Source: an optimization exercise on an open RTL-to-GDS flow (aim: small area, a short achievable clock period and few clock cycles per item). Production flows keep margins and buffers that such runs may drop. In this exercise RTL edits were held to simulation tests only and were not proved equivalent to the original. Not every run is shown, and edits may drop behaviour that the tests do not exercise. Power and IR drop assume default switching activity.

===== design/flow/design.v =====
module insertion_sort
  (
   clk,
   rst,
   src_tvalid,
   src_tready,
   src_tdata,
   src_tlast,
   dest_tvalid,
   dest_tready,
   dest_tdata,
   dest_tlast,
   tlast_err
   );
   parameter DATA_WIDTH = 8;
   parameter ADDR_WIDTH = 6;
   input clk;
   input rst;
   input  src_tvalid;
   output src_tready;
   input  [DATA_WIDTH-1:0] src_tdata;
   input  src_tlast;
   output dest_tvalid;
   input  dest_tready;
   output [DATA_WIDTH-1:0] dest_tdata;
   output dest_tlast;
   output tlast_err;
   localparam SM_SORT = 1'b0;
   localparam SM_EJECT = 1'b1;
   reg [DATA_WIDTH-1:0] data_buf [2**ADDR_WIDTH-1:0];
   reg 	  sm;
   reg [ADDR_WIDTH:0] cnt;
   wire 	      tlast;
   integer 	      i;
   assign tlast = ((cnt == 2**ADDR_WIDTH-1) && (sm == SM_SORT))?src_tvalid : src_tlast;
   assign tlast_err = tlast && !src_tlast && src_tvalid && src_tready;
   assign src_tready = (sm == SM_SORT) && !rst ;
   assign dest_tvalid = (sm == SM_EJECT) && !rst;
   assign dest_tdata = data_buf[0];
   assign dest_tlast = (sm == SM_EJECT) && cnt == 1 && dest_tvalid;
   always @(posedge clk) begin
      if (src_tvalid && src_tready) begin
	 case (sm)
	   SM_SORT: begin
 	      data_buf[0] <= (cnt == 0)?src_tdata:
			    (data_buf[0] > src_tdata)?src_tdata : data_buf[0];
	      for (i = 1; i < 2**ADDR_WIDTH; i = i + 1) begin
		 if (i < cnt) begin
		    data_buf[i] <= (data_buf[i - 1] >= src_tdata)?data_buf[i-1]:
				   (data_buf[i] >= src_tdata)?src_tdata:
				   data_buf[i];
		 end else if (i == cnt) begin
		    data_buf[i] <= (data_buf[i - 1] >= src_tdata)?data_buf[i-1]:
				   src_tdata;
		 end else begin
		    data_buf[i] <= data_buf[i - 1];
		 end
	      end 
	   end 
	   SM_EJECT: begin
	      for (i = 1; i < 2**ADDR_WIDTH; i = i + 1) begin
		 data_buf[i] <= data_buf[i];
	      end
	   end    
	 endcase  
      end else if (dest_tvalid && dest_tready) begin
	 for (i = 0; i < 2**ADDR_WIDTH-1; i = i + 1) begin
	    data_buf[i] <= data_buf[i + 1];
	 end
      end else begin
	 for (i = 0; i < 2**ADDR_WIDTH; i = i + 1) begin
	    data_buf[i] <= data_buf[i];	 
	 end
      end
      if (src_tvalid && src_tready && !(dest_tvalid && dest_tready)) begin
	 cnt <= cnt + 1;
      end else if (!(src_tvalid && src_tready)
		   && dest_tvalid && dest_tready) begin
	 cnt <= (cnt == 0)?0:cnt - 1;
      end else begin
	 cnt <= cnt;
      end
      case (sm)
	SM_SORT: sm <= (src_tvalid && src_tready && tlast)? SM_EJECT:SM_SORT;
	SM_EJECT: sm <= (dest_tvalid && dest_tready && dest_tlast)? SM_SORT:
			SM_EJECT;
      endcase
      if (rst) begin
	 cnt <= 0;
	 sm <= SM_SORT;
      end
   end  
endmodule  

===== design/flow/run.sh =====
#!/bin/bash
# synth_recipe.tcl (not shown) runs the flow's synth.tcl, then flattens the netlist and writes it again
# the make line also repeats each setting of config.mk as NAME=value (left out here)
make -C /OpenROAD-flow-scripts/flow DESIGN_CONFIG=/design/flow/config.mk WORK_HOME=/design/flow/orfs CLKGATE_MAP_FILE= SYNTH_SCRIPT=/design/flow/synth_recipe.tcl finish

===== design/flow/config.mk =====
export PLATFORM = sky130hd
export DESIGN_NAME = insertion_sort
export DESIGN_NICKNAME = insertion_sort
export VERILOG_FILES = /design/flow/design.v
export SDC_FILE = /design/flow/constraint.sdc
export NUM_CORES = 4
export LEC_CHECK = 0
export CAP_MARGIN = 20
export CORE_MARGIN = 2
export CORE_UTILIZATION = 40
export SLEW_MARGIN = 20

===== design/flow/constraint.sdc =====
create_clock -name core_clock -period 10.0 [get_ports {clk}]
set_input_delay 2.0000 -clock core_clock [delete_from_list [all_inputs] [get_ports {clk}]]
set_output_delay 2.0000 -clock core_clock [all_outputs]
set_load 0.01 [all_outputs]

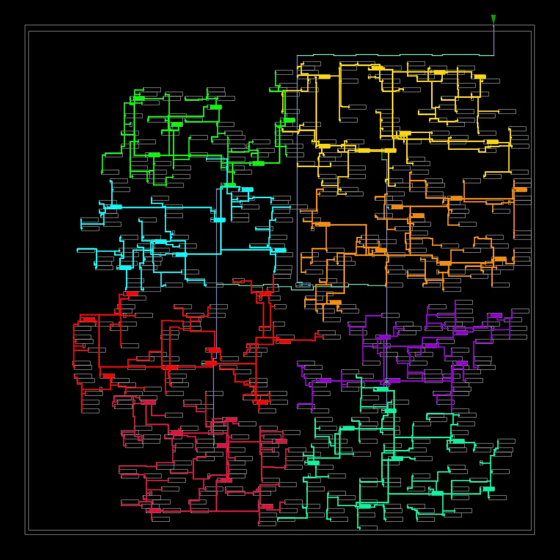
**Above:** run 1 (clock tree after CTS).
number of buffers added by the clock tree synthesis step: 66
number of sinks on the clock net: 520
number of levels the H-tree was split into: 3
Seq cells: 520

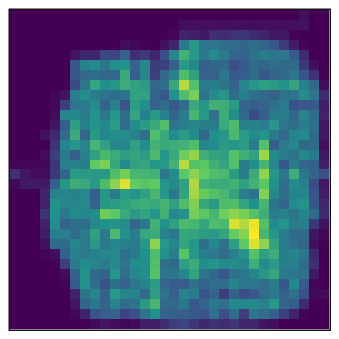
**Above:** run 1 (wiring heat map).
Scale: 1 px per um. The die is cut into 32 by 32 equal tiles; dark purple is low, yellow is high, scaled to the fullest tile. Values are wire area over tile area, all layers added.
25% of the tiles are over half the peak. The fullest tile reaches 0.74. The mean over all tiles is 0.24. The emptiest ninth of the die: upper left. 22% of the tiles are nearly empty. The densest ninth of the die: centre.

==> impl_metrics.xml, run 1 <==
<?xml version="1.0" encoding="UTF-8"?>
<metrics>
  <group name="layout">
    <metric name="num-multi-input-gates" unit="">3253</metric>
    <metric name="final_area" unit="um^2">43100</metric>
    <metric name="clock_buffers" unit="">76</metric>
    <metric name="final-instance-count-excl-fill" unit="">5342</metric>
    <metric name="area_share_clock_buf_inv" unit="%">4.44</metric>
    <metric name="max_flop_register" unit="">data_buf</metric>
    <metric name="mostFrequentLayoutCells" unit="">sky130_fd_sc_hd__ha_1, sky130_fd_sc_hd__edfxtp_1, sky130_fd_sc_hd__a21oi_1, sky130_fd_sc_hd__nand2_1, sky130_fd_sc_hd__nor2_1</metric>
  </group>
  <group name="run_status">
    <metric name="outcome" unit="">finished clean</metric>
  </group>
  <group name="global_routing">
    <metric name="antenna_found_initial" unit="">1</metric>
    <metric name="grt.met1_usage" unit="%">39.1</metric>
    <metric name="largest_net_degree_at_the_start_of_global_routing" unit="">190</metric>
  </group>
  <group name="timing">
    <metric name="finalWorstSetupSlack" unit="ps">3000</metric>
    <metric name="setup-violations-final" unit="">0</metric>
    <metric name="post-route-period-util" unit="%">70.0</metric>
    <metric name="min_tclk_post_route" unit="ps">7000</metric>
  </group>
  <group name="logic_synthesis">
    <metric name="yosysMostFrequentCell" unit="">sky130_fd_sc_hd__ha_1</metric>
    <metric name="synth.cells.most_frequent" unit="">sky130_fd_sc_hd__ha_1, sky130_fd_sc_hd__edfxtp_1, sky130_fd_sc_hd__a21oi_1</metric>
    <metric name="synth.mux.area_fraction" unit="%">1.71</metric>
    <metric name="synth_edf_count" unit="">512</metric>
    <metric name="synth_top_family_by_area" unit="">compound AO/OA/AOI/OAI gates</metric>
  </group>
  <group name="routing">
    <metric name="vias" unit="">35700</metric>
    <metric name="routed_wire_length_per_instance" unit="um">27.3</metric>
    <metric name="met2WireLength" unit="um">63200</metric>
  </group>
  <group name="place">
    <metric name="cell_area_placed" unit="um^2">41100</metric>
    <metric name="numPortBuffers" unit="">24</metric>
  </group>
  <group name="critical_path">
    <metric name="path_common_cell" unit="">sky130_fd_sc_hd__clkdlybuf4s50_1</metric>
    <metric name="slowest_stage" unit="">sky130_fd_sc_hd__or3b_4</metric>
    <metric name="r2r_end" unit="">data_buf[30][2]</metric>
    <metric name="startpoint" unit="">rst</metric>
  </group>
  <group name="floorplan">
    <metric name="placeableCoreArea" unit="um^2">98600</metric>
  </group>
  <group name="power">
    <metric name="clock_power_share" unit="%">33.0</metric>
    <metric name="share_seq_of_total_power" unit="%">41.1</metric>
    <metric name="leakage" unit="uW">0.0167</metric>
    <metric name="power.net_switching" unit="uW">2370</metric>
  </group>
  <group name="clock_network">
    <metric name="clkTransAtPathRegs" unit="ps">60</metric>
  </group>
</metrics>
Testbench counts for the RTL of run 1, summed over its fixed seeds: cycles 20,714, items 10,357.
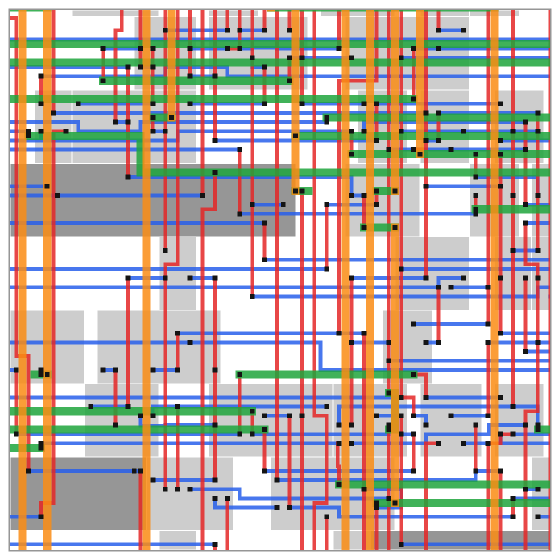
**Above:** run 1 (zoomed window).
Window x 230 to 250, y 70 to 90 um. Cells in grey, sequential cells in the stronger grey; small squares are vias.
metal 3: marked green. metal 2: marked red. metal 4: marked orange. metal 1: marked blue.
Most frequent: a21oi_1 (6), ha_1 (5), nor2_1 (2). 23 logic cells have their middle in the window. Netlist names of flops here include data_buf (1). Sequential cells in the window: 1.

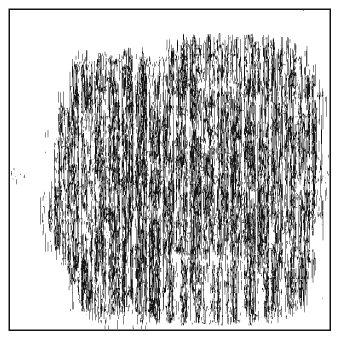
**Above:** run 1 (the metal 2 layer).
Scale: 1 px per um.
3666 nets have wire on it. The layer holds 43% of the routed length. The longest straight run is 109 um. The wires run mostly vertical. The layer carries 63.2 mm of wire.

**Run 1: path with the least slack**

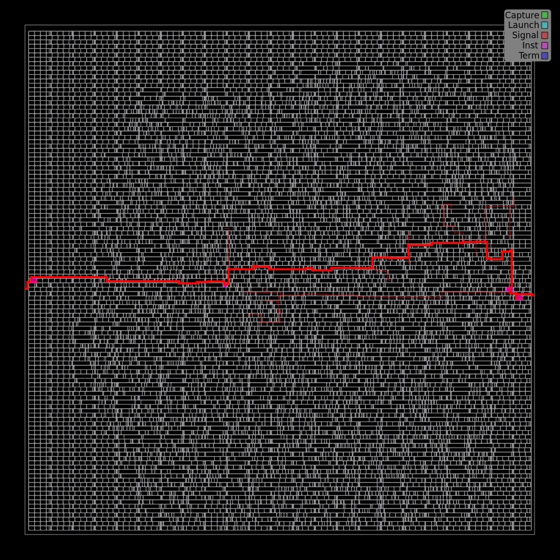

==> inputs of run 2 (changes only) <==
==> design/flow/design.v (replaced) <==
module insertion_sort
  (
   clk,
   rst,
   src_tvalid,
   src_tready,
   src_tdata,
   src_tlast,
   dest_tvalid,
   dest_tready,
   dest_tdata,
   dest_tlast,
   tlast_err
   );
   parameter DATA_WIDTH = 8;
   parameter ADDR_WIDTH = 6;
   localparam N = 2**ADDR_WIDTH;
   input clk;
   input rst;
   input  src_tvalid;
   output src_tready;
   input  [DATA_WIDTH-1:0] src_tdata;
   input  src_tlast;
   output dest_tvalid;
   input  dest_tready;
   output [DATA_WIDTH-1:0] dest_tdata;
   output dest_tlast;
   output tlast_err;
   reg [DATA_WIDTH-1:0] data [0:N-1];   
   reg [N-1:0]          mark;           
   reg [ADDR_WIDTH:0]   n;              
   reg [ADDR_WIDTH:0]   nc;             
   reg [ADDR_WIDTH-1:0] pos;            
   reg                  full;           
   reg                  have;           
   wire out = have && dest_tready && !rst;
   assign src_tready = !rst && (!full || (have && dest_tready));
   assign dest_tvalid = have && !rst;
   assign dest_tdata = data[0];
   assign dest_tlast = mark[0];
   wire ins = src_tvalid && src_tready;
   wire pos_max = &pos;
   assign tlast_err = ins && pos_max && !src_tlast;
   wire done = ins && (src_tlast || pos_max);
   function lt8;
      input [DATA_WIDTH-1:0] a, b;
      integer j;
      begin
         lt8 = 1'b0;
         for (j = 0; j < DATA_WIDTH; j = j + 1)
           lt8 = (!a[j] && b[j]) || (!a[j] && lt8) || (b[j] && lt8);
      end
   endfunction
   reg [N+1:0] L;
   reg [N:0]   V;
   reg [N-1:0] s_dn, s_up, s_x, s_h;
   reg [DATA_WIDTH-1:0] d_dn, d_up, d_next [0:N-1];
   function [N-1:0] therm;
      input [ADDR_WIDTH:0] v;
      reg [N-1:0] t;
      integer k, j;
      begin
         t = {N{1'b0}};
         t[0] = v[0];
         for (k = 1; k < ADDR_WIDTH; k = k + 1)
           for (j = 0; j < N/2; j = j + 1)
             if (j < (1 << k)) begin
                t[j+(1<<k)] = v[k] & t[j];
                t[j]        = v[k] | t[j];
             end
         therm = {N{v[ADDR_WIDTH]}} | t;
      end
   endfunction
   wire [N-1:0] Tn = therm(n);
   wire [N-1:0] Tc = therm(nc);
   integer i;
   always @* begin
      L[0] = 1'b1;
      L[N+1] = 1'b0;
      for (i = 0; i < N; i = i + 1)
        L[i+1] = !ins || Tc[i] || (Tn[i] && lt8(data[i], src_tdata));
      for (i = 0; i < N; i = i + 1)
        V[i] = Tn[i];
      V[N] = 1'b0;
      for (i = 0; i < N; i = i + 1) begin
         s_dn[i] = out && L[i+2];
         s_up[i] = !out && !L[i];
         s_x[i]  = out ? (L[i+1] && !L[i+2]) : (L[i] && !L[i+1]);
         s_h[i]  = out ? !L[i+1] : L[i+1];
         d_dn = (i < N-1) ? data[(i+1)%N] : {DATA_WIDTH{1'b0}};
         d_up = (i > 0) ? data[(i+N-1)%N] : {DATA_WIDTH{1'b0}};
         d_next[i] = ({DATA_WIDTH{s_dn[i]}} & d_dn)
                   | ({DATA_WIDTH{s_up[i]}} & d_up)
                   | ({DATA_WIDTH{s_x[i]}}  & src_tdata)
                   | ({DATA_WIDTH{s_h[i]}}  & data[i]);
      end
   end
   wire [ADDR_WIDTH:0] n_next = n + ins - out;
   always @(posedge clk) begin
      for (i = 0; i < N; i = i + 1)
        data[i] <= d_next[i];
      for (i = 0; i < N; i = i + 1) begin
         if (rst)
           mark[i] <= 1'b0;
         else if (done && (out ? (V[i] && !V[i+1]) : ((i == 0 || V[(i+N-1)%N]) && !V[i])))
           mark[i] <= 1'b1;
         else if (out)
           mark[i] <= (i < N-1) ? mark[(i+1)%N] : 1'b0;
      end
      n <= n_next;
      full <= (n_next == N);
      if (done) begin
         nc <= n_next;
         have <= 1'b1;
      end else if (out) begin
         nc <= nc - 1'b1;
         have <= (nc != 1);
      end
      if (done)     pos <= 0;
      else if (ins) pos <= pos + 1'b1;
      if (rst) begin
         n <= 0;
         nc <= 0;
         pos <= 0;
         full <= 1'b0;
         have <= 1'b0;
      end
   end
endmodule
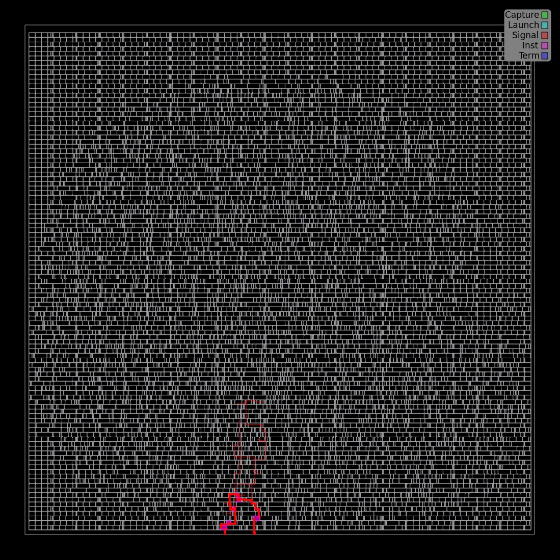
**Above:** run 2 (path with the least slack).
smallest setup slack after layout: 3430 ps
min Tclk post-route: 6570 ps
share of the core filled with cells in the final layout: 43.9%

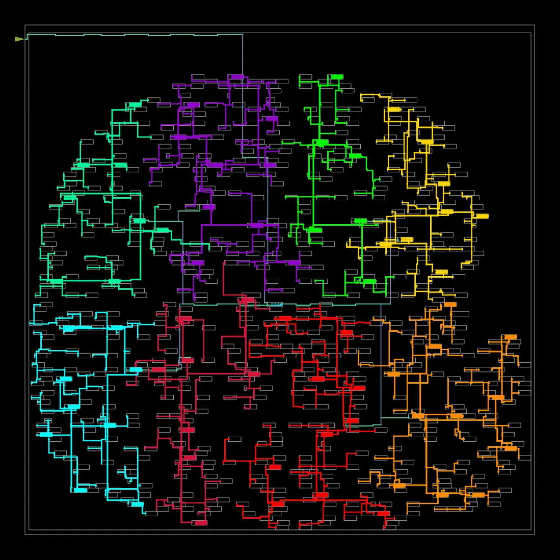
**Above:** run 2 (clock tree after CTS).
number of sinks on the clock net: 598
number of buffers added by the clock tree synthesis step: 71
Seq cells: 598

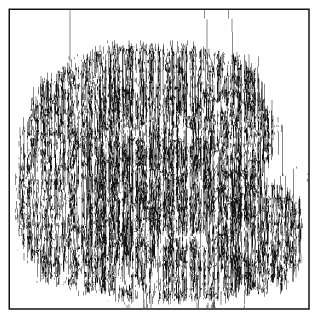
**Above:** run 2 (the metal 2 layer).
Scale: 1 px per um.
The wires run mostly vertical. 3165 nets have wire on it. The layer carries 59.0 mm of wire.

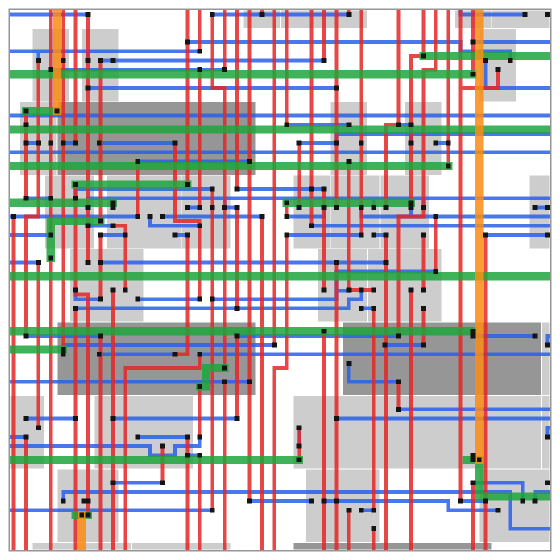
**Above:** run 2 (zoomed window).
Window x 214 to 234, y 65 to 85 um. Cells in grey, sequential cells in the stronger grey; small squares are vias.
metal 2: marked red. metal 4: marked orange. metal 3: marked green. metal 1: marked blue.
Sequential cells in the window: 3. Most frequent: nor2_1 (5), nand3_1 (5), o211ai_1 (5). 23 logic cells have their middle in the window. Netlist names of flops here include data (3).

==> run 2 against run 1 <==
  * Critical endpoint unchanged
  * Highest routed layer is now met5
  * Flip-flop and latch count grew 78
  * Hold slack got worse by 86 ps
  * Critical path depth rose by 2
  * Die area fell by 13%
  * Still clean
  * Non-clock buffer count down 12
  * First-iteration DRC count is 42% higher
  * Clock skew up 3.2 ps
  * Power increased by 89%
  * Global-route usage increased by 1.1 points
  * Final area down 13%
==> impl_metrics.xml, run 2 <==
<?xml version="1.0" encoding="UTF-8"?>
<metrics>
  <group name="run_status">
    <metric name="outcome" unit="">finished clean</metric>
  </group>
  <group name="place">
    <metric name="numPortBuffers" unit="">24</metric>
    <metric name="placed_cells" unit="">4817</metric>
    <metric name="cell_area_placed" unit="um^2">35100</metric>
  </group>
  <group name="timing">
    <metric name="post-route-period-util" unit="%">65.7</metric>
    <metric name="timing.clock.skew" unit="ps">28.0</metric>
    <metric name="setup-violations-final" unit="">0</metric>
    <metric name="rsz0062_at_grt" unit="">false</metric>
    <metric name="slew_headroom" unit="%">29.6</metric>
    <metric name="slew_viol_final" unit="">0</metric>
  </group>
  <group name="layout">
    <metric name="dominant-cell-class" unit="">multi-input combinational cells</metric>
    <metric name="fraction_of_area_in_multi_input_gates" unit="%">54.2</metric>
    <metric name="nonClockInverterCount" unit="">180</metric>
    <metric name="nonClkBufAreaFrac" unit="%">1.61</metric>
    <metric name="final_area" unit="um^2">37500</metric>
    <metric name="final-instance-count-excl-fill" unit="">4948</metric>
    <metric name="num-multi-input-gates" unit="">2823</metric>
    <metric name="area_share_clock_buf_inv" unit="%">6.56</metric>
    <metric name="max_flop_register" unit="">data</metric>
    <metric name="layout_commonest_cell" unit="">sky130_fd_sc_hd__dfxtp_1</metric>
    <metric name="mostFrequentLayoutCells" unit="">sky130_fd_sc_hd__dfxtp_1, sky130_fd_sc_hd__a222oi_1, sky130_fd_sc_hd__o21ai_0, sky130_fd_sc_hd__nand2_1, sky130_fd_sc_hd__maj3_1</metric>
    <metric name="clock_buffers" unit="">99</metric>
  </group>
  <group name="logic_synthesis">
    <metric name="synth_fa_ha_area_share" unit="%">10.6</metric>
    <metric name="yosysMostFrequentCell" unit="">sky130_fd_sc_hd__dfxtp_1</metric>
    <metric name="synth_top_family_by_area" unit="">compound AO/OA/AOI/OAI gates</metric>
    <metric name="synth.cells.most_frequent" unit="">sky130_fd_sc_hd__dfxtp_1, sky130_fd_sc_hd__a222oi_1, sky130_fd_sc_hd__o21ai_0</metric>
    <metric name="synth.top_cell.area_share" unit="%">34.6</metric>
    <metric name="synth_edf_count" unit="">0</metric>
    <metric name="synth.mux.area_fraction" unit="%">0.0867</metric>
    <metric name="mean_area_per_synthesized_cell" unit="um^2">8.64</metric>
  </group>
  <group name="critical_path">
    <metric name="startpoint" unit="">rst</metric>
    <metric name="worst-setup-path-type" unit="">in2out</metric>
    <metric name="timing.critical_path.max_delay_family" unit="">buffers and inverters</metric>
    <metric name="r2r.worst_path.cells" unit="">9</metric>
    <metric name="r2r_end" unit="">data[44][2]</metric>
    <metric name="path_common_cell" unit="">sky130_fd_sc_hd__clkdlybuf4s50_1</metric>
    <metric name="slowest_stage" unit="">sky130_fd_sc_hd__clkdlybuf4s50_1</metric>
  </group>
  <group name="routing">
    <metric name="vias" unit="">34700</metric>
    <metric name="met2WireLength" unit="um">59000</metric>
    <metric name="initialDrtViolationCount" unit="">6486</metric>
    <metric name="routed_wire_length_per_instance" unit="um">26.9</metric>
  </group>
  <group name="floorplan">
    <metric name="placeableCoreArea" unit="um^2">85500</metric>
    <metric name="placementRows" unit="">107</metric>
  </group>
  <group name="global_routing">
    <metric name="grtUsageMet2" unit="%">44.4</metric>
    <metric name="antenna_found_initial" unit="">3</metric>
    <metric name="grt_util_met3" unit="%">5.48</metric>
    <metric name="largest_net_degree_at_the_start_of_global_routing" unit="">110</metric>
    <metric name="grt.met1_usage" unit="%">39.3</metric>
  </group>
  <group name="power">
    <metric name="power.net_switching" unit="uW">5550</metric>
    <metric name="clock_power_share" unit="%">21.3</metric>
    <metric name="leakage" unit="uW">0.0137</metric>
    <metric name="share_seq_of_total_power" unit="%">40.7</metric>
  </group>
  <group name="clock_network">
    <metric name="clkTransAtPathRegs" unit="ps">60</metric>
    <metric name="ctsHtreeMaxLevel" unit="">3</metric>
    <metric name="cts_tree" unit="">built</metric>
    <metric name="post_cts_resize_count" unit="">0</metric>
  </group>
  <group name="job">
    <metric name="max_cap_viol_count" unit="">0</metric>
  </group>
</metrics>
Testbench counts for the RTL of run 2, summed over its fixed seeds: cycles 10,866, items 10,357.
**Run 2: wiring heat map**

Scale: 1 px per um. The die is cut into 30 by 30 equal tiles; dark purple is low, yellow is high, scaled to the fullest tile. Values are wire area over tile area, all layers added.
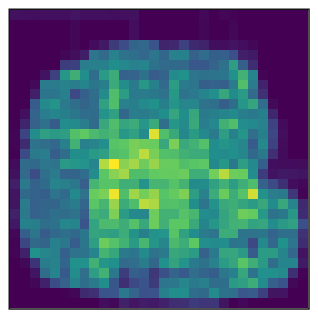

==> inputs of run 3 (changes only) <==
--- a/design/flow/config.mk
+++ b/design/flow/config.mk
@@ -9,3 +9,4 @@
 export CORE_MARGIN = 2
 export CORE_UTILIZATION = 40
+export SETUP_SLACK_MARGIN = 5
 export SLEW_MARGIN = 20
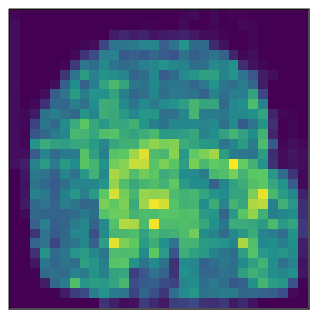
**Above:** run 3 (wiring heat map).
Scale: 1 px per um. The die is cut into 30 by 30 equal tiles; dark purple is low, yellow is high, scaled to the fullest tile. Values are wire area over tile area, all layers added.
21% of the tiles are nearly empty. The fullest tile reaches 0.74. The mean over all tiles is 0.26. 32% of the tiles are over half the peak. The densest ninth of the die: centre.

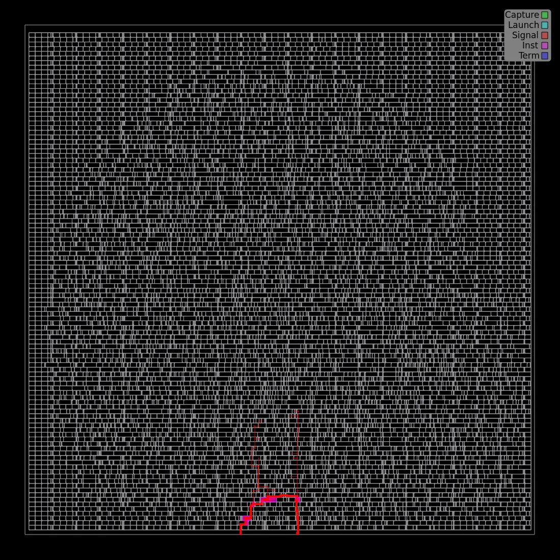
**Above:** run 3 (path with the least slack).
Finished Layout Cells: 4954
smallest setup slack after layout: 5070 ps
min Tclk post-route: 4930 ps
share of the core filled with cells in the final layout: 44.1%
Setup TNS Final: 0 ps

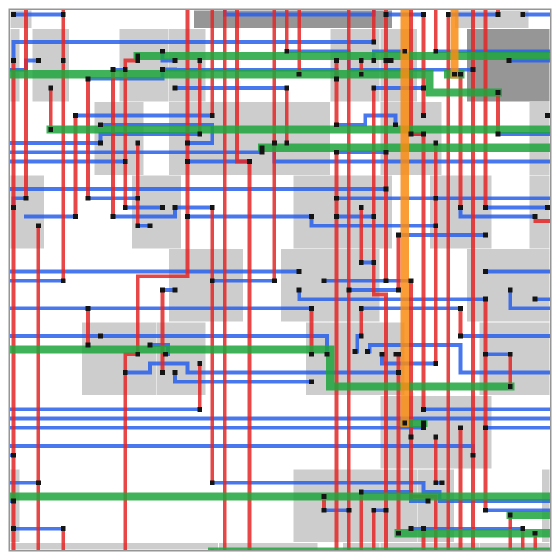
**Above:** run 3 (zoomed window).
Window x 214 to 234, y 65 to 85 um. Cells in grey, sequential cells in the stronger grey; small squares are vias.
metal 2: marked red. metal 1: marked blue. metal 3: marked green. metal 4: marked orange.
Most frequent: maj3_1 (3), inv_1 (2), a21oi_1 (2). Sequential cells in the window: 0. 20 logic cells have their middle in the window.

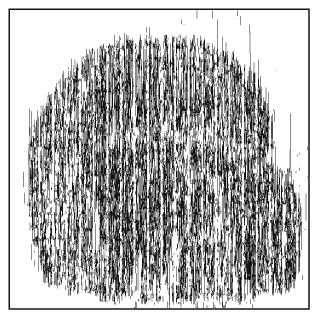
**Above:** run 3 (the metal 2 layer).
Scale: 1 px per um.
The wires run mostly vertical. 3159 nets have wire on it.

==> run 3 against run 2 <==
  * Largest cell class unchanged
  * Sequential power is essentially flat
  * Sequential share of layout area shrank 0.19 points
  * Fmax grew 33%
  * Area after synthesis is the same
  * Register-to-register slack lost 100 ps
  * Synthesized cell count is the same
  * Wire length grew 1.4%
  * Combinational power is essentially flat
  * Non-clock buffer count grew 5
  * Critical endpoint unchanged
  * Core utilization grew 0.27 points
  * Count of clock-buffer cells in the layout grew 3
  * Final area grew 0.61%
  * Still clean on timing, DRC and antenna
==> impl_metrics.xml, run 3 <==
<?xml version="1.0" encoding="UTF-8"?>
<metrics>
  <group name="run_status">
    <metric name="outcome" unit="">finished clean</metric>
  </group>
  <group name="layout">
    <metric name="final_area" unit="um^2">37800</metric>
    <metric name="nonClockInverterCount" unit="">182</metric>
    <metric name="area_share_clock_buf_inv" unit="%">6.31</metric>
    <metric name="seq_cell_count" unit="">598</metric>
    <metric name="dominant-cell-class" unit="">multi-input combinational cells</metric>
    <metric name="max_flop_register" unit="">data</metric>
    <metric name="layout_commonest_cell" unit="">sky130_fd_sc_hd__dfxtp_1</metric>
    <metric name="fraction_of_area_in_multi_input_gates" unit="%">54.2</metric>
  </group>
  <group name="routing">
    <metric name="met2WireLength" unit="um">59800</metric>
  </group>
  <group name="critical_path">
    <metric name="r2r_end" unit="">data[44][0]</metric>
    <metric name="worst-setup-path-type" unit="">in2out</metric>
    <metric name="timing.critical_path.max_delay_family" unit="">simple AND/OR/NAND/NOR gates</metric>
  </group>
  <group name="logic_synthesis">
    <metric name="synth_edf_count" unit="">0</metric>
    <metric name="mean_area_per_synthesized_cell" unit="um^2">8.64</metric>
    <metric name="synth.mux.area_fraction" unit="%">0.0867</metric>
    <metric name="synth_top_family_by_area" unit="">compound AO/OA/AOI/OAI gates</metric>
    <metric name="yosysMostFrequentCell" unit="">sky130_fd_sc_hd__dfxtp_1</metric>
    <metric name="synth_fa_ha_area_share" unit="%">10.6</metric>
  </group>
  <group name="global_routing">
    <metric name="grtUsageMet2" unit="%">44.4</metric>
    <metric name="antenna_found_initial" unit="">1</metric>
    <metric name="grt.met1_usage" unit="%">37.8</metric>
    <metric name="largest_net_degree_at_the_start_of_global_routing" unit="">93</metric>
  </group>
  <group name="timing">
    <metric name="post-route-period-util" unit="%">49.3</metric>
    <metric name="slew_viol_final" unit="">0</metric>
    <metric name="slew_headroom" unit="%">25.7</metric>
    <metric name="timing.clock.skew" unit="ps">31.0</metric>
  </group>
  <group name="job">
    <metric name="max_cap_viol_count" unit="">0</metric>
  </group>
  <group name="floorplan">
    <metric name="placementRows" unit="">107</metric>
    <metric name="placeableCoreArea" unit="um^2">85500</metric>
  </group>
  <group name="place">
    <metric name="placed_cells" unit="">4815</metric>
    <metric name="numPortBuffers" unit="">24</metric>
    <metric name="cell_area_placed" unit="um^2">35100</metric>
  </group>
  <group name="clock_network">
    <metric name="cts_tree" unit="">built</metric>
    <metric name="cts_buffers" unit="">71</metric>
    <metric name="clkTransAtPathRegs" unit="ps">60</metric>
  </group>
  <group name="power">
    <metric name="leakage" unit="uW">0.0138</metric>
    <metric name="share_seq_of_total_power" unit="%">40.8</metric>
    <metric name="power.net_switching" unit="uW">5520</metric>
    <metric name="clock_power_share" unit="%">20.9</metric>
  </group>
</metrics>
**Run 3: clock tree after CTS**

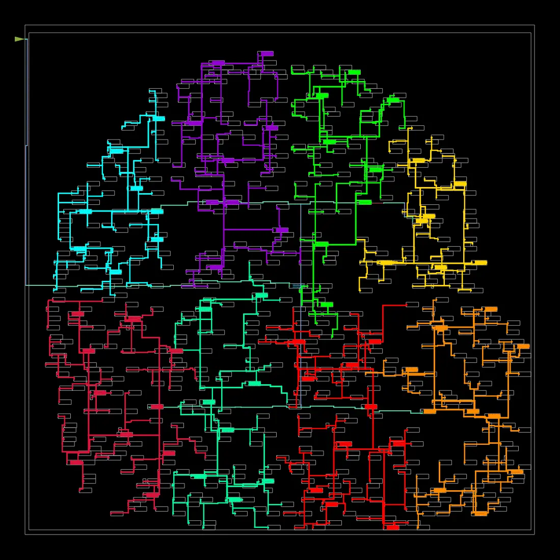

==> inputs of run 4 (changes only) <==
--- a/design/flow/design.v
+++ b/design/flow/design.v
@@ -34,13 +34,17 @@
    reg                  full;           
    reg                  have;           
+   reg [DATA_WIDTH-1:0] x;              
+   reg                  xv;             
+   reg                  xlast;          
    wire out = have && dest_tready && !rst;
-   assign src_tready = !rst && (!full || (have && dest_tready));
+   wire ins = xv && (!full || out);     
+   assign src_tready = !rst && (!xv || !full || (have && dest_tready));
    assign dest_tvalid = have && !rst;
    assign dest_tdata = data[0];
    assign dest_tlast = mark[0];
-   wire ins = src_tvalid && src_tready;
+   wire acc = src_tvalid && src_tready;
    wire pos_max = &pos;
-   assign tlast_err = ins && pos_max && !src_tlast;
-   wire done = ins && (src_tlast || pos_max);
+   assign tlast_err = acc && pos_max && !src_tlast;
+   wire done = ins && xlast;
    function lt8;
       input [DATA_WIDTH-1:0] a, b;
@@ -52,8 +56,4 @@
       end
    endfunction
-   reg [N+1:0] L;
-   reg [N:0]   V;
-   reg [N-1:0] s_dn, s_up, s_x, s_h;
-   reg [DATA_WIDTH-1:0] d_dn, d_up, d_next [0:N-1];
    function [N-1:0] therm;
       input [ADDR_WIDTH:0] v;
@@ -74,4 +74,8 @@
    wire [N-1:0] Tn = therm(n);
    wire [N-1:0] Tc = therm(nc);
+   reg [N+1:0] L;
+   reg [N:0]   V;
+   reg [N-1:0] s_dn, s_up, s_x, s_h;
+   reg [DATA_WIDTH-1:0] d_dn, d_up, d_next [0:N-1];
    integer i;
    always @* begin
@@ -79,5 +83,5 @@
       L[N+1] = 1'b0;
       for (i = 0; i < N; i = i + 1)
-        L[i+1] = !ins || Tc[i] || (Tn[i] && lt8(data[i], src_tdata));
+        L[i+1] = !ins || Tc[i] || (Tn[i] && lt8(data[i], x));
       for (i = 0; i < N; i = i + 1)
         V[i] = Tn[i];
@@ -92,5 +96,5 @@
          d_next[i] = ({DATA_WIDTH{s_dn[i]}} & d_dn)
                    | ({DATA_WIDTH{s_up[i]}} & d_up)
-                   | ({DATA_WIDTH{s_x[i]}}  & src_tdata)
+                   | ({DATA_WIDTH{s_x[i]}}  & x)
                    | ({DATA_WIDTH{s_h[i]}}  & data[i]);
       end
@@ -108,4 +112,9 @@
            mark[i] <= (i < N-1) ? mark[(i+1)%N] : 1'b0;
       end
+      if (acc) begin
+         x <= src_tdata;
+         xlast <= src_tlast || pos_max;
+      end
+      xv <= acc || (xv && !ins);
       n <= n_next;
       full <= (n_next == N);
@@ -117,6 +126,5 @@
          have <= (nc != 1);
       end
-      if (done)     pos <= 0;
-      else if (ins) pos <= pos + 1'b1;
+      if (acc) pos <= (src_tlast || pos_max) ? 0 : pos + 1'b1;
       if (rst) begin
          n <= 0;
@@ -125,4 +133,5 @@
          full <= 1'b0;
          have <= 1'b0;
+         xv <= 1'b0;
       end
    end
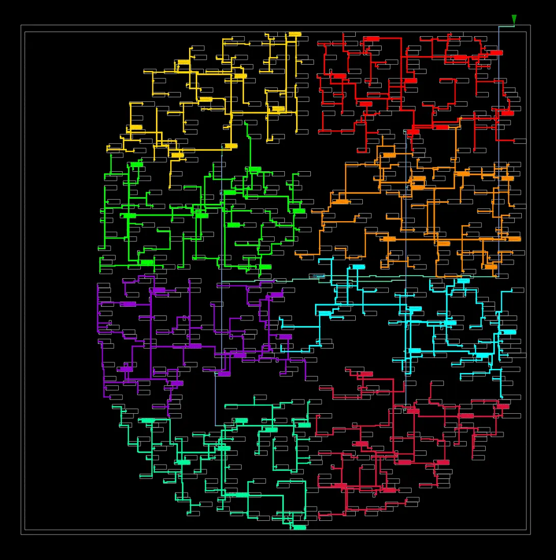
**Above:** run 4 (clock tree after CTS).
CTS root buffer: sky130_fd_sc_hd__clkbuf_16
number of sinks on the clock net: 608
Seq cells: 608

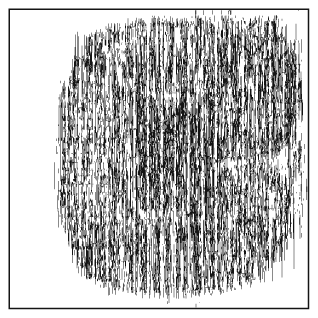
**Above:** run 4 (the metal 2 layer).
Scale: 1 px per um.
3029 nets have wire on it. The layer carries 56.2 mm of wire. The layer holds 46% of the routed length.

==> run 4 against run 3 <==
  * Core utilization down 0.19 points
  * Synthesized cell count fell by 3.1%
  * Sequential power hardly changed
  * Final area is 0.74% lower
  * Sequential share of layout area grew 1.0 points
  * Via count decreased by 4.1%
  * Area after synthesis fell by 0.36%
  * Clock power shrank 1%
  * Combinational power fell by 2%
  * Count of clock-buffer cells in the layout is the same
  * Critical path depth shrank 2
  * Critical endpoint unchanged
==> impl_metrics.xml, run 4 <==
<?xml version="1.0" encoding="UTF-8"?>
<metrics>
  <group name="run_status">
    <metric name="outcome" unit="">finished clean</metric>
  </group>
  <group name="logic_synthesis">
    <metric name="synth-xor-area-share" unit="%">0.330</metric>
    <metric name="mean_area_per_synthesized_cell" unit="um^2">8.89</metric>
    <metric name="synth_edf_count" unit="">9</metric>
    <metric name="synth_top_family_by_area" unit="">compound AO/OA/AOI/OAI gates</metric>
    <metric name="synth.mux.area_fraction" unit="%">0.279</metric>
    <metric name="yosysMostFrequentCell" unit="">sky130_fd_sc_hd__dfxtp_1</metric>
    <metric name="synth.top_cell.area_share" unit="%">34.7</metric>
    <metric name="synth_fa_ha_area_share" unit="%">10.6</metric>
    <metric name="syn-num-nets" unit="">4047</metric>
    <metric name="synth_seq_area_share" unit="%">35.5</metric>
  </group>
  <group name="layout">
    <metric name="fraction_of_area_in_multi_input_gates" unit="%">53.8</metric>
    <metric name="num-multi-input-gates" unit="">2732</metric>
    <metric name="final-instance-count-excl-fill" unit="">4839</metric>
    <metric name="area_share_clock_buf_inv" unit="%">6.23</metric>
    <metric name="nonClockInverterCount" unit="">150</metric>
    <metric name="max_flop_register" unit="">data</metric>
    <metric name="nonClkBufAreaFrac" unit="%">1.85</metric>
    <metric name="dominant-cell-class" unit="">multi-input combinational cells</metric>
    <metric name="mostFrequentLayoutCells" unit="">sky130_fd_sc_hd__dfxtp_1, sky130_fd_sc_hd__o21ai_0, sky130_fd_sc_hd__a222oi_1, sky130_fd_sc_hd__nor2_1, sky130_fd_sc_hd__maj3_1</metric>
    <metric name="layout_commonest_cell" unit="">sky130_fd_sc_hd__dfxtp_1</metric>
    <metric name="final_util" unit="%">44.0</metric>
    <metric name="clock_buffers" unit="">102</metric>
    <metric name="final_area" unit="um^2">37500</metric>
  </group>
  <group name="floorplan">
    <metric name="placementRows" unit="">107</metric>
    <metric name="placeableCoreArea" unit="um^2">85300</metric>
  </group>
  <group name="critical_path">
    <metric name="worst-setup-path-type" unit="">in2out</metric>
    <metric name="timing.critical_path.required" unit="ps">8000</metric>
    <metric name="r2r.worst_path.cells" unit="">10</metric>
    <metric name="r2r_end" unit="">data[40][7]</metric>
    <metric name="slowest_stage" unit="">sky130_fd_sc_hd__clkdlybuf4s50_1</metric>
    <metric name="startpoint" unit="">src_tvalid</metric>
  </group>
  <group name="routing">
    <metric name="met2WireLength" unit="um">56200</metric>
    <metric name="routed_wire_length_per_instance" unit="um">25.5</metric>
    <metric name="vias" unit="">33400</metric>
    <metric name="initialDrtViolationCount" unit="">5598</metric>
  </group>
  <group name="timing">
    <metric name="min_tclk_post_route" unit="ps">4930</metric>
    <metric name="rsz0062_at_grt" unit="">true</metric>
    <metric name="hold-worst-slack" unit="ps">486</metric>
    <metric name="setup-violations-final" unit="">0</metric>
    <metric name="slew_viol_final" unit="">0</metric>
    <metric name="finalWorstSetupSlack" unit="ps">5070</metric>
    <metric name="setup_total_negative_slack" unit="ps">0</metric>
    <metric name="timing.clock.skew" unit="ps">14.5</metric>
  </group>
  <group name="clock_network">
    <metric name="clkTransAtPathRegs" unit="ps">60</metric>
    <metric name="post_cts_resize_count" unit="">22</metric>
    <metric name="ctsHtreeMaxLevel" unit="">3</metric>
  </group>
  <group name="global_routing">
    <metric name="antenna_found_initial" unit="">2</metric>
    <metric name="grt_util_met3" unit="%">3.91</metric>
    <metric name="grt.met1_usage" unit="%">36.3</metric>
    <metric name="largest_net_degree_at_the_start_of_global_routing" unit="">145</metric>
    <metric name="grtUsageMet2" unit="%">42.8</metric>
  </group>
  <group name="power">
    <metric name="clock_power_share" unit="%">20.8</metric>
    <metric name="share_seq_of_total_power" unit="%">41.4</metric>
    <metric name="power.net_switching" unit="uW">5320</metric>
  </group>
  <group name="place">
    <metric name="numPortBuffers" unit="">24</metric>
    <metric name="cell_area_placed" unit="um^2">35000</metric>
  </group>
  <group name="job">
    <metric name="max_cap_viol_count" unit="">0</metric>
  </group>
</metrics>
Testbench counts for the RTL of run 4, summed over its fixed seeds: cycles 10,874, items 10,357.
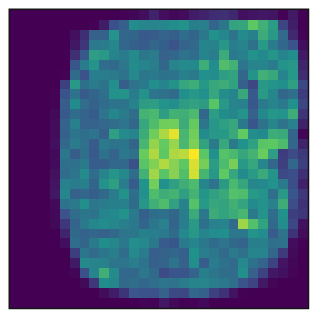
**Above:** run 4 (wiring heat map).
Scale: 1 px per um. The die is cut into 30 by 30 equal tiles; dark purple is low, yellow is high, scaled to the fullest tile. Values are wire area over tile area, all layers added.
21% of the tiles are over half the peak. The mean over all tiles is 0.23. 23% of the tiles are nearly empty. The fullest tile reaches 0.72. The densest ninth of the die: centre.

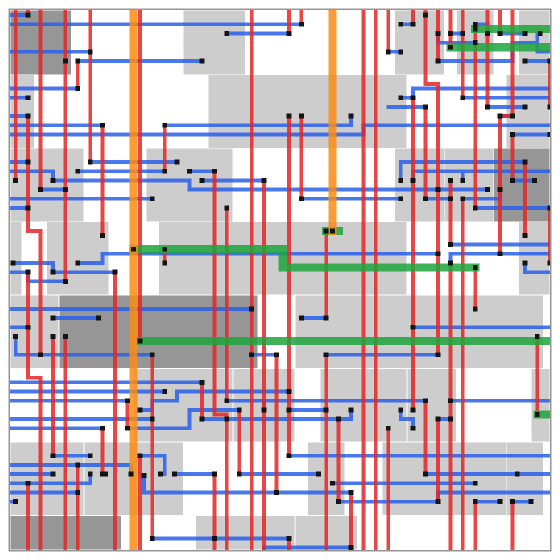
**Above:** run 4 (zoomed window).
Window x 213 to 233, y 64 to 84 um. Cells in grey, sequential cells in the stronger grey; small squares are vias.
metal 1: marked blue. metal 4: marked orange. metal 3: marked green. metal 2: marked red.
24 logic cells have their middle in the window. Netlist names of flops here include data (1). Sequential cells in the window: 1. Most frequent: nor3_1 (3).

**Run 4: path with the least slack**

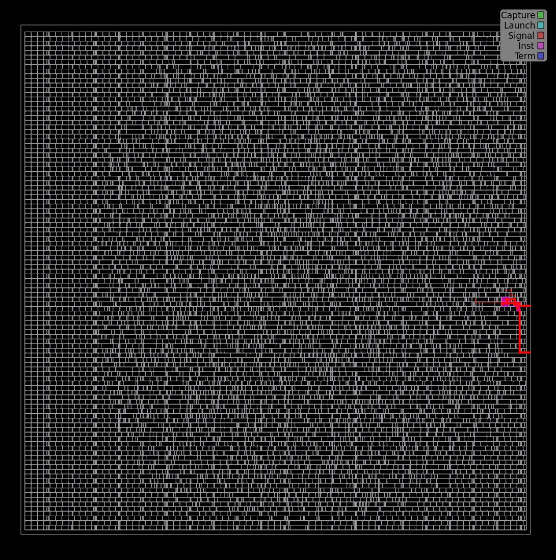

==> inputs of run 5 (changes only) <==
--- a/design/flow/design.v
+++ b/design/flow/design.v
@@ -37,7 +37,9 @@
    reg                  xv;             
    reg                  xlast;          
+   reg                  rdy;            
+   reg                  rdy_max;        
    wire out = have && dest_tready && !rst;
    wire ins = xv && (!full || out);     
-   assign src_tready = !rst && (!xv || !full || (have && dest_tready));
+   assign src_tready = !rst && rdy;
    assign dest_tvalid = have && !rst;
    assign dest_tdata = data[0];
@@ -45,5 +47,5 @@
    wire acc = src_tvalid && src_tready;
    wire pos_max = &pos;
-   assign tlast_err = acc && pos_max && !src_tlast;
+   assign tlast_err = src_tvalid && !src_tlast && !rst && rdy_max;
    wire done = ins && xlast;
    function lt8;
@@ -101,4 +103,7 @@
    end
    wire [ADDR_WIDTH:0] n_next = n + ins - out;
+   wire xv_next = acc || (xv && !ins);
+   wire [ADDR_WIDTH-1:0] pos_next = !acc ? pos : (src_tlast || pos_max) ? 0 : pos + 1'b1;
+   wire rdy_next = !(xv_next && n_next == N);
    always @(posedge clk) begin
       for (i = 0; i < N; i = i + 1)
@@ -116,5 +121,7 @@
          xlast <= src_tlast || pos_max;
       end
-      xv <= acc || (xv && !ins);
+      xv <= xv_next;
+      rdy <= rdy_next;
+      rdy_max <= rdy_next && (&pos_next);
       n <= n_next;
       full <= (n_next == N);
@@ -126,5 +133,5 @@
          have <= (nc != 1);
       end
-      if (acc) pos <= (src_tlast || pos_max) ? 0 : pos + 1'b1;
+      pos <= pos_next;
       if (rst) begin
          n <= 0;
@@ -134,4 +141,6 @@
          have <= 1'b0;
          xv <= 1'b0;
+         rdy <= 1'b1;
+         rdy_max <= 1'b0;
       end
    end
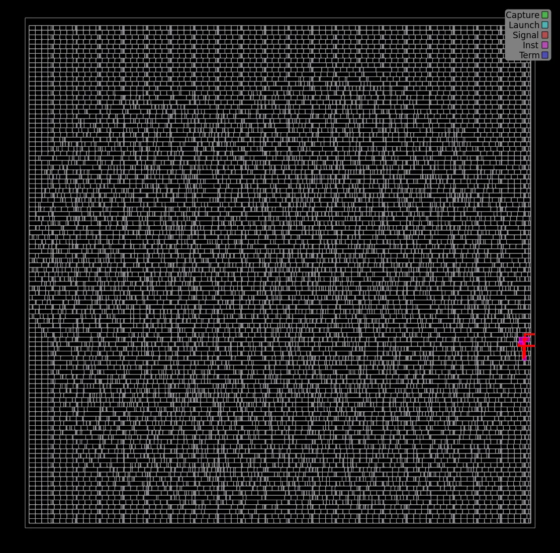
**Above:** run 5 (path with the least slack).
Finished Layout Cells: 4912
smallest setup slack after layout: 5120 ps
min Tclk post-route: 4880 ps
share of the core filled with cells in the final layout: 44.0%

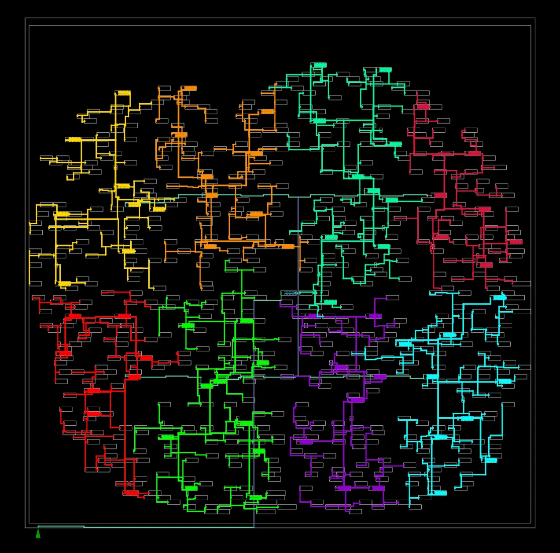
**Above:** run 5 (clock tree after CTS).
Seq cells: 610
number of buffers added by the clock tree synthesis step: 70

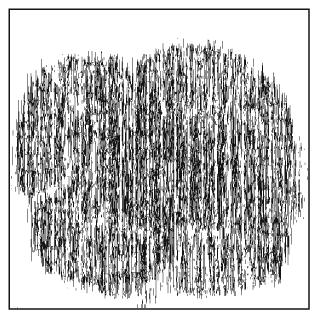
**Above:** run 5 (the metal 2 layer).
Scale: 1 px per um.
3083 nets have wire on it. The longest straight run is 80.2 um. The layer holds 45% of the routed length.

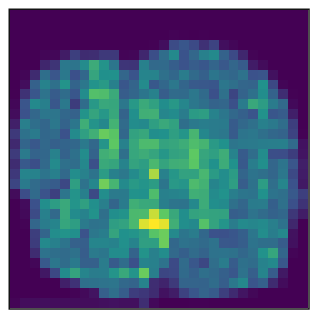
**Above:** run 5 (wiring heat map).
Scale: 1 px per um. The die is cut into 30 by 30 equal tiles; dark purple is low, yellow is high, scaled to the fullest tile. Values are wire area over tile area, all layers added.
The mean over all tiles is 0.24. 18% of the tiles are over half the peak. The densest ninth of the die: centre. 23% of the tiles are nearly empty.

==> run 5 against run 4 <==
  * Combinational power is 12% lower
  * First-iteration DRC count is 8.9% higher
  * Highest routed layer is now met4
  * Cell count is 1.5% higher
  * Critical path type unchanged
  * Still clean on timing, DRC and antenna
  * Flip-flop and latch count is 2 higher
  * Core utilization is 0.079 points higher
==> impl_metrics.xml, run 5 <==
<?xml version="1.0" encoding="UTF-8"?>
<metrics>
  <group name="critical_path">
    <metric name="slowest_stage" unit="">sky130_fd_sc_hd__clkdlybuf4s50_1</metric>
    <metric name="worst-setup-path-type" unit="">in2out</metric>
    <metric name="r2r.worst_path.cells" unit="">12</metric>
    <metric name="r2r_end" unit="">data[27][6]</metric>
    <metric name="startpoint" unit="">src_tlast</metric>
  </group>
  <group name="global_routing">
    <metric name="largest_net_degree_at_the_start_of_global_routing" unit="">89</metric>
    <metric name="grt_util_met3" unit="%">5.40</metric>
    <metric name="antenna_found_initial" unit="">1</metric>
  </group>
  <group name="clock_network">
    <metric name="clock-root-buffer" unit="">sky130_fd_sc_hd__clkbuf_16</metric>
    <metric name="cts_tree" unit="">built</metric>
    <metric name="clkTransAtPathRegs" unit="ps">60</metric>
    <metric name="cts.sink_count" unit="">610</metric>
    <metric name="ctsHtreeMaxLevel" unit="">3</metric>
  </group>
  <group name="layout">
    <metric name="nonClockInverterCount" unit="">155</metric>
    <metric name="area_share_clock_buf_inv" unit="%">5.95</metric>
    <metric name="mostFrequentLayoutCells" unit="">sky130_fd_sc_hd__dfxtp_1, sky130_fd_sc_hd__a222oi_1, sky130_fd_sc_hd__o21ai_0, sky130_fd_sc_hd__o21ai_1, sky130_fd_sc_hd__a21oi_1</metric>
    <metric name="dominant-cell-class" unit="">multi-input combinational cells</metric>
    <metric name="final_area" unit="um^2">37600</metric>
    <metric name="layout_commonest_cell" unit="">sky130_fd_sc_hd__dfxtp_1</metric>
    <metric name="max_flop_register" unit="">data</metric>
    <metric name="fraction_of_area_in_multi_input_gates" unit="%">53.7</metric>
  </group>
  <group name="timing">
    <metric name="slew_viol_final" unit="">0</metric>
    <metric name="timing.clock.skew" unit="ps">28.2</metric>
    <metric name="slew_headroom" unit="%">30.4</metric>
    <metric name="post-route-period-util" unit="%">48.8</metric>
    <metric name="setup_total_negative_slack" unit="ps">0</metric>
  </group>
  <group name="floorplan">
    <metric name="placeableCoreArea" unit="um^2">85400</metric>
  </group>
  <group name="logic_synthesis">
    <metric name="syn-num-nets" unit="">4124</metric>
    <metric name="yosysMostFrequentCell" unit="">sky130_fd_sc_hd__dfxtp_1</metric>
    <metric name="synth_top_family_by_area" unit="">compound AO/OA/AOI/OAI gates</metric>
    <metric name="synth.top_cell.area_share" unit="%">34.7</metric>
    <metric name="mean_area_per_synthesized_cell" unit="um^2">8.74</metric>
    <metric name="synth_edf_count" unit="">9</metric>
    <metric name="synth.cells.most_frequent" unit="">sky130_fd_sc_hd__dfxtp_1, sky130_fd_sc_hd__a222oi_1, sky130_fd_sc_hd__o21ai_0</metric>
  </group>
  <group name="place">
    <metric name="cell_area_placed" unit="um^2">35100</metric>
    <metric name="placed_cells" unit="">4779</metric>
  </group>
  <group name="routing">
    <metric name="met2WireLength" unit="um">57000</metric>
    <metric name="initialDrtViolationCount" unit="">6096</metric>
    <metric name="routed_wire_length_per_instance" unit="um">25.8</metric>
  </group>
  <group name="run_status">
    <metric name="outcome" unit="">finished clean</metric>
  </group>
  <group name="job">
    <metric name="max_cap_viol_count" unit="">0</metric>
  </group>
  <group name="power">
    <metric name="clock_power_share" unit="%">21.2</metric>
    <metric name="power.net_switching" unit="uW">4990</metric>
    <metric name="leakage" unit="uW">0.0134</metric>
  </group>
</metrics>
Testbench counts for the RTL of run 5, summed over its fixed seeds: cycles 10,876, items 10,357.
**Run 5: zoomed window**

Window x 214 to 234, y 65 to 85 um. Cells in grey, sequential cells in the stronger grey; small squares are vias.
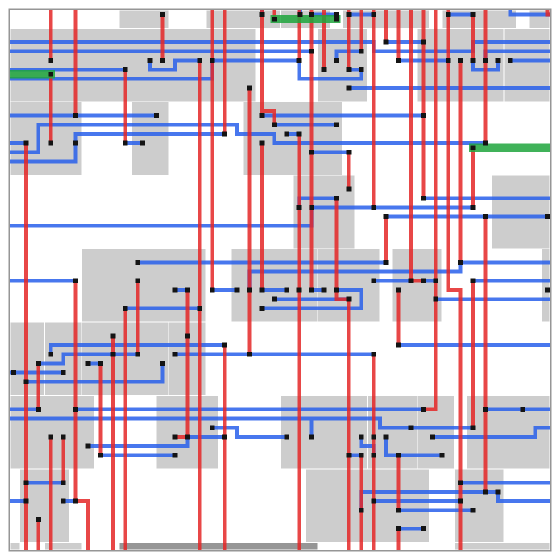

==> inputs of run 6 (changes only) <==
==> design/flow/flow/run.sh (new file) <==
#!/bin/bash
set -euo pipefail
bash standard.sh SETUP_SLACK_MARGIN=5.6 finish > standard.log 2>&1
==> design/flow/standard.sh (new file) <==
#!/bin/bash
# synth_recipe.tcl (not shown) runs the flow's synth.tcl, then flattens the netlist and writes it again
# the make line also repeats each setting of config.mk as NAME=value (left out here)
make -C /OpenROAD-flow-scripts/flow DESIGN_CONFIG=/design/flow/config.mk WORK_HOME=/design/flow/orfs CLKGATE_MAP_FILE= SYNTH_SCRIPT=/design/flow/synth_recipe.tcl "${@:-finish}"
--- a/design/flow/config.mk
+++ b/design/flow/config.mk
@@ -9,4 +9,3 @@
 export CORE_MARGIN = 2
 export CORE_UTILIZATION = 40
-export SETUP_SLACK_MARGIN = 5
 export SLEW_MARGIN = 20
removed: design/flow/run.sh
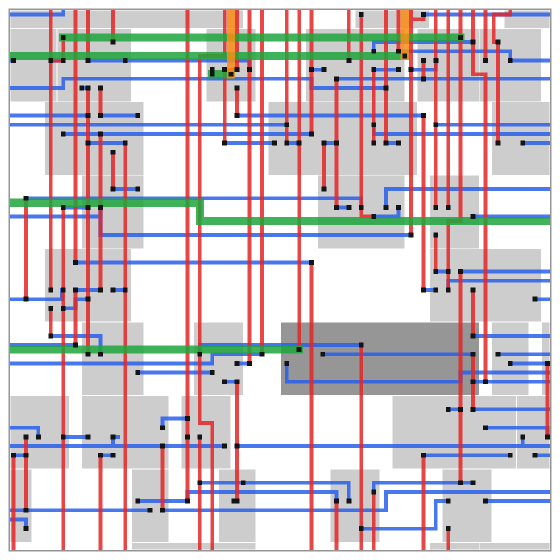
**Above:** run 6 (zoomed window).
Window x 214 to 234, y 65 to 85 um. Cells in grey, sequential cells in the stronger grey; small squares are vias.
metal 3: marked green. metal 4: marked orange. metal 1: marked blue. metal 2: marked red.
Most frequent: nand2b_1 (3), nor3_1 (3). 26 logic cells have their middle in the window. Sequential cells in the window: 1. Netlist names of flops here include data (1).

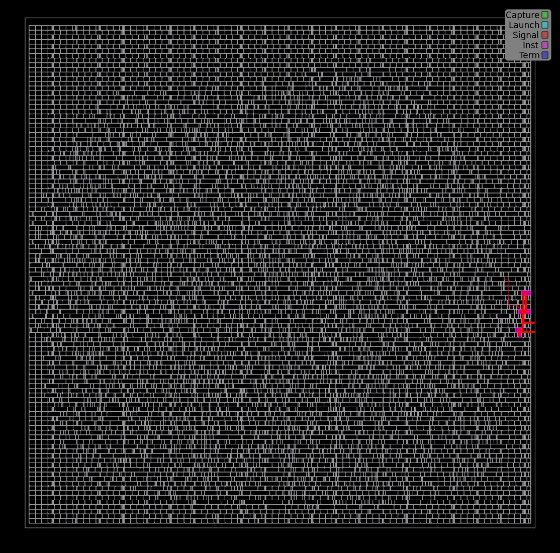
**Above:** run 6 (path with the least slack).
Finished Layout Cells: 4953
share of the core filled with cells in the final layout: 45.6%

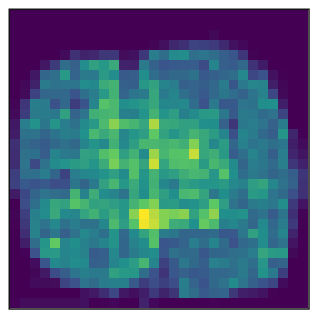
**Above:** run 6 (wiring heat map).
Scale: 1 px per um. The die is cut into 30 by 30 equal tiles; dark purple is low, yellow is high, scaled to the fullest tile. Values are wire area over tile area, all layers added.
The densest ninth of the die: centre. 22% of the tiles are over half the peak. 23% of the tiles are nearly empty. The emptiest ninth of the die: upper right. The mean over all tiles is 0.25.

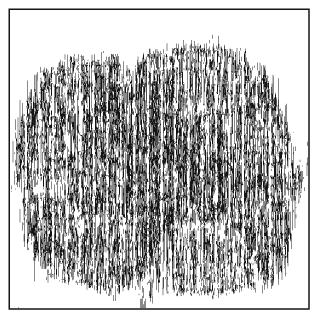
**Above:** run 6 (the metal 2 layer).
Scale: 1 px per um.
The layer holds 45% of the routed length. The wires run mostly vertical. The layer carries 58.1 mm of wire. The longest straight run is 78.2 um. 3172 nets have wire on it.

==> run 6 against run 5 <==
  * Setup slack better by 260 ps
  * Largest power group unchanged
  * Die area did not move
  * Largest cell class unchanged
  * Non-clock buffer count rose by 41
  * Still clean on timing, DRC and antenna
  * Clock skew fell by 3.9 ps
==> impl_metrics.xml, run 6 <==
<?xml version="1.0" encoding="UTF-8"?>
<metrics>
  <group name="clock_network">
    <metric name="clock-root-buffer" unit="">sky130_fd_sc_hd__clkbuf_16</metric>
    <metric name="post_cts_resize_count" unit="">64</metric>
    <metric name="clkTransAtPathRegs" unit="ps">60</metric>
    <metric name="cts_buffers" unit="">71</metric>
    <metric name="ctsHtreeMaxLevel" unit="">3</metric>
    <metric name="cts.sink_count" unit="">610</metric>
    <metric name="cts_tree" unit="">built</metric>
  </group>
  <group name="timing">
    <metric name="rsz0062_at_grt" unit="">true</metric>
    <metric name="setup-violations-final" unit="">0</metric>
    <metric name="finalWorstSetupSlack" unit="ps">5380</metric>
    <metric name="setup_total_negative_slack" unit="ps">0</metric>
    <metric name="hold-worst-slack" unit="ps">500</metric>
    <metric name="slew_viol_final" unit="">0</metric>
    <metric name="slew_headroom" unit="%">24.1</metric>
    <metric name="min_tclk_post_route" unit="ps">4620</metric>
  </group>
  <group name="routing">
    <metric name="initialDrtViolationCount" unit="">6201</metric>
    <metric name="met2WireLength" unit="um">58100</metric>
  </group>
  <group name="floorplan">
    <metric name="placeableCoreArea" unit="um^2">85400</metric>
    <metric name="placementRows" unit="">107</metric>
  </group>
  <group name="critical_path">
    <metric name="slowest_stage" unit="">sky130_fd_sc_hd__nor4bb_1</metric>
    <metric name="timing.critical_path.max_delay_family" unit="">buffers and inverters</metric>
    <metric name="startpoint" unit="">rst</metric>
    <metric name="worst-setup-path-type" unit="">in2out</metric>
    <metric name="r2r_end" unit="">data[60][7]</metric>
    <metric name="timing.critical_path.required" unit="ps">8000</metric>
  </group>
  <group name="layout">
    <metric name="fraction_of_area_in_multi_input_gates" unit="%">53.8</metric>
    <metric name="area.share.sequential" unit="%">31.6</metric>
    <metric name="area_share_clock_buf_inv" unit="%">6.23</metric>
    <metric name="num-multi-input-gates" unit="">2797</metric>
    <metric name="dominant-cell-class" unit="">multi-input combinational cells</metric>
    <metric name="max_flop_register" unit="">data</metric>
    <metric name="clock_buffers" unit="">106</metric>
    <metric name="layout_commonest_cell" unit="">sky130_fd_sc_hd__dfxtp_1</metric>
    <metric name="mostFrequentLayoutCells" unit="">sky130_fd_sc_hd__dfxtp_1, sky130_fd_sc_hd__a222oi_1, sky130_fd_sc_hd__o21ai_1, sky130_fd_sc_hd__o21ai_0, sky130_fd_sc_hd__a21oi_1</metric>
    <metric name="final_area" unit="um^2">38900</metric>
    <metric name="nonClockInverterCount" unit="">156</metric>
  </group>
  <group name="global_routing">
    <metric name="grt.met1_usage" unit="%">37.0</metric>
    <metric name="grt_util_met3" unit="%">5.12</metric>
    <metric name="grtUsageMet2" unit="%">43.6</metric>
    <metric name="largest_net_degree_at_the_start_of_global_routing" unit="">88</metric>
    <metric name="antenna_found_initial" unit="">3</metric>
  </group>
  <group name="logic_synthesis">
    <metric name="yosysMostFrequentCell" unit="">sky130_fd_sc_hd__dfxtp_1</metric>
    <metric name="synth_top_family_by_area" unit="">compound AO/OA/AOI/OAI gates</metric>
    <metric name="synth.top_cell.area_share" unit="%">34.7</metric>
    <metric name="syn-num-nets" unit="">4124</metric>
    <metric name="synth_seq_area_share" unit="%">35.5</metric>
    <metric name="mean_area_per_synthesized_cell" unit="um^2">8.74</metric>
    <metric name="synth.mux.area_fraction" unit="%">0.231</metric>
  </group>
  <group name="power">
    <metric name="share_seq_of_total_power" unit="%">42.5</metric>
    <metric name="clock_power_share" unit="%">22.1</metric>
    <metric name="p_per_area" unit="nW/um^2">320</metric>
    <metric name="leakage" unit="uW">0.0138</metric>
  </group>
  <group name="run_status">
    <metric name="outcome" unit="">finished clean</metric>
  </group>
  <group name="place">
    <metric name="cell_area_placed" unit="um^2">35200</metric>
    <metric name="placed_cells" unit="">4777</metric>
  </group>
</metrics>
**Run 6: clock tree after CTS**

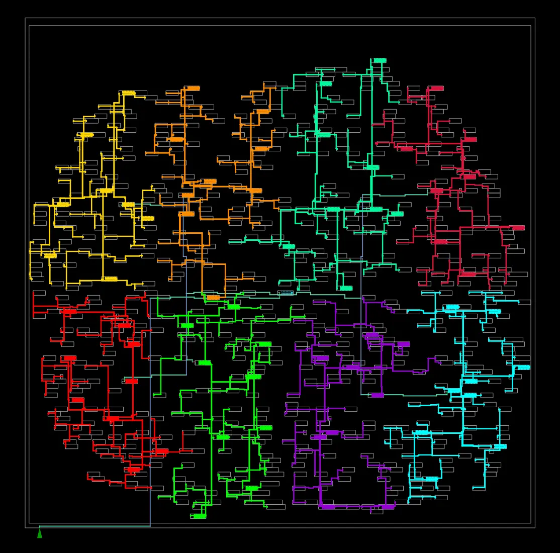

==> inputs of run 7 (changes only) <==
==> design/flow/flow/run.sh (replaced) <==
#!/bin/bash
# The standard layout (standard.sh: the standard synthesis and ORFS flow,
# unchanged) with two changes of settings:
# - timing repair aims at a larger setup margin than config.mk accepts, so
#   that repair works the design below the fixed clock period;
# - clock tree synthesis clusters at most 12 flip-flops within 50 um per
#   clkbuf_8 leaf buffer and inserts no dummy loads, which makes a smaller
#   tree than the default clkbuf_16 one while keeping clock-pin slew low.
# make's whole output goes to standard.log; ORFS keeps each step's log under
# orfs/logs.
set -euo pipefail
bash standard.sh SETUP_SLACK_MARGIN=5.6 \
  "CTS_ARGS=-sink_clustering_enable -repair_clock_nets -dont_use_dummy_load -buf_list sky130_fd_sc_hd__clkbuf_8 -sink_clustering_size 12 -sink_clustering_max_diameter 50" \
  finish > standard.log 2>&1
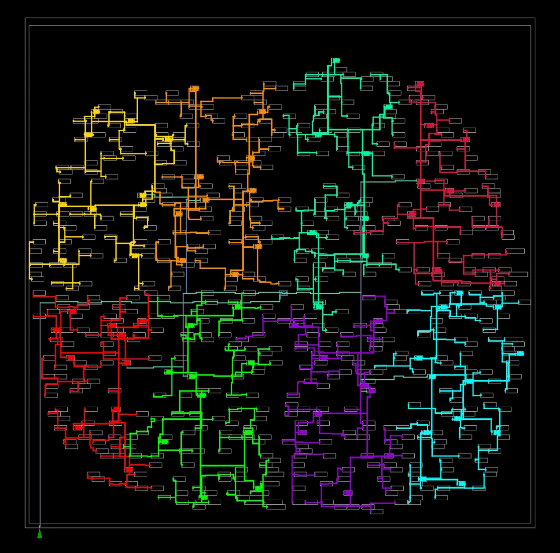
**Above:** run 7 (clock tree after CTS).
number of sinks on the clock net: 610
CTS root buffer: sky130_fd_sc_hd__clkbuf_8
number of buffers added by the clock tree synthesis step: 80

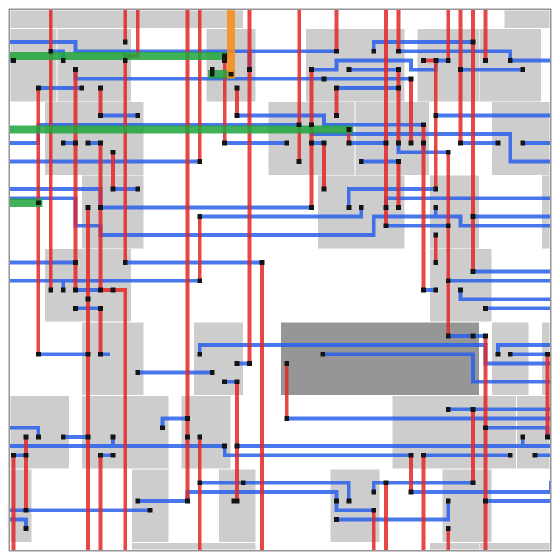
**Above:** run 7 (zoomed window).
Window x 214 to 234, y 65 to 85 um. Cells in grey, sequential cells in the stronger grey; small squares are vias.
metal 2: marked red. metal 4: marked orange. metal 3: marked green. metal 1: marked blue.
Netlist names of flops here include data (1). Most frequent: nand2b_1 (3), nor3_1 (3). Sequential cells in the window: 1. 27 logic cells have their middle in the window.

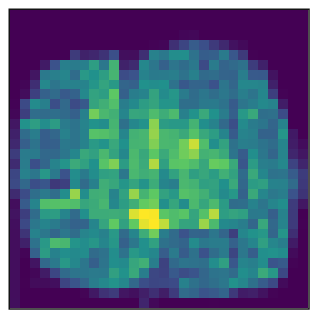
**Above:** run 7 (wiring heat map).
Scale: 1 px per um. The die is cut into 30 by 30 equal tiles; dark purple is low, yellow is high, scaled to the fullest tile. Values are wire area over tile area, all layers added.
The mean over all tiles is 0.24. 23% of the tiles are nearly empty. The emptiest ninth of the die: upper right. The densest ninth of the die: centre. The fullest tile reaches 0.74. 24% of the tiles are over half the peak.

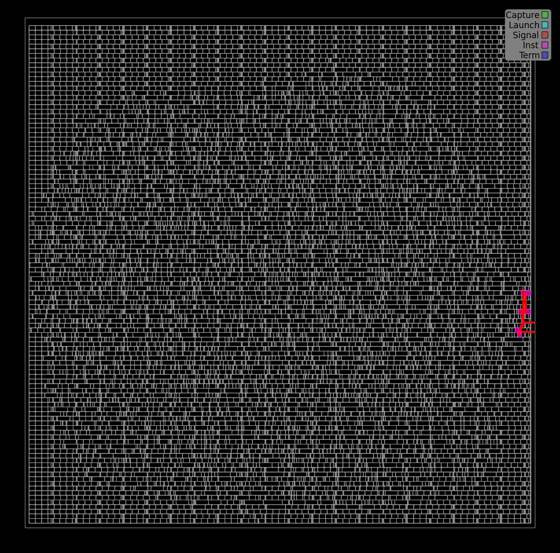
**Above:** run 7 (path with the least slack).
Finished Layout Cells: 4882
min Tclk post-route: 4620 ps

==> run 7 against run 6 <==
  * Still clean on timing, DRC and antenna
  * Fmax is essentially flat
  * Wire length shrank 1.2%
  * Critical path depth is the same
  * Combinational power shrank 3%
  * Largest cell class unchanged
==> impl_metrics.xml, run 7 <==
<?xml version="1.0" encoding="UTF-8"?>
<metrics>
  <group name="run_status">
    <metric name="outcome" unit="">finished clean</metric>
  </group>
  <group name="critical_path">
    <metric name="timing.critical_path.max_delay_family" unit="">buffers and inverters</metric>
    <metric name="r2r_end" unit="">data[4][4]</metric>
    <metric name="worst-setup-path-type" unit="">in2out</metric>
  </group>
  <group name="logic_synthesis">
    <metric name="syn-num-nets" unit="">4124</metric>
    <metric name="synth_edf_count" unit="">9</metric>
    <metric name="synth_top_family_by_area" unit="">compound AO/OA/AOI/OAI gates</metric>
    <metric name="synth-xor-area-share" unit="%">0.354</metric>
    <metric name="synth_seq_area_share" unit="%">35.5</metric>
  </group>
  <group name="power">
    <metric name="leakage" unit="uW">0.0130</metric>
  </group>
  <group name="layout">
    <metric name="max_flop_register" unit="">data</metric>
    <metric name="layout_commonest_cell" unit="">sky130_fd_sc_hd__dfxtp_1</metric>
    <metric name="mostFrequentLayoutCells" unit="">sky130_fd_sc_hd__dfxtp_1, sky130_fd_sc_hd__a222oi_1, sky130_fd_sc_hd__o21ai_0, sky130_fd_sc_hd__o21ai_1, sky130_fd_sc_hd__a21oi_1</metric>
    <metric name="final_util" unit="%">43.1</metric>
    <metric name="final_area" unit="um^2">36800</metric>
    <metric name="area.share.sequential" unit="%">33.4</metric>
    <metric name="clock_buffers" unit="">80</metric>
    <metric name="dominant-cell-class" unit="">multi-input combinational cells</metric>
  </group>
  <group name="routing">
    <metric name="vias" unit="">34200</metric>
    <metric name="met2WireLength" unit="um">57700</metric>
    <metric name="routed_wire_length_per_instance" unit="um">26.2</metric>
  </group>
  <group name="timing">
    <metric name="post-route-period-util" unit="%">46.2</metric>
    <metric name="hold-worst-slack" unit="ps">493</metric>
    <metric name="setup_total_negative_slack" unit="ps">0</metric>
    <metric name="setup-violations-final" unit="">0</metric>
    <metric name="rsz0062_at_grt" unit="">true</metric>
  </group>
  <group name="global_routing">
    <metric name="grt_util_met3" unit="%">5.06</metric>
    <metric name="grtUsageMet2" unit="%">43.3</metric>
    <metric name="grt.met1_usage" unit="%">36.7</metric>
  </group>
  <group name="floorplan">
    <metric name="placeableCoreArea" unit="um^2">85400</metric>
  </group>
  <group name="clock_network">
    <metric name="clkTransAtPathRegs" unit="ps">80</metric>
  </group>
  <group name="job">
    <metric name="max_cap_viol_count" unit="">0</metric>
  </group>
  <group name="place">
    <metric name="placed_cells" unit="">4777</metric>
  </group>
</metrics>
**Run 7: the metal 2 layer**

Scale: 1 px per um.
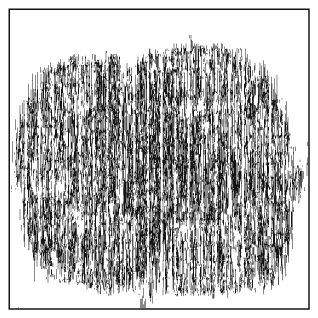

==> inputs of run 8 (changes only) <==
==> design/flow/flow/run.sh (replaced) <==
#!/bin/bash
# The standard layout (standard.sh: the standard synthesis and ORFS flow,
# unchanged) with two changes of settings:
# - timing repair aims at a larger setup margin than config.mk accepts, so
#   that repair works the design below the fixed clock period;
# - clock tree synthesis clusters at most 10 flip-flops within 40 um per
#   clkbuf_4 leaf buffer and inserts no dummy loads, which makes a smaller
#   tree than the default clkbuf_16 one while keeping clock-pin slew low.
# make's whole output goes to standard.log; ORFS keeps each step's log under
# orfs/logs.
set -euo pipefail
bash standard.sh SETUP_SLACK_MARGIN=5.6 \
  "CTS_ARGS=-sink_clustering_enable -repair_clock_nets -dont_use_dummy_load -buf_list sky130_fd_sc_hd__clkbuf_4 -sink_clustering_size 10 -sink_clustering_max_diameter 40" \
  finish > standard.log 2>&1
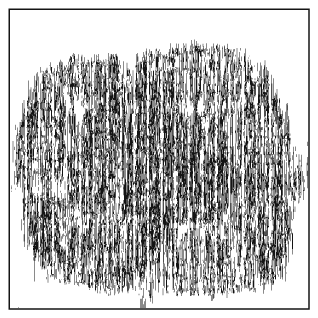
**Above:** run 8 (the metal 2 layer).
Scale: 1 px per um.
The longest straight run is 81.6 um. 3166 nets have wire on it.

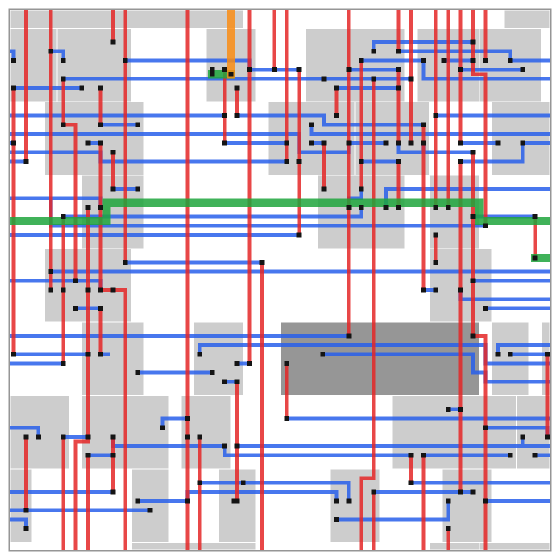
**Above:** run 8 (zoomed window).
Window x 214 to 234, y 65 to 85 um. Cells in grey, sequential cells in the stronger grey; small squares are vias.
metal 2: marked red. metal 3: marked green. metal 4: marked orange. metal 1: marked blue.
Most frequent: nand2b_1 (3), nor3_1 (3). Sequential cells in the window: 1. Netlist names of flops here include data (1). 27 logic cells have their middle in the window.

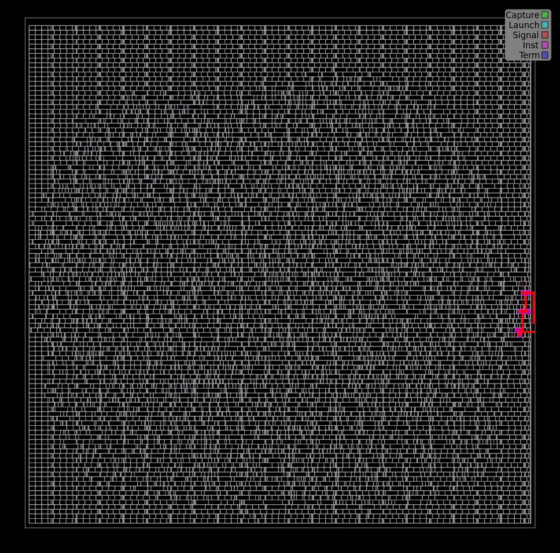
**Above:** run 8 (path with the least slack).
share of the core filled with cells in the final layout: 42.6%
smallest setup slack after layout: 5380 ps
Finished Layout Cells: 4906
min Tclk post-route: 4620 ps

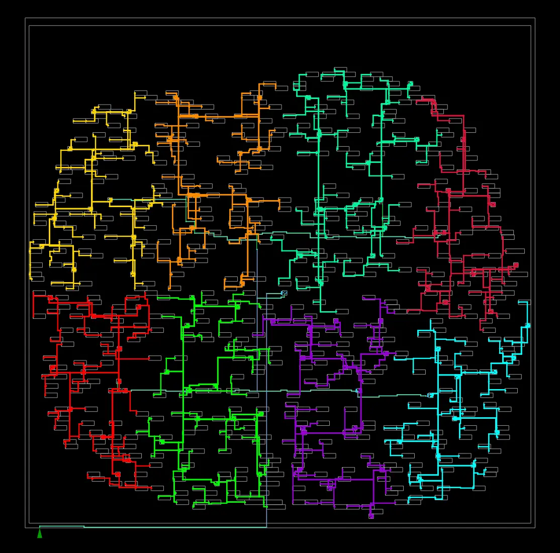
**Above:** run 8 (clock tree after CTS).
number of buffers added by the clock tree synthesis step: 106
CTS root buffer: sky130_fd_sc_hd__clkbuf_4

==> run 8 against run 7 <==
  * Still clean on timing, DRC and antenna
  * First-iteration DRC count up 6.4%
  * Non-clock buffer count down 5
  * Cell count up 0.49%
  * Final area down 1.3%
  * Die area unchanged
  * Highest routed layer unchanged
==> impl_metrics.xml, run 8 <==
<?xml version="1.0" encoding="UTF-8"?>
<metrics>
  <group name="critical_path">
    <metric name="timing.critical_path.max_delay_family" unit="">buffers and inverters</metric>
    <metric name="worst-setup-path-type" unit="">in2out</metric>
    <metric name="r2r.worst_path.cells" unit="">12</metric>
    <metric name="r2r_end" unit="">data[4][3]</metric>
    <metric name="startpoint" unit="">rst</metric>
    <metric name="timing.critical_path.required" unit="ps">8000</metric>
    <metric name="slowest_stage" unit="">sky130_fd_sc_hd__nor4bb_1</metric>
  </group>
  <group name="clock_network">
    <metric name="post_cts_resize_count" unit="">47</metric>
    <metric name="cts_tree" unit="">built</metric>
    <metric name="cts.sink_count" unit="">610</metric>
  </group>
  <group name="place">
    <metric name="cell_area_placed" unit="um^2">35200</metric>
    <metric name="placed_cells" unit="">4777</metric>
  </group>
  <group name="layout">
    <metric name="fraction_of_area_in_multi_input_gates" unit="%">55.8</metric>
    <metric name="mostFrequentLayoutCells" unit="">sky130_fd_sc_hd__dfxtp_1, sky130_fd_sc_hd__a222oi_1, sky130_fd_sc_hd__o21ai_0, sky130_fd_sc_hd__o21ai_1, sky130_fd_sc_hd__a21oi_1</metric>
    <metric name="nonClkBufAreaFrac" unit="%">2.40</metric>
    <metric name="area_share_clock_buf_inv" unit="%">2.19</metric>
    <metric name="layout_commonest_cell" unit="">sky130_fd_sc_hd__dfxtp_1</metric>
    <metric name="final_area" unit="um^2">36400</metric>
    <metric name="num-multi-input-gates" unit="">2797</metric>
    <metric name="max_flop_register" unit="">data</metric>
    <metric name="seq_cell_count" unit="">610</metric>
    <metric name="clock_buffers" unit="">106</metric>
  </group>
  <group name="logic_synthesis">
    <metric name="synth_top_family_by_area" unit="">compound AO/OA/AOI/OAI gates</metric>
    <metric name="synth.mux.area_fraction" unit="%">0.231</metric>
    <metric name="mean_area_per_synthesized_cell" unit="um^2">8.74</metric>
    <metric name="synth.cells.most_frequent" unit="">sky130_fd_sc_hd__dfxtp_1, sky130_fd_sc_hd__a222oi_1, sky130_fd_sc_hd__o21ai_0</metric>
    <metric name="yosysMostFrequentCell" unit="">sky130_fd_sc_hd__dfxtp_1</metric>
    <metric name="synth.top_cell.area_share" unit="%">34.7</metric>
    <metric name="synth-xor-area-share" unit="%">0.354</metric>
    <metric name="synth_fa_ha_area_share" unit="%">10.6</metric>
  </group>
  <group name="global_routing">
    <metric name="antenna_found_initial" unit="">4</metric>
    <metric name="largest_net_degree_at_the_start_of_global_routing" unit="">88</metric>
    <metric name="grt_util_met3" unit="%">5.16</metric>
    <metric name="grtUsageMet2" unit="%">43.1</metric>
    <metric name="grt.met1_usage" unit="%">36.5</metric>
  </group>
  <group name="timing">
    <metric name="hold-worst-slack" unit="ps">461</metric>
    <metric name="slew_headroom" unit="%">22.9</metric>
    <metric name="slew_viol_final" unit="">0</metric>
    <metric name="setup_total_negative_slack" unit="ps">0</metric>
  </group>
  <group name="power">
    <metric name="p_per_area" unit="nW/um^2">301</metric>
    <metric name="clock_power_share" unit="%">12.7</metric>
    <metric name="share_seq_of_total_power" unit="%">48.3</metric>
    <metric name="leakage" unit="uW">0.0128</metric>
    <metric name="power.net_switching" unit="uW">4820</metric>
  </group>
  <group name="routing">
    <metric name="met2WireLength" unit="um">57400</metric>
    <metric name="initialDrtViolationCount" unit="">6212</metric>
    <metric name="vias" unit="">34300</metric>
  </group>
  <group name="job">
    <metric name="max_cap_viol_count" unit="">0</metric>
  </group>
  <group name="floorplan">
    <metric name="placementRows" unit="">107</metric>
    <metric name="placeableCoreArea" unit="um^2">85400</metric>
  </group>
  <group name="run_status">
    <metric name="outcome" unit="">finished clean</metric>
  </group>
</metrics>
**Run 8: wiring heat map**

Scale: 1 px per um. The die is cut into 30 by 30 equal tiles; dark purple is low, yellow is high, scaled to the fullest tile. Values are wire area over tile area, all layers added.
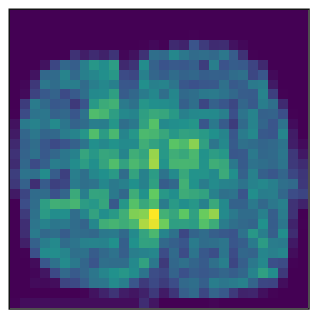

==> inputs of run 9 (changes only) <==
--- a/design/flow/flow/run.sh
+++ b/design/flow/flow/run.sh
@@ -1,5 +1,8 @@
 #!/bin/bash
-# The standard layout (standard.sh: the standard synthesis and ORFS flow,
-# unchanged) with two changes of settings:
+# The standard layout (standard.sh and the ORFS flow) with these changes:
+# - synthesis is the standard one (synth_recipe.tcl) except that ABC maps the
+#   logic with flow/abc_area.script: one area-oriented mapping pass (delay
+#   relaxed, after two rounds of &dc2 restructuring) and no buffering or gate sizing, which the layout's repair
+#   steps do later where timing needs it;
 # - timing repair aims at a larger setup margin than config.mk accepts, so
 #   that repair works the design below the fixed clock period;
@@ -10,5 +13,8 @@
 # orfs/logs.
 set -euo pipefail
-bash standard.sh SETUP_SLACK_MARGIN=5.6 \
+here=$PWD
+export MY_ABC_SCRIPT=$here/flow/abc_area.script
+export FLOW_REF_SYNTH=$here/synth_recipe.tcl
+bash standard.sh SYNTH_SCRIPT=$here/flow/synth.tcl SETUP_SLACK_MARGIN=5.6 \
   "CTS_ARGS=-sink_clustering_enable -repair_clock_nets -dont_use_dummy_load -buf_list sky130_fd_sc_hd__clkbuf_4 -sink_clustering_size 10 -sink_clustering_max_diameter 40" \
   finish > standard.log 2>&1
==> design/flow/flow/abc_area.script (new file) <==
&get -n
&st
&dc2
&dc2
&dch
&nf -R 1000 -p
&put
topo
==> design/flow/flow/synth.tcl (new file) <==
# The standard synthesis (synth_recipe.tcl, sourced unchanged), except that
# ABC's technology mapping runs the script in $MY_ABC_SCRIPT in place of
# ORFS's abc_speed.script.  Only the combinational mapping changes: the
# registers, their names and cells come out as in the standard synthesis.
proc abc {args} {
  set i [lsearch -exact $args -script]
  if {$i >= 0 && [string match *abc_speed.script [lindex $args [expr {$i + 1}]]]} {
    lset args [expr {$i + 1}] $::env(MY_ABC_SCRIPT)
  }
  yosys abc {*}$args
}
source $::env(FLOW_REF_SYNTH)
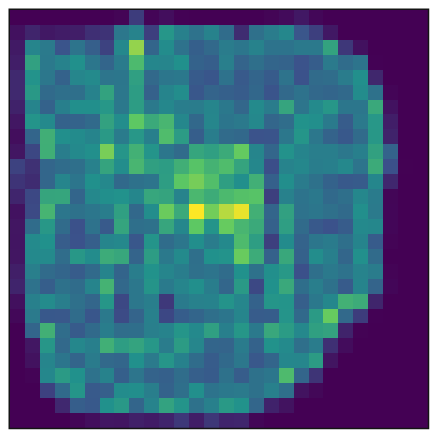
**Above:** run 9 (wiring heat map).
Scale: 1.5 px per um. The die is cut into 28 by 28 equal tiles; dark purple is low, yellow is high, scaled to the fullest tile. Values are wire area over tile area, all layers added.
19% of the tiles are nearly empty. 18% of the tiles are over half the peak. The mean over all tiles is 0.23. The emptiest ninth of the die: lower right. The densest ninth of the die: centre. The fullest tile reaches 0.73.

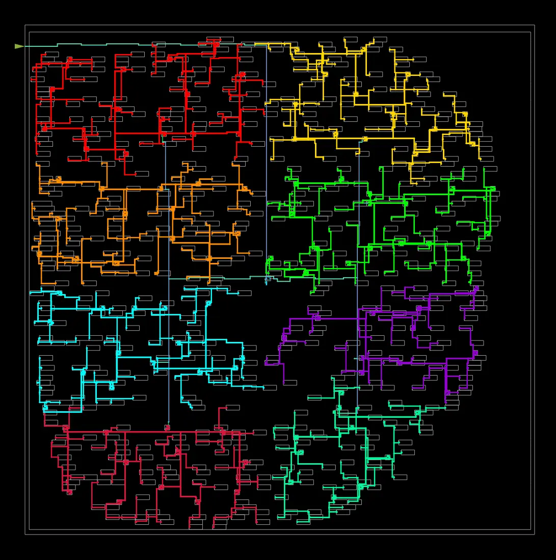
**Above:** run 9 (clock tree after CTS).
number of buffers added by the clock tree synthesis step: 109

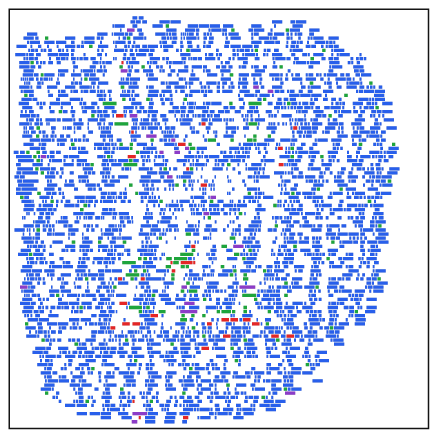
**Above:** run 9 (cells by drive strength).
Scale: 1.5 px per um.
_0 and _1 cells: marked blue, cells 3157, share 93%. _6 and larger: marked purple, cells 23, share 0.68%. _3 and _4 cells: marked green, cells 185, share 5.4%. _2 cells: marked red, cells 35, share 1.0%.

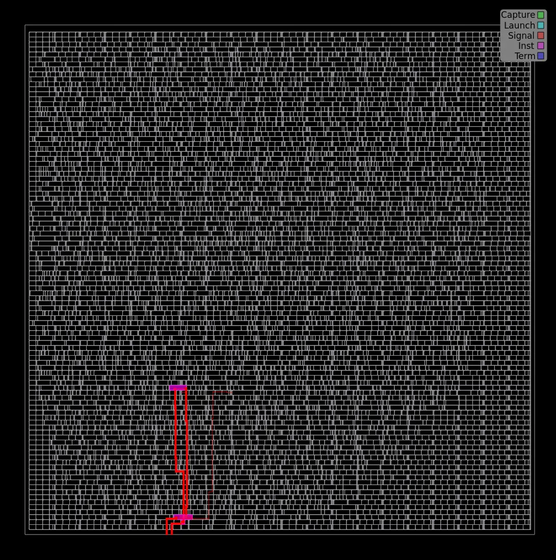
**Above:** run 9 (path with the least slack).
Finished Layout Cells: 4370
smallest setup slack after layout: 5330 ps

==> run 9 against run 8 <==
  * Non-clock buffer count shrank 9
  * Area after synthesis shrank 13%
  * Final area shrank 7.8%
  * Via count shrank 5.5%
  * Highest routed layer unchanged
  * Cell count shrank 11%
  * Combinational power shrank 14%
  * Setup slack lost 46 ps
==> impl_metrics.xml, run 9 <==
<?xml version="1.0" encoding="UTF-8"?>
<metrics>
  <group name="run_status">
    <metric name="outcome" unit="">finished clean</metric>
  </group>
  <group name="power">
    <metric name="p_per_area" unit="nW/um^2">307</metric>
    <metric name="clock_power_share" unit="%">13.5</metric>
  </group>
  <group name="floorplan">
    <metric name="placementRows" unit="">100</metric>
    <metric name="placeableCoreArea" unit="um^2">74600</metric>
  </group>
  <group name="logic_synthesis">
    <metric name="synth_top_family_by_area" unit="">compound AO/OA/AOI/OAI gates</metric>
    <metric name="synth_seq_area_share" unit="%">40.8</metric>
    <metric name="synth.cells.most_frequent" unit="">sky130_fd_sc_hd__dfxtp_1, sky130_fd_sc_hd__o21ai_0, sky130_fd_sc_hd__a222oi_1</metric>
    <metric name="yosysMostFrequentCell" unit="">sky130_fd_sc_hd__dfxtp_1</metric>
    <metric name="synth.mux.area_fraction" unit="%">0</metric>
    <metric name="synth-xor-area-share" unit="%">0.349</metric>
  </group>
  <group name="layout">
    <metric name="final_util" unit="%">44.9</metric>
    <metric name="fraction_of_area_in_multi_input_gates" unit="%">53.4</metric>
    <metric name="max_flop_register" unit="">data</metric>
    <metric name="seq_cell_count" unit="">610</metric>
    <metric name="clock_buffers" unit="">109</metric>
    <metric name="nonClockInverterCount" unit="">112</metric>
  </group>
  <group name="critical_path">
    <metric name="timing.critical_path.required" unit="ps">8000</metric>
    <metric name="timing.critical_path.max_delay_family" unit="">simple AND/OR/NAND/NOR gates</metric>
    <metric name="r2r.worst_path.cells" unit="">10</metric>
  </group>
  <group name="clock_network">
    <metric name="cts.sink_count" unit="">610</metric>
    <metric name="post_cts_resize_count" unit="">49</metric>
  </group>
  <group name="timing">
    <metric name="timing.clock.skew" unit="ps">125</metric>
    <metric name="setup_total_negative_slack" unit="ps">0</metric>
  </group>
  <group name="job">
    <metric name="max_cap_viol_count" unit="">0</metric>
  </group>
  <group name="global_routing">
    <metric name="antenna_found_initial" unit="">2</metric>
    <metric name="grt.met1_usage" unit="%">36.5</metric>
  </group>
</metrics>
**Run 9: the metal 2 layer**

Scale: 1.5 px per um.
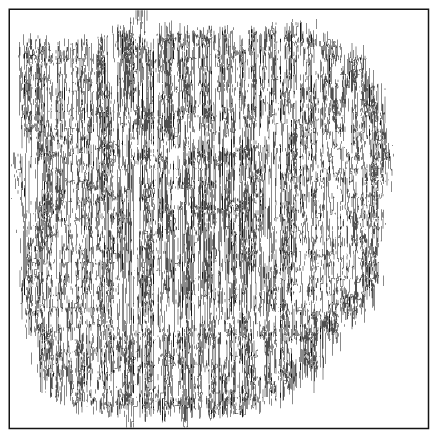

==> inputs of run 10 (changes only) <==
--- a/design/flow/flow/run.sh
+++ b/design/flow/flow/run.sh
@@ -16,5 +16,5 @@
 export MY_ABC_SCRIPT=$here/flow/abc_area.script
 export FLOW_REF_SYNTH=$here/synth_recipe.tcl
-bash standard.sh SYNTH_SCRIPT=$here/flow/synth.tcl SETUP_SLACK_MARGIN=5.6 \
+bash standard.sh SYNTH_SCRIPT=$here/flow/synth.tcl SETUP_SLACK_MARGIN=5.3 \
   "CTS_ARGS=-sink_clustering_enable -repair_clock_nets -dont_use_dummy_load -buf_list sky130_fd_sc_hd__clkbuf_4 -sink_clustering_size 10 -sink_clustering_max_diameter 40" \
   finish > standard.log 2>&1
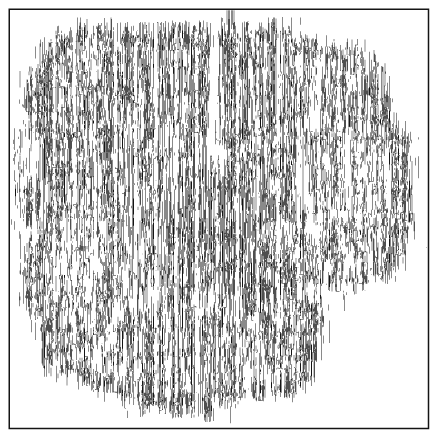
**Above:** run 10 (the metal 2 layer).
Scale: 1.5 px per um.
2945 nets have wire on it. The layer holds 46% of the routed length. The longest straight run is 112 um. The wires run mostly vertical.

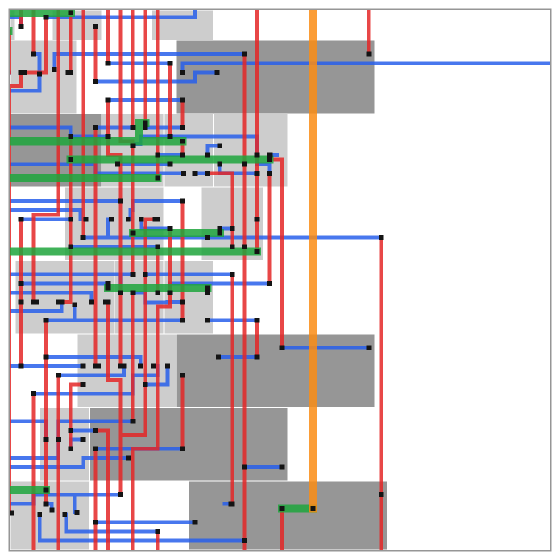
**Above:** run 10 (zoomed window).
Window x 199 to 219, y 60 to 80 um. Cells in grey, sequential cells in the stronger grey; small squares are vias.
metal 2: marked red. metal 4: marked orange. metal 1: marked blue. metal 3: marked green.
16 logic cells have their middle in the window. Netlist names of flops here include data (4). Sequential cells in the window: 4. Most frequent: a222oi_1 (5), dfxtp_1 (4), o21ai_0 (3).

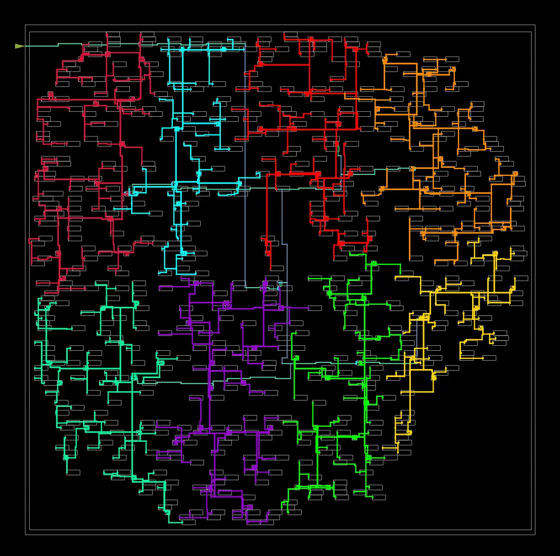
**Above:** run 10 (clock tree after CTS).
number of buffers added by the clock tree synthesis step: 110

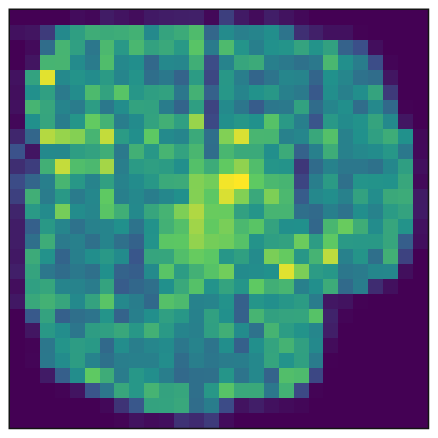
**Above:** run 10 (wiring heat map).
Scale: 1.5 px per um. The die is cut into 28 by 28 equal tiles; dark purple is low, yellow is high, scaled to the fullest tile. Values are wire area over tile area, all layers added.
17% of the tiles are nearly empty. 38% of the tiles are over half the peak. The mean over all tiles is 0.23. The densest ninth of the die: centre. The emptiest ninth of the die: lower right.

==> run 10 against run 9 <==
  * Highest routed layer is now met4
  * Global-route usage is 0.71 points higher
  * Flip-flop and latch count stayed put
  * Still clean on timing, DRC and antenna
  * Hold slack worse by 8.3 ps
  * Sequential power is 0.8% higher
  * Register-to-register slack worse by 350 ps
  * Die area stayed put
==> impl_metrics.xml, run 10 <==
<?xml version="1.0" encoding="UTF-8"?>
<metrics>
  <group name="layout">
    <metric name="dominant-cell-class" unit="">multi-input combinational cells</metric>
    <metric name="max_flop_register" unit="">data</metric>
    <metric name="fraction_of_area_in_multi_input_gates" unit="%">53.5</metric>
    <metric name="nonClockInverterCount" unit="">110</metric>
    <metric name="mostFrequentLayoutCells" unit="">sky130_fd_sc_hd__dfxtp_1, sky130_fd_sc_hd__o21ai_0, sky130_fd_sc_hd__a222oi_1, sky130_fd_sc_hd__o22ai_1, sky130_fd_sc_hd__nand2_1</metric>
    <metric name="clock_buffers" unit="">110</metric>
    <metric name="final_util" unit="%">44.6</metric>
    <metric name="area.share.sequential" unit="%">37.0</metric>
    <metric name="area_share_clock_buf_inv" unit="%">2.48</metric>
    <metric name="final-instance-count-excl-fill" unit="">4362</metric>
    <metric name="layout_commonest_cell" unit="">sky130_fd_sc_hd__dfxtp_1</metric>
    <metric name="seq_cell_count" unit="">610</metric>
  </group>
  <group name="job">
    <metric name="max_cap_viol_count" unit="">0</metric>
  </group>
  <group name="power">
    <metric name="leakage" unit="uW">0.0113</metric>
    <metric name="p_per_area" unit="nW/um^2">310</metric>
    <metric name="power.net_switching" unit="uW">4470</metric>
    <metric name="share_seq_of_total_power" unit="%">51.3</metric>
  </group>
  <group name="critical_path">
    <metric name="r2r.worst_path.cells" unit="">11</metric>
    <metric name="timing.critical_path.required" unit="ps">8000</metric>
    <metric name="setup.worst_path.end" unit="">tlast_err</metric>
    <metric name="worst-setup-path-type" unit="">in2out</metric>
    <metric name="startpoint" unit="">rst</metric>
    <metric name="slowest_stage" unit="">sky130_fd_sc_hd__nor4bb_4</metric>
  </group>
  <group name="global_routing">
    <metric name="grt_pass1_wl" unit="um">176000</metric>
    <metric name="antenna_found_initial" unit="">2</metric>
    <metric name="largest_net_degree_at_the_start_of_global_routing" unit="">115</metric>
    <metric name="grtUsageMet2" unit="%">44.3</metric>
    <metric name="grt.met1_usage" unit="%">37.2</metric>
  </group>
  <group name="floorplan">
    <metric name="placementRows" unit="">100</metric>
    <metric name="floorplan.tapcells" unit="">969</metric>
  </group>
  <group name="place">
    <metric name="placed_cells" unit="">4224</metric>
    <metric name="numPortBuffers" unit="">24</metric>
    <metric name="cell_area_placed" unit="um^2">32200</metric>
  </group>
  <group name="clock_network">
    <metric name="count_of_hold_buffers_inserted_by_post_cts_repair" unit="">0</metric>
    <metric name="insertion_delay" unit="ps">980</metric>
    <metric name="clkTransAtPathRegs" unit="ps">80</metric>
    <metric name="ctsHtreeMaxLevel" unit="">3</metric>
    <metric name="post_cts_resize_count" unit="">31</metric>
    <metric name="clock-root-buffer" unit="">sky130_fd_sc_hd__clkbuf_4</metric>
    <metric name="cts.sink_count" unit="">610</metric>
  </group>
  <group name="timing">
    <metric name="post-route-period-util" unit="%">46.7</metric>
    <metric name="rsz0062_at_grt" unit="">true</metric>
    <metric name="min_tclk_post_route" unit="ps">4670</metric>
    <metric name="slew_viol_final" unit="">0</metric>
    <metric name="hold-worst-slack" unit="ps">414</metric>
    <metric name="timing.clock.skew" unit="ps">162</metric>
    <metric name="finalWorstSetupSlack" unit="ps">5330</metric>
  </group>
  <group name="run_status">
    <metric name="outcome" unit="">finished clean</metric>
  </group>
  <group name="routing">
    <metric name="routed_wire_length_per_instance" unit="um">25.3</metric>
    <metric name="met2WireLength" unit="um">50600</metric>
  </group>
  <group name="logic_synthesis">
    <metric name="synth_edf_count" unit="">9</metric>
    <metric name="synth_top_family_by_area" unit="">compound AO/OA/AOI/OAI gates</metric>
    <metric name="synth-xor-area-share" unit="%">0.349</metric>
    <metric name="synth_fa_ha_area_share" unit="%">6.21</metric>
    <metric name="synth.mux.area_fraction" unit="%">0</metric>
    <metric name="mean_area_per_synthesized_cell" unit="um^2">9.41</metric>
    <metric name="synth_seq_area_share" unit="%">40.8</metric>
  </group>
</metrics>
**Run 10: cells by drive strength**

Scale: 1.5 px per um.
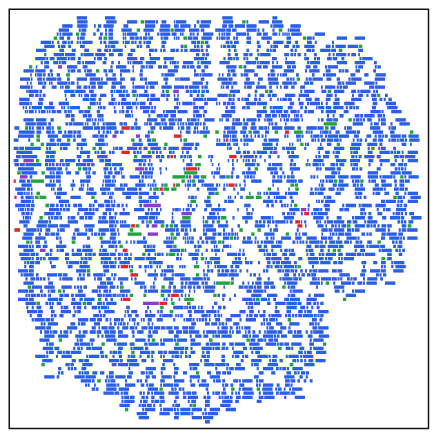

==> inputs of run 11 (changes only) <==
--- a/design/flow/flow/run.sh
+++ b/design/flow/flow/run.sh
@@ -2,6 +2,6 @@
 # The standard layout (standard.sh and the ORFS flow) with these changes:
 # - synthesis is the standard one (synth_recipe.tcl) except that ABC maps the
-#   logic with flow/abc_area.script: one area-oriented mapping pass (delay
-#   relaxed, after two rounds of &dc2 restructuring) and no buffering or gate sizing, which the layout's repair
+#   logic with flow/abc_area.script: two rounds of &dc2 restructuring, one
+#   mapping pass and no buffering or gate sizing, which the layout's repair
 #   steps do later where timing needs it;
 # - timing repair aims at a larger setup margin than config.mk accepts, so
@@ -16,5 +16,5 @@
 export MY_ABC_SCRIPT=$here/flow/abc_area.script
 export FLOW_REF_SYNTH=$here/synth_recipe.tcl
-bash standard.sh SYNTH_SCRIPT=$here/flow/synth.tcl SETUP_SLACK_MARGIN=5.3 \
+bash standard.sh SYNTH_SCRIPT=$here/flow/synth.tcl SETUP_SLACK_MARGIN=5.6 \
   "CTS_ARGS=-sink_clustering_enable -repair_clock_nets -dont_use_dummy_load -buf_list sky130_fd_sc_hd__clkbuf_4 -sink_clustering_size 10 -sink_clustering_max_diameter 40" \
   finish > standard.log 2>&1
==> design/flow/flow/abc_area.script (replaced) <==
&get -n
&st
&dc2
&dc2
&dch
&nf -p
&put
topo
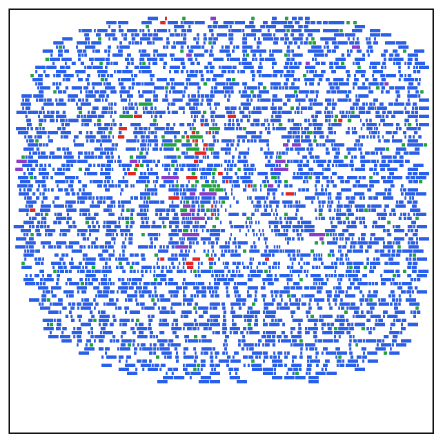
**Above:** run 11 (cells by drive strength).
Scale: 1.5 px per um.
_3 and _4 cells: marked green, cells 179, share 5.2%. _6 and larger: marked purple, cells 24, share 0.70%. _0 and _1 cells: marked blue, cells 3212, share 93%. _2 cells: marked red, cells 34, share 0.99%.

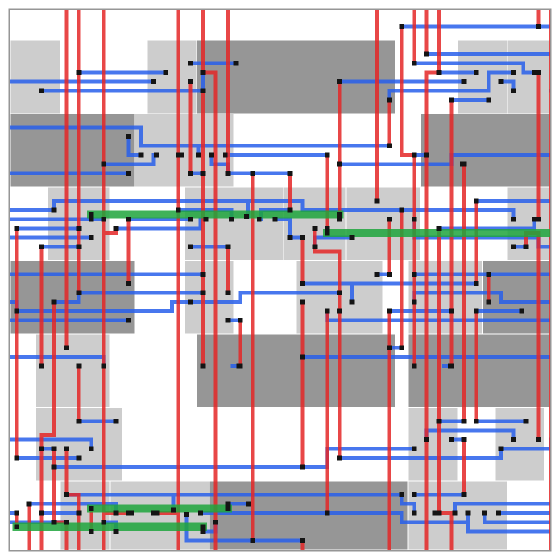
**Above:** run 11 (zoomed window).
Window x 201 to 221, y 60 to 80 um. Cells in grey, sequential cells in the stronger grey; small squares are vias.
metal 3: marked green. metal 2: marked red. metal 1: marked blue.
Netlist names of flops here include data (7). Most frequent: dfxtp_1 (7), o21ai_0 (6), a222oi_1 (4). 25 logic cells have their middle in the window. Sequential cells in the window: 7.

==> run 11 against run 10 <==
  * Combinational power up 1%
  * Non-clock buffer count up 21
  * Global-route usage down 0.84 points
  * Highest routed layer is now met5
==> impl_metrics.xml, run 11 <==
<?xml version="1.0" encoding="UTF-8"?>
<metrics>
  <group name="routing">
    <metric name="vias" unit="">32200</metric>
    <metric name="routed_wire_length_per_instance" unit="um">25.0</metric>
  </group>
  <group name="clock_network">
    <metric name="ctsHtreeMaxLevel" unit="">3</metric>
    <metric name="count_of_hold_buffers_inserted_by_post_cts_repair" unit="">0</metric>
    <metric name="post_cts_resize_count" unit="">47</metric>
  </group>
  <group name="floorplan">
    <metric name="placeableCoreArea" unit="um^2">76200</metric>
    <metric name="floorplan.tapcells" unit="">1030</metric>
    <metric name="placementRows" unit="">101</metric>
  </group>
  <group name="critical_path">
    <metric name="startpoint" unit="">rst</metric>
    <metric name="worst-setup-path-type" unit="">in2out</metric>
    <metric name="timing.critical_path.max_delay_family" unit="">buffers and inverters</metric>
    <metric name="r2r_end" unit="">data[58][7]</metric>
    <metric name="timing.critical_path.required" unit="ps">8000</metric>
  </group>
  <group name="logic_synthesis">
    <metric name="synth.mux.area_fraction" unit="%">0</metric>
    <metric name="synth.cells.most_frequent" unit="">sky130_fd_sc_hd__dfxtp_1, sky130_fd_sc_hd__o21ai_0, sky130_fd_sc_hd__a222oi_1</metric>
    <metric name="synth_seq_area_share" unit="%">39.9</metric>
    <metric name="synth-xor-area-share" unit="%">0.341</metric>
    <metric name="yosysMostFrequentCell" unit="">sky130_fd_sc_hd__dfxtp_1</metric>
    <metric name="synth_fa_ha_area_share" unit="%">6.07</metric>
    <metric name="syn-num-nets" unit="">3410</metric>
    <metric name="mean_area_per_synthesized_cell" unit="um^2">9.50</metric>
    <metric name="synth_top_family_by_area" unit="">compound AO/OA/AOI/OAI gates</metric>
  </group>
  <group name="layout">
    <metric name="final_area" unit="um^2">34300</metric>
    <metric name="dominant-cell-class" unit="">multi-input combinational cells</metric>
    <metric name="layout_commonest_cell" unit="">sky130_fd_sc_hd__dfxtp_1</metric>
    <metric name="fraction_of_area_in_multi_input_gates" unit="%">53.8</metric>
    <metric name="num-multi-input-gates" unit="">2529</metric>
    <metric name="mostFrequentLayoutCells" unit="">sky130_fd_sc_hd__dfxtp_1, sky130_fd_sc_hd__o21ai_0, sky130_fd_sc_hd__a222oi_1, sky130_fd_sc_hd__o22ai_1, sky130_fd_sc_hd__a21oi_1</metric>
    <metric name="area.share.sequential" unit="%">35.9</metric>
    <metric name="nonClkBufAreaFrac" unit="%">2.69</metric>
    <metric name="max_flop_register" unit="">data</metric>
    <metric name="area_share_clock_buf_inv" unit="%">2.30</metric>
  </group>
  <group name="power">
    <metric name="leakage" unit="uW">0.0119</metric>
    <metric name="power.net_switching" unit="uW">4420</metric>
  </group>
  <group name="timing">
    <metric name="hold-worst-slack" unit="ps">467</metric>
    <metric name="slew_viol_final" unit="">0</metric>
    <metric name="setup_total_negative_slack" unit="ps">0</metric>
    <metric name="slew_headroom" unit="%">20.4</metric>
    <metric name="rsz0062_at_grt" unit="">true</metric>
    <metric name="setup-violations-final" unit="">0</metric>
    <metric name="timing.clock.skew" unit="ps">95.8</metric>
  </group>
  <group name="place">
    <metric name="cell_area_placed" unit="um^2">32900</metric>
    <metric name="numPortBuffers" unit="">24</metric>
    <metric name="placed_cells" unit="">4335</metric>
  </group>
  <group name="run_status">
    <metric name="outcome" unit="">finished clean</metric>
  </group>
  <group name="global_routing">
    <metric name="grt_pass1_wl" unit="um">173000</metric>
    <metric name="grt.met1_usage" unit="%">38.1</metric>
    <metric name="largest_net_degree_at_the_start_of_global_routing" unit="">117</metric>
    <metric name="grtUsageMet2" unit="%">41.2</metric>
  </group>
</metrics>
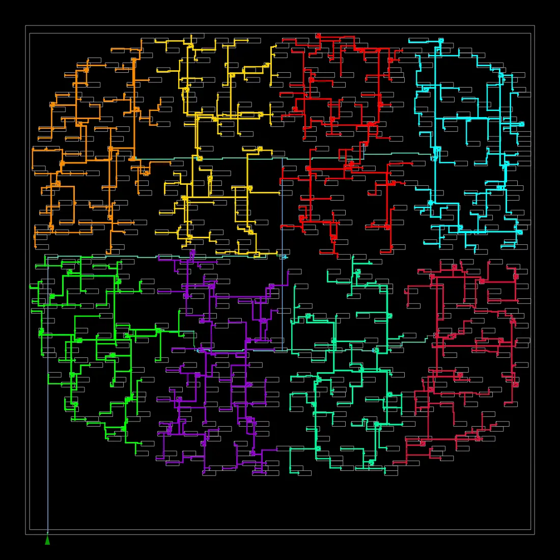
**Above:** run 11 (clock tree after CTS).
number of buffers added by the clock tree synthesis step: 105

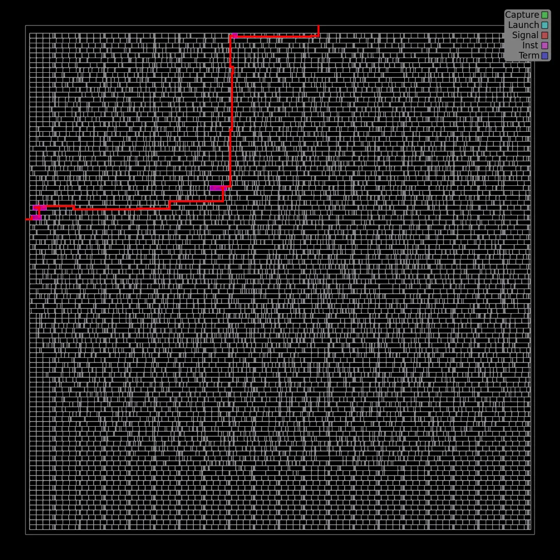
**Above:** run 11 (path with the least slack).
share of the core filled with cells in the final layout: 45.0%
min Tclk post-route: 4790 ps
Finished Layout Cells: 4485
smallest setup slack after layout: 5210 ps

**Run 11: the metal 2 layer**

Scale: 1.5 px per um.
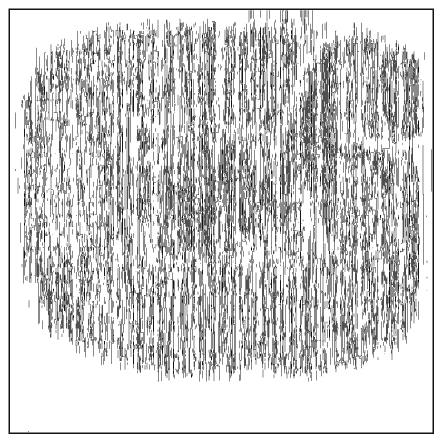

==> inputs of run 12 (changes only) <==
--- a/design/flow/design.v
+++ b/design/flow/design.v
@@ -34,11 +34,7 @@
    reg                  full;           
    reg                  have;           
-   reg [DATA_WIDTH-1:0] x;              
-   reg                  xv;             
-   reg                  xlast;          
    reg                  rdy;            
    reg                  rdy_max;        
    wire out = have && dest_tready && !rst;
-   wire ins = xv && (!full || out);     
    assign src_tready = !rst && rdy;
    assign dest_tvalid = have && !rst;
@@ -46,7 +42,9 @@
    assign dest_tlast = mark[0];
    wire acc = src_tvalid && src_tready;
+   wire ins = acc;
+   wire [DATA_WIDTH-1:0] x = src_tdata;
    wire pos_max = &pos;
    assign tlast_err = src_tvalid && !src_tlast && !rst && rdy_max;
-   wire done = ins && xlast;
+   wire done = acc && (src_tlast || pos_max);
    function lt8;
       input [DATA_WIDTH-1:0] a, b;
@@ -103,7 +101,6 @@
    end
    wire [ADDR_WIDTH:0] n_next = n + ins - out;
-   wire xv_next = acc || (xv && !ins);
    wire [ADDR_WIDTH-1:0] pos_next = !acc ? pos : (src_tlast || pos_max) ? 0 : pos + 1'b1;
-   wire rdy_next = !(xv_next && n_next == N);
+   wire rdy_next = !(n_next == N);
    always @(posedge clk) begin
       for (i = 0; i < N; i = i + 1)
@@ -117,9 +114,4 @@
            mark[i] <= (i < N-1) ? mark[(i+1)%N] : 1'b0;
       end
-      if (acc) begin
-         x <= src_tdata;
-         xlast <= src_tlast || pos_max;
-      end
-      xv <= xv_next;
       rdy <= rdy_next;
       rdy_max <= rdy_next && (&pos_next);
@@ -140,5 +132,4 @@
          full <= 1'b0;
          have <= 1'b0;
-         xv <= 1'b0;
          rdy <= 1'b1;
          rdy_max <= 1'b0;
--- a/design/flow/flow/run.sh
+++ b/design/flow/flow/run.sh
@@ -2,6 +2,6 @@
 # The standard layout (standard.sh and the ORFS flow) with these changes:
 # - synthesis is the standard one (synth_recipe.tcl) except that ABC maps the
-#   logic with flow/abc_area.script: two rounds of &dc2 restructuring, one
-#   mapping pass and no buffering or gate sizing, which the layout's repair
+#   logic with flow/abc_area.script: one area-oriented mapping pass (delay
+#   relaxed, after two rounds of &dc2 restructuring) and no buffering or gate sizing, which the layout's repair
 #   steps do later where timing needs it;
 # - timing repair aims at a larger setup margin than config.mk accepts, so
==> design/flow/flow/abc_area.script (replaced) <==
&get -n
&st
&dc2
&dc2
&dch
&nf -R 1000 -p
&put
topo
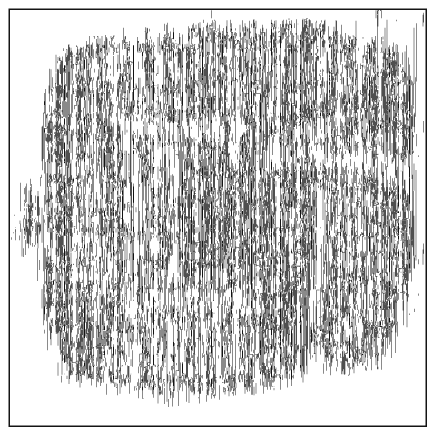
**Above:** run 12 (the metal 2 layer).
Scale: 1.5 px per um.
3032 nets have wire on it. The longest straight run is 97.8 um. The layer carries 56.6 mm of wire.

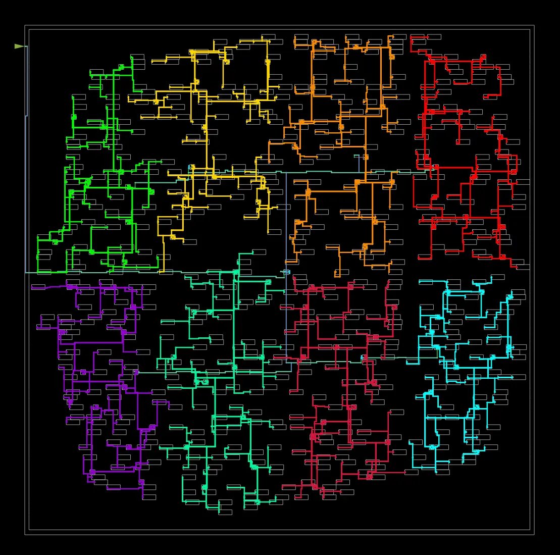
**Above:** run 12 (clock tree after CTS).
Seq cells: 599
number of buffers added by the clock tree synthesis step: 111

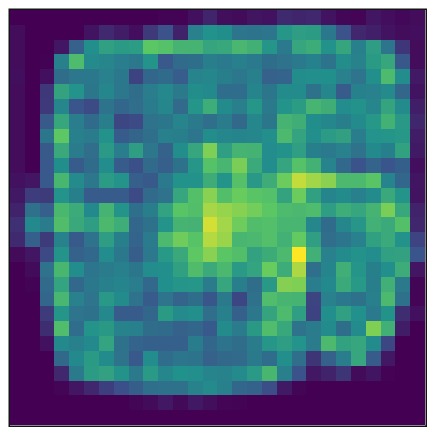
**Above:** run 12 (wiring heat map).
Scale: 1.5 px per um. The die is cut into 28 by 28 equal tiles; dark purple is low, yellow is high, scaled to the fullest tile. Values are wire area over tile area, all layers added.
29% of the tiles are over half the peak. The mean over all tiles is 0.29. The fullest tile reaches 0.79. The densest ninth of the die: centre.

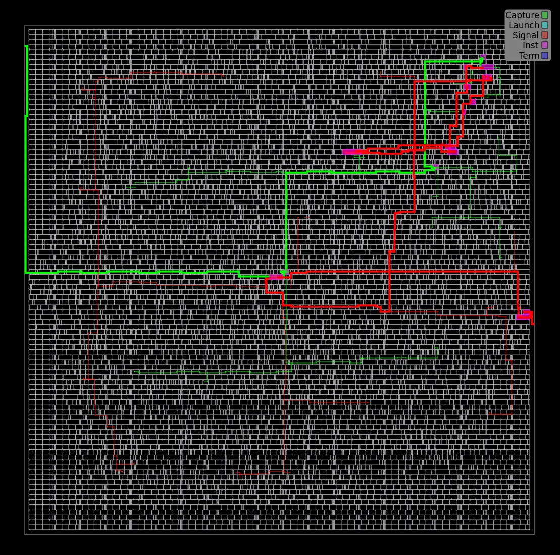
**Above:** run 12 (path with the least slack).
smallest setup slack after layout: 5580 ps
share of the core filled with cells in the final layout: 45.7%

==> run 12 against run 11 <==
  * Global-route usage grew 3.5 points
  * Cell count down 1.9%
  * Wire length is 15% higher
  * Die area down 3.3%
  * Power increased by 11%
  * Clock power hardly changed
  * Clock skew shrank 10 ps
  * Combinational power increased by 31%
  * Critical endpoint is now data[4][2]
==> impl_metrics.xml, run 12 <==
<?xml version="1.0" encoding="UTF-8"?>
<metrics>
  <group name="global_routing">
    <metric name="grt_util_met3" unit="%">6.30</metric>
    <metric name="grt.met1_usage" unit="%">39.7</metric>
    <metric name="grtUsageMet2" unit="%">47.7</metric>
  </group>
  <group name="layout">
    <metric name="clock_buffers" unit="">111</metric>
    <metric name="mostFrequentLayoutCells" unit="">sky130_fd_sc_hd__dfxtp_1, sky130_fd_sc_hd__o21ai_0, sky130_fd_sc_hd__a222oi_1, sky130_fd_sc_hd__o22ai_1, sky130_fd_sc_hd__nand2_1</metric>
    <metric name="nonClockInverterCount" unit="">132</metric>
    <metric name="area_share_clock_buf_inv" unit="%">2.46</metric>
    <metric name="max_flop_register" unit="">data</metric>
    <metric name="final-instance-count-excl-fill" unit="">4400</metric>
    <metric name="fraction_of_area_in_multi_input_gates" unit="%">53.0</metric>
    <metric name="dominant-cell-class" unit="">multi-input combinational cells</metric>
    <metric name="area.share.sequential" unit="%">35.4</metric>
  </group>
  <group name="logic_synthesis">
    <metric name="yosysMostFrequentCell" unit="">sky130_fd_sc_hd__dfxtp_1</metric>
    <metric name="synth_seq_area_share" unit="%">40.2</metric>
    <metric name="syn-num-nets" unit="">3368</metric>
    <metric name="mean_area_per_synthesized_cell" unit="um^2">9.30</metric>
    <metric name="synth.cells.most_frequent" unit="">sky130_fd_sc_hd__dfxtp_1, sky130_fd_sc_hd__o21ai_0, sky130_fd_sc_hd__a222oi_1</metric>
    <metric name="synth-xor-area-share" unit="%">0.382</metric>
  </group>
  <group name="clock_network">
    <metric name="clkTransAtPathRegs" unit="ps">100</metric>
    <metric name="post_cts_resize_count" unit="">93</metric>
    <metric name="insertion_delay" unit="ps">960</metric>
    <metric name="ctsHtreeMaxLevel" unit="">3</metric>
  </group>
  <group name="floorplan">
    <metric name="placementRows" unit="">100</metric>
    <metric name="floorplan.tapcells" unit="">969</metric>
  </group>
  <group name="routing">
    <metric name="initialDrtViolationCount" unit="">6861</metric>
    <metric name="vias" unit="">33800</metric>
    <metric name="routed_wire_length_per_instance" unit="um">29.1</metric>
  </group>
  <group name="critical_path">
    <metric name="timing.critical_path.required" unit="ps">10820</metric>
    <metric name="r2r.worst_path.cells" unit="">10</metric>
    <metric name="timing.critical_path.max_delay_family" unit="">compound AO/OA/AOI/OAI gates</metric>
    <metric name="slowest_stage" unit="">sky130_fd_sc_hd__clkdlybuf4s50_1</metric>
    <metric name="startpoint" unit="">src_tdata[2]</metric>
  </group>
  <group name="place">
    <metric name="placed_cells" unit="">4226</metric>
  </group>
  <group name="timing">
    <metric name="post-route-period-util" unit="%">44.2</metric>
    <metric name="setup_total_negative_slack" unit="ps">0</metric>
  </group>
  <group name="power">
    <metric name="power.net_switching" unit="uW">5330</metric>
  </group>
  <group name="job">
    <metric name="max_cap_viol_count" unit="">0</metric>
  </group>
  <group name="run_status">
    <metric name="outcome" unit="">finished clean</metric>
  </group>
</metrics>
Testbench counts for the RTL of run 12, summed over its fixed seeds: cycles 10,868, items 10,357.
**Run 12: cells by drive strength**

Scale: 1.5 px per um.
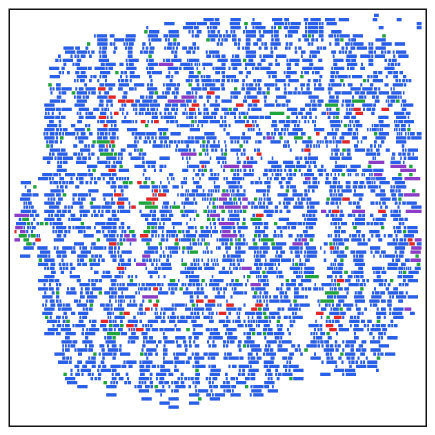

==> inputs of run 13 (changes only) <==
--- a/design/flow/flow/run.sh
+++ b/design/flow/flow/run.sh
@@ -3,6 +3,7 @@
 # - synthesis is the standard one (synth_recipe.tcl) except that ABC maps the
 #   logic with flow/abc_area.script: one area-oriented mapping pass (delay
-#   relaxed, after two rounds of &dc2 restructuring) and no buffering or gate sizing, which the layout's repair
-#   steps do later where timing needs it;
+#   relaxed, after two rounds of &dc2 restructuring), no buffering or gate
+#   sizing, which the layout's repair steps do later where timing needs it,
+#   and no 4-input NOR cells (see flow/synth.tcl);
 # - timing repair aims at a larger setup margin than config.mk accepts, so
 #   that repair works the design below the fixed clock period;
==> design/flow/flow/synth.tcl (replaced) <==
# The standard synthesis (synth_recipe.tcl, sourced unchanged), except that
# ABC's technology mapping runs the script in $MY_ABC_SCRIPT in place of
# ORFS's abc_speed.script, and may not use the 4-input NOR cells (their four
# stacked p-transistors make them slow on the short port-to-port paths).
# Only the combinational mapping changes: the registers, their names and
# cells come out as in the standard synthesis.
proc abc {args} {
  set i [lsearch -exact $args -script]
  if {$i >= 0 && [string match *abc_speed.script [lindex $args [expr {$i + 1}]]]} {
    lset args [expr {$i + 1}] $::env(MY_ABC_SCRIPT)
    foreach c {nor4_1 nor4_2 nor4_4 nor4b_1 nor4b_2 nor4b_4 nor4bb_1 nor4bb_2 nor4bb_4} {
      lappend args -dont_use sky130_fd_sc_hd__$c
    }
  }
  yosys abc {*}$args
}
source $::env(FLOW_REF_SYNTH)
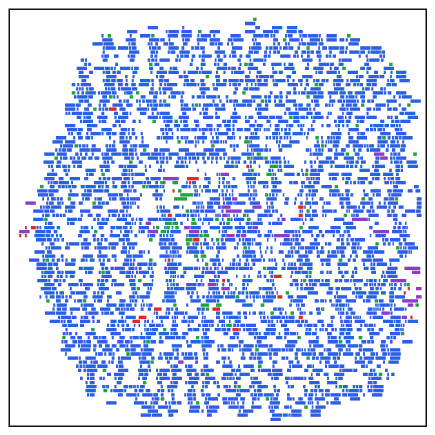
**Above:** run 13 (cells by drive strength).
Scale: 1.5 px per um.
_3 and _4 cells: marked green, cells 143, share 4.3%. _6 and larger: marked purple, cells 34, share 1.0%. _2 cells: marked red, cells 26, share 0.77%. _0 and _1 cells: marked blue, cells 3157, share 94%.

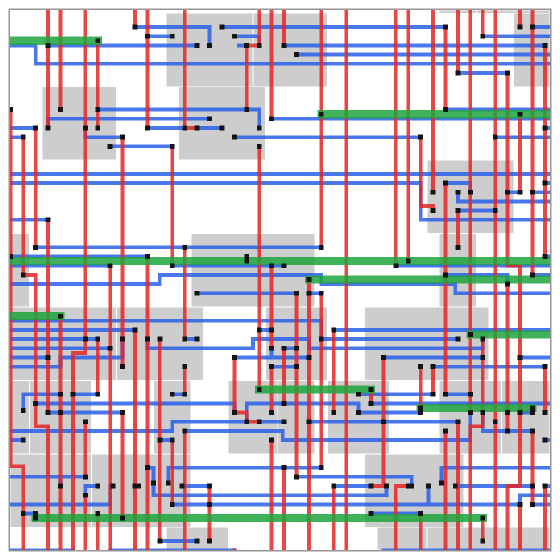
**Above:** run 13 (zoomed window).
Window x 198 to 218, y 59 to 79 um. Cells in grey, sequential cells in the stronger grey; small squares are vias.
metal 3: marked green. metal 1: marked blue. metal 2: marked red.
Sequential cells in the window: 0. 22 logic cells have their middle in the window. Most frequent: clkinv_1 (4), o22ai_1 (4), ha_1 (4).

==> run 13 against run 12 <==
  * Still clean
  * Area after synthesis hardly changed
  * Core utilization is 1.3 points lower
  * Critical path depth is 9 lower
  * Global-route usage is 0.84 points lower
  * First-iteration DRC count is 5.4% lower
  * Wire length is 6.1% lower
  * Clock power is 3% lower
  * Final area is 2.9% lower
  * Synthesized cell count is 0.44% lower
  * Critical endpoint is now tlast_err
  * Largest cell class unchanged
  * Largest power group unchanged
==> impl_metrics.xml, run 13 <==
<?xml version="1.0" encoding="UTF-8"?>
<metrics>
  <group name="critical_path">
    <metric name="startpoint" unit="">src_tvalid</metric>
    <metric name="r2r_end" unit="">data[59][0]</metric>
    <metric name="worst-setup-path-type" unit="">in2out</metric>
    <metric name="slowest_stage" unit="">sky130_fd_sc_hd__buf_2</metric>
    <metric name="timing.critical_path.max_delay_family" unit="">buffers and inverters</metric>
  </group>
  <group name="clock_network">
    <metric name="cts_buffers" unit="">105</metric>
    <metric name="clock-root-buffer" unit="">sky130_fd_sc_hd__clkbuf_4</metric>
    <metric name="cts.sink_count" unit="">599</metric>
    <metric name="clkTransAtPathRegs" unit="ps">110</metric>
  </group>
  <group name="timing">
    <metric name="slew_headroom" unit="%">25.7</metric>
    <metric name="timing.clock.skew" unit="ps">101</metric>
  </group>
  <group name="logic_synthesis">
    <metric name="synth_top_family_by_area" unit="">compound AO/OA/AOI/OAI gates</metric>
    <metric name="synth_edf_count" unit="">0</metric>
    <metric name="synth_seq_area_share" unit="%">40.2</metric>
    <metric name="synth.top_cell.area_share" unit="%">40.2</metric>
    <metric name="synth-xor-area-share" unit="%">0.412</metric>
    <metric name="yosysMostFrequentCell" unit="">sky130_fd_sc_hd__dfxtp_1</metric>
  </group>
  <group name="power">
    <metric name="power.net_switching" unit="uW">5160</metric>
    <metric name="clock_power_share" unit="%">12.1</metric>
  </group>
  <group name="run_status">
    <metric name="outcome" unit="">finished clean</metric>
  </group>
  <group name="layout">
    <metric name="layout_commonest_cell" unit="">sky130_fd_sc_hd__dfxtp_1</metric>
    <metric name="seq_cell_count" unit="">599</metric>
    <metric name="area_share_clock_buf_inv" unit="%">2.40</metric>
    <metric name="num-multi-input-gates" unit="">2483</metric>
  </group>
  <group name="routing">
    <metric name="vias" unit="">32900</metric>
  </group>
</metrics>
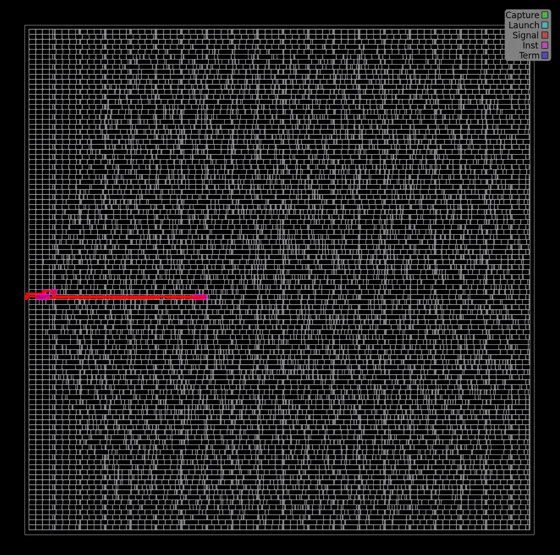
**Above:** run 13 (path with the least slack).
share of the core filled with cells in the final layout: 44.4%
smallest setup slack after layout: 5560 ps

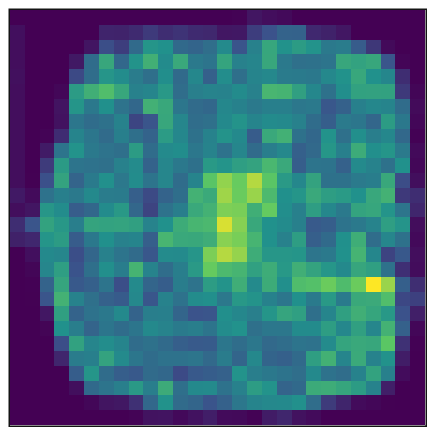
**Above:** run 13 (wiring heat map).
Scale: 1.5 px per um. The die is cut into 28 by 28 equal tiles; dark purple is low, yellow is high, scaled to the fullest tile. Values are wire area over tile area, all layers added.
The densest ninth of the die: centre. The fullest tile reaches 0.78. The mean over all tiles is 0.27. 16% of the tiles are nearly empty. 24% of the tiles are over half the peak.

what the ideal ports hide:
In the flow no input, the clock included, has a driving cell. The finished layouts below were timed again as built, in two steps.
Step 1 assumes that a clkbuf_16 drives the clock port and a buf_2 every other input.
Step 2 also shifts input and output timing later by t, the mid clock arrival at the registers, as if the neighbouring blocks saw the same clock.
a / b / c = ideal / step 1 / step 2; a / b = the first two.
run	t (ns)	slack for setup (ns)	hold WS [ns]
run 1	0.679	3.004 / 2.975 / 2.975	0.585 / 0.585 / 0.585
run 2	0.702	3.427 / 3.402 / 3.402	0.499 / 0.499 / 0.499
run 3	0.677	5.070 / 5.039 / 4.495	0.494 / 0.494 / 0.494
run 4	0.689	5.075 / 5.040 / 4.533	0.486 / 0.486 / 0.486
run 5	0.680	5.123 / 5.098 / 4.691	0.486 / 0.486 / 0.486
run 6	0.690	5.380 / 5.333 / 4.880	0.500 / 0.500 / 0.500
run 7	0.742	5.380 / 5.332 / 4.892	0.493 / 0.493 / 0.493
run 8	1.001	5.379 / 5.333 / 4.642	0.461 / 0.461 / 0.461
run 9	0.938	5.333 / 5.223 / 4.730	0.422 / 0.422 / 0.422
run 10	0.972	5.335 / 5.295 / 4.544	0.414 / 0.414 / 0.414
run 11	0.988	5.213 / 5.143 / 4.649	0.467 / 0.467 / 0.467
run 12	0.981	5.575 / 5.539 / 4.630	0.460 / 0.460 / 0.460
run 13	0.961	5.557 / 5.494 / 4.723	0.472 / 0.472 / 0.472
After both steps setup and hold are still met in every run listed. The setup slack of run 12, which loses most, moves by -0.036 ns with the drivers and by -0.945 ns with both steps.
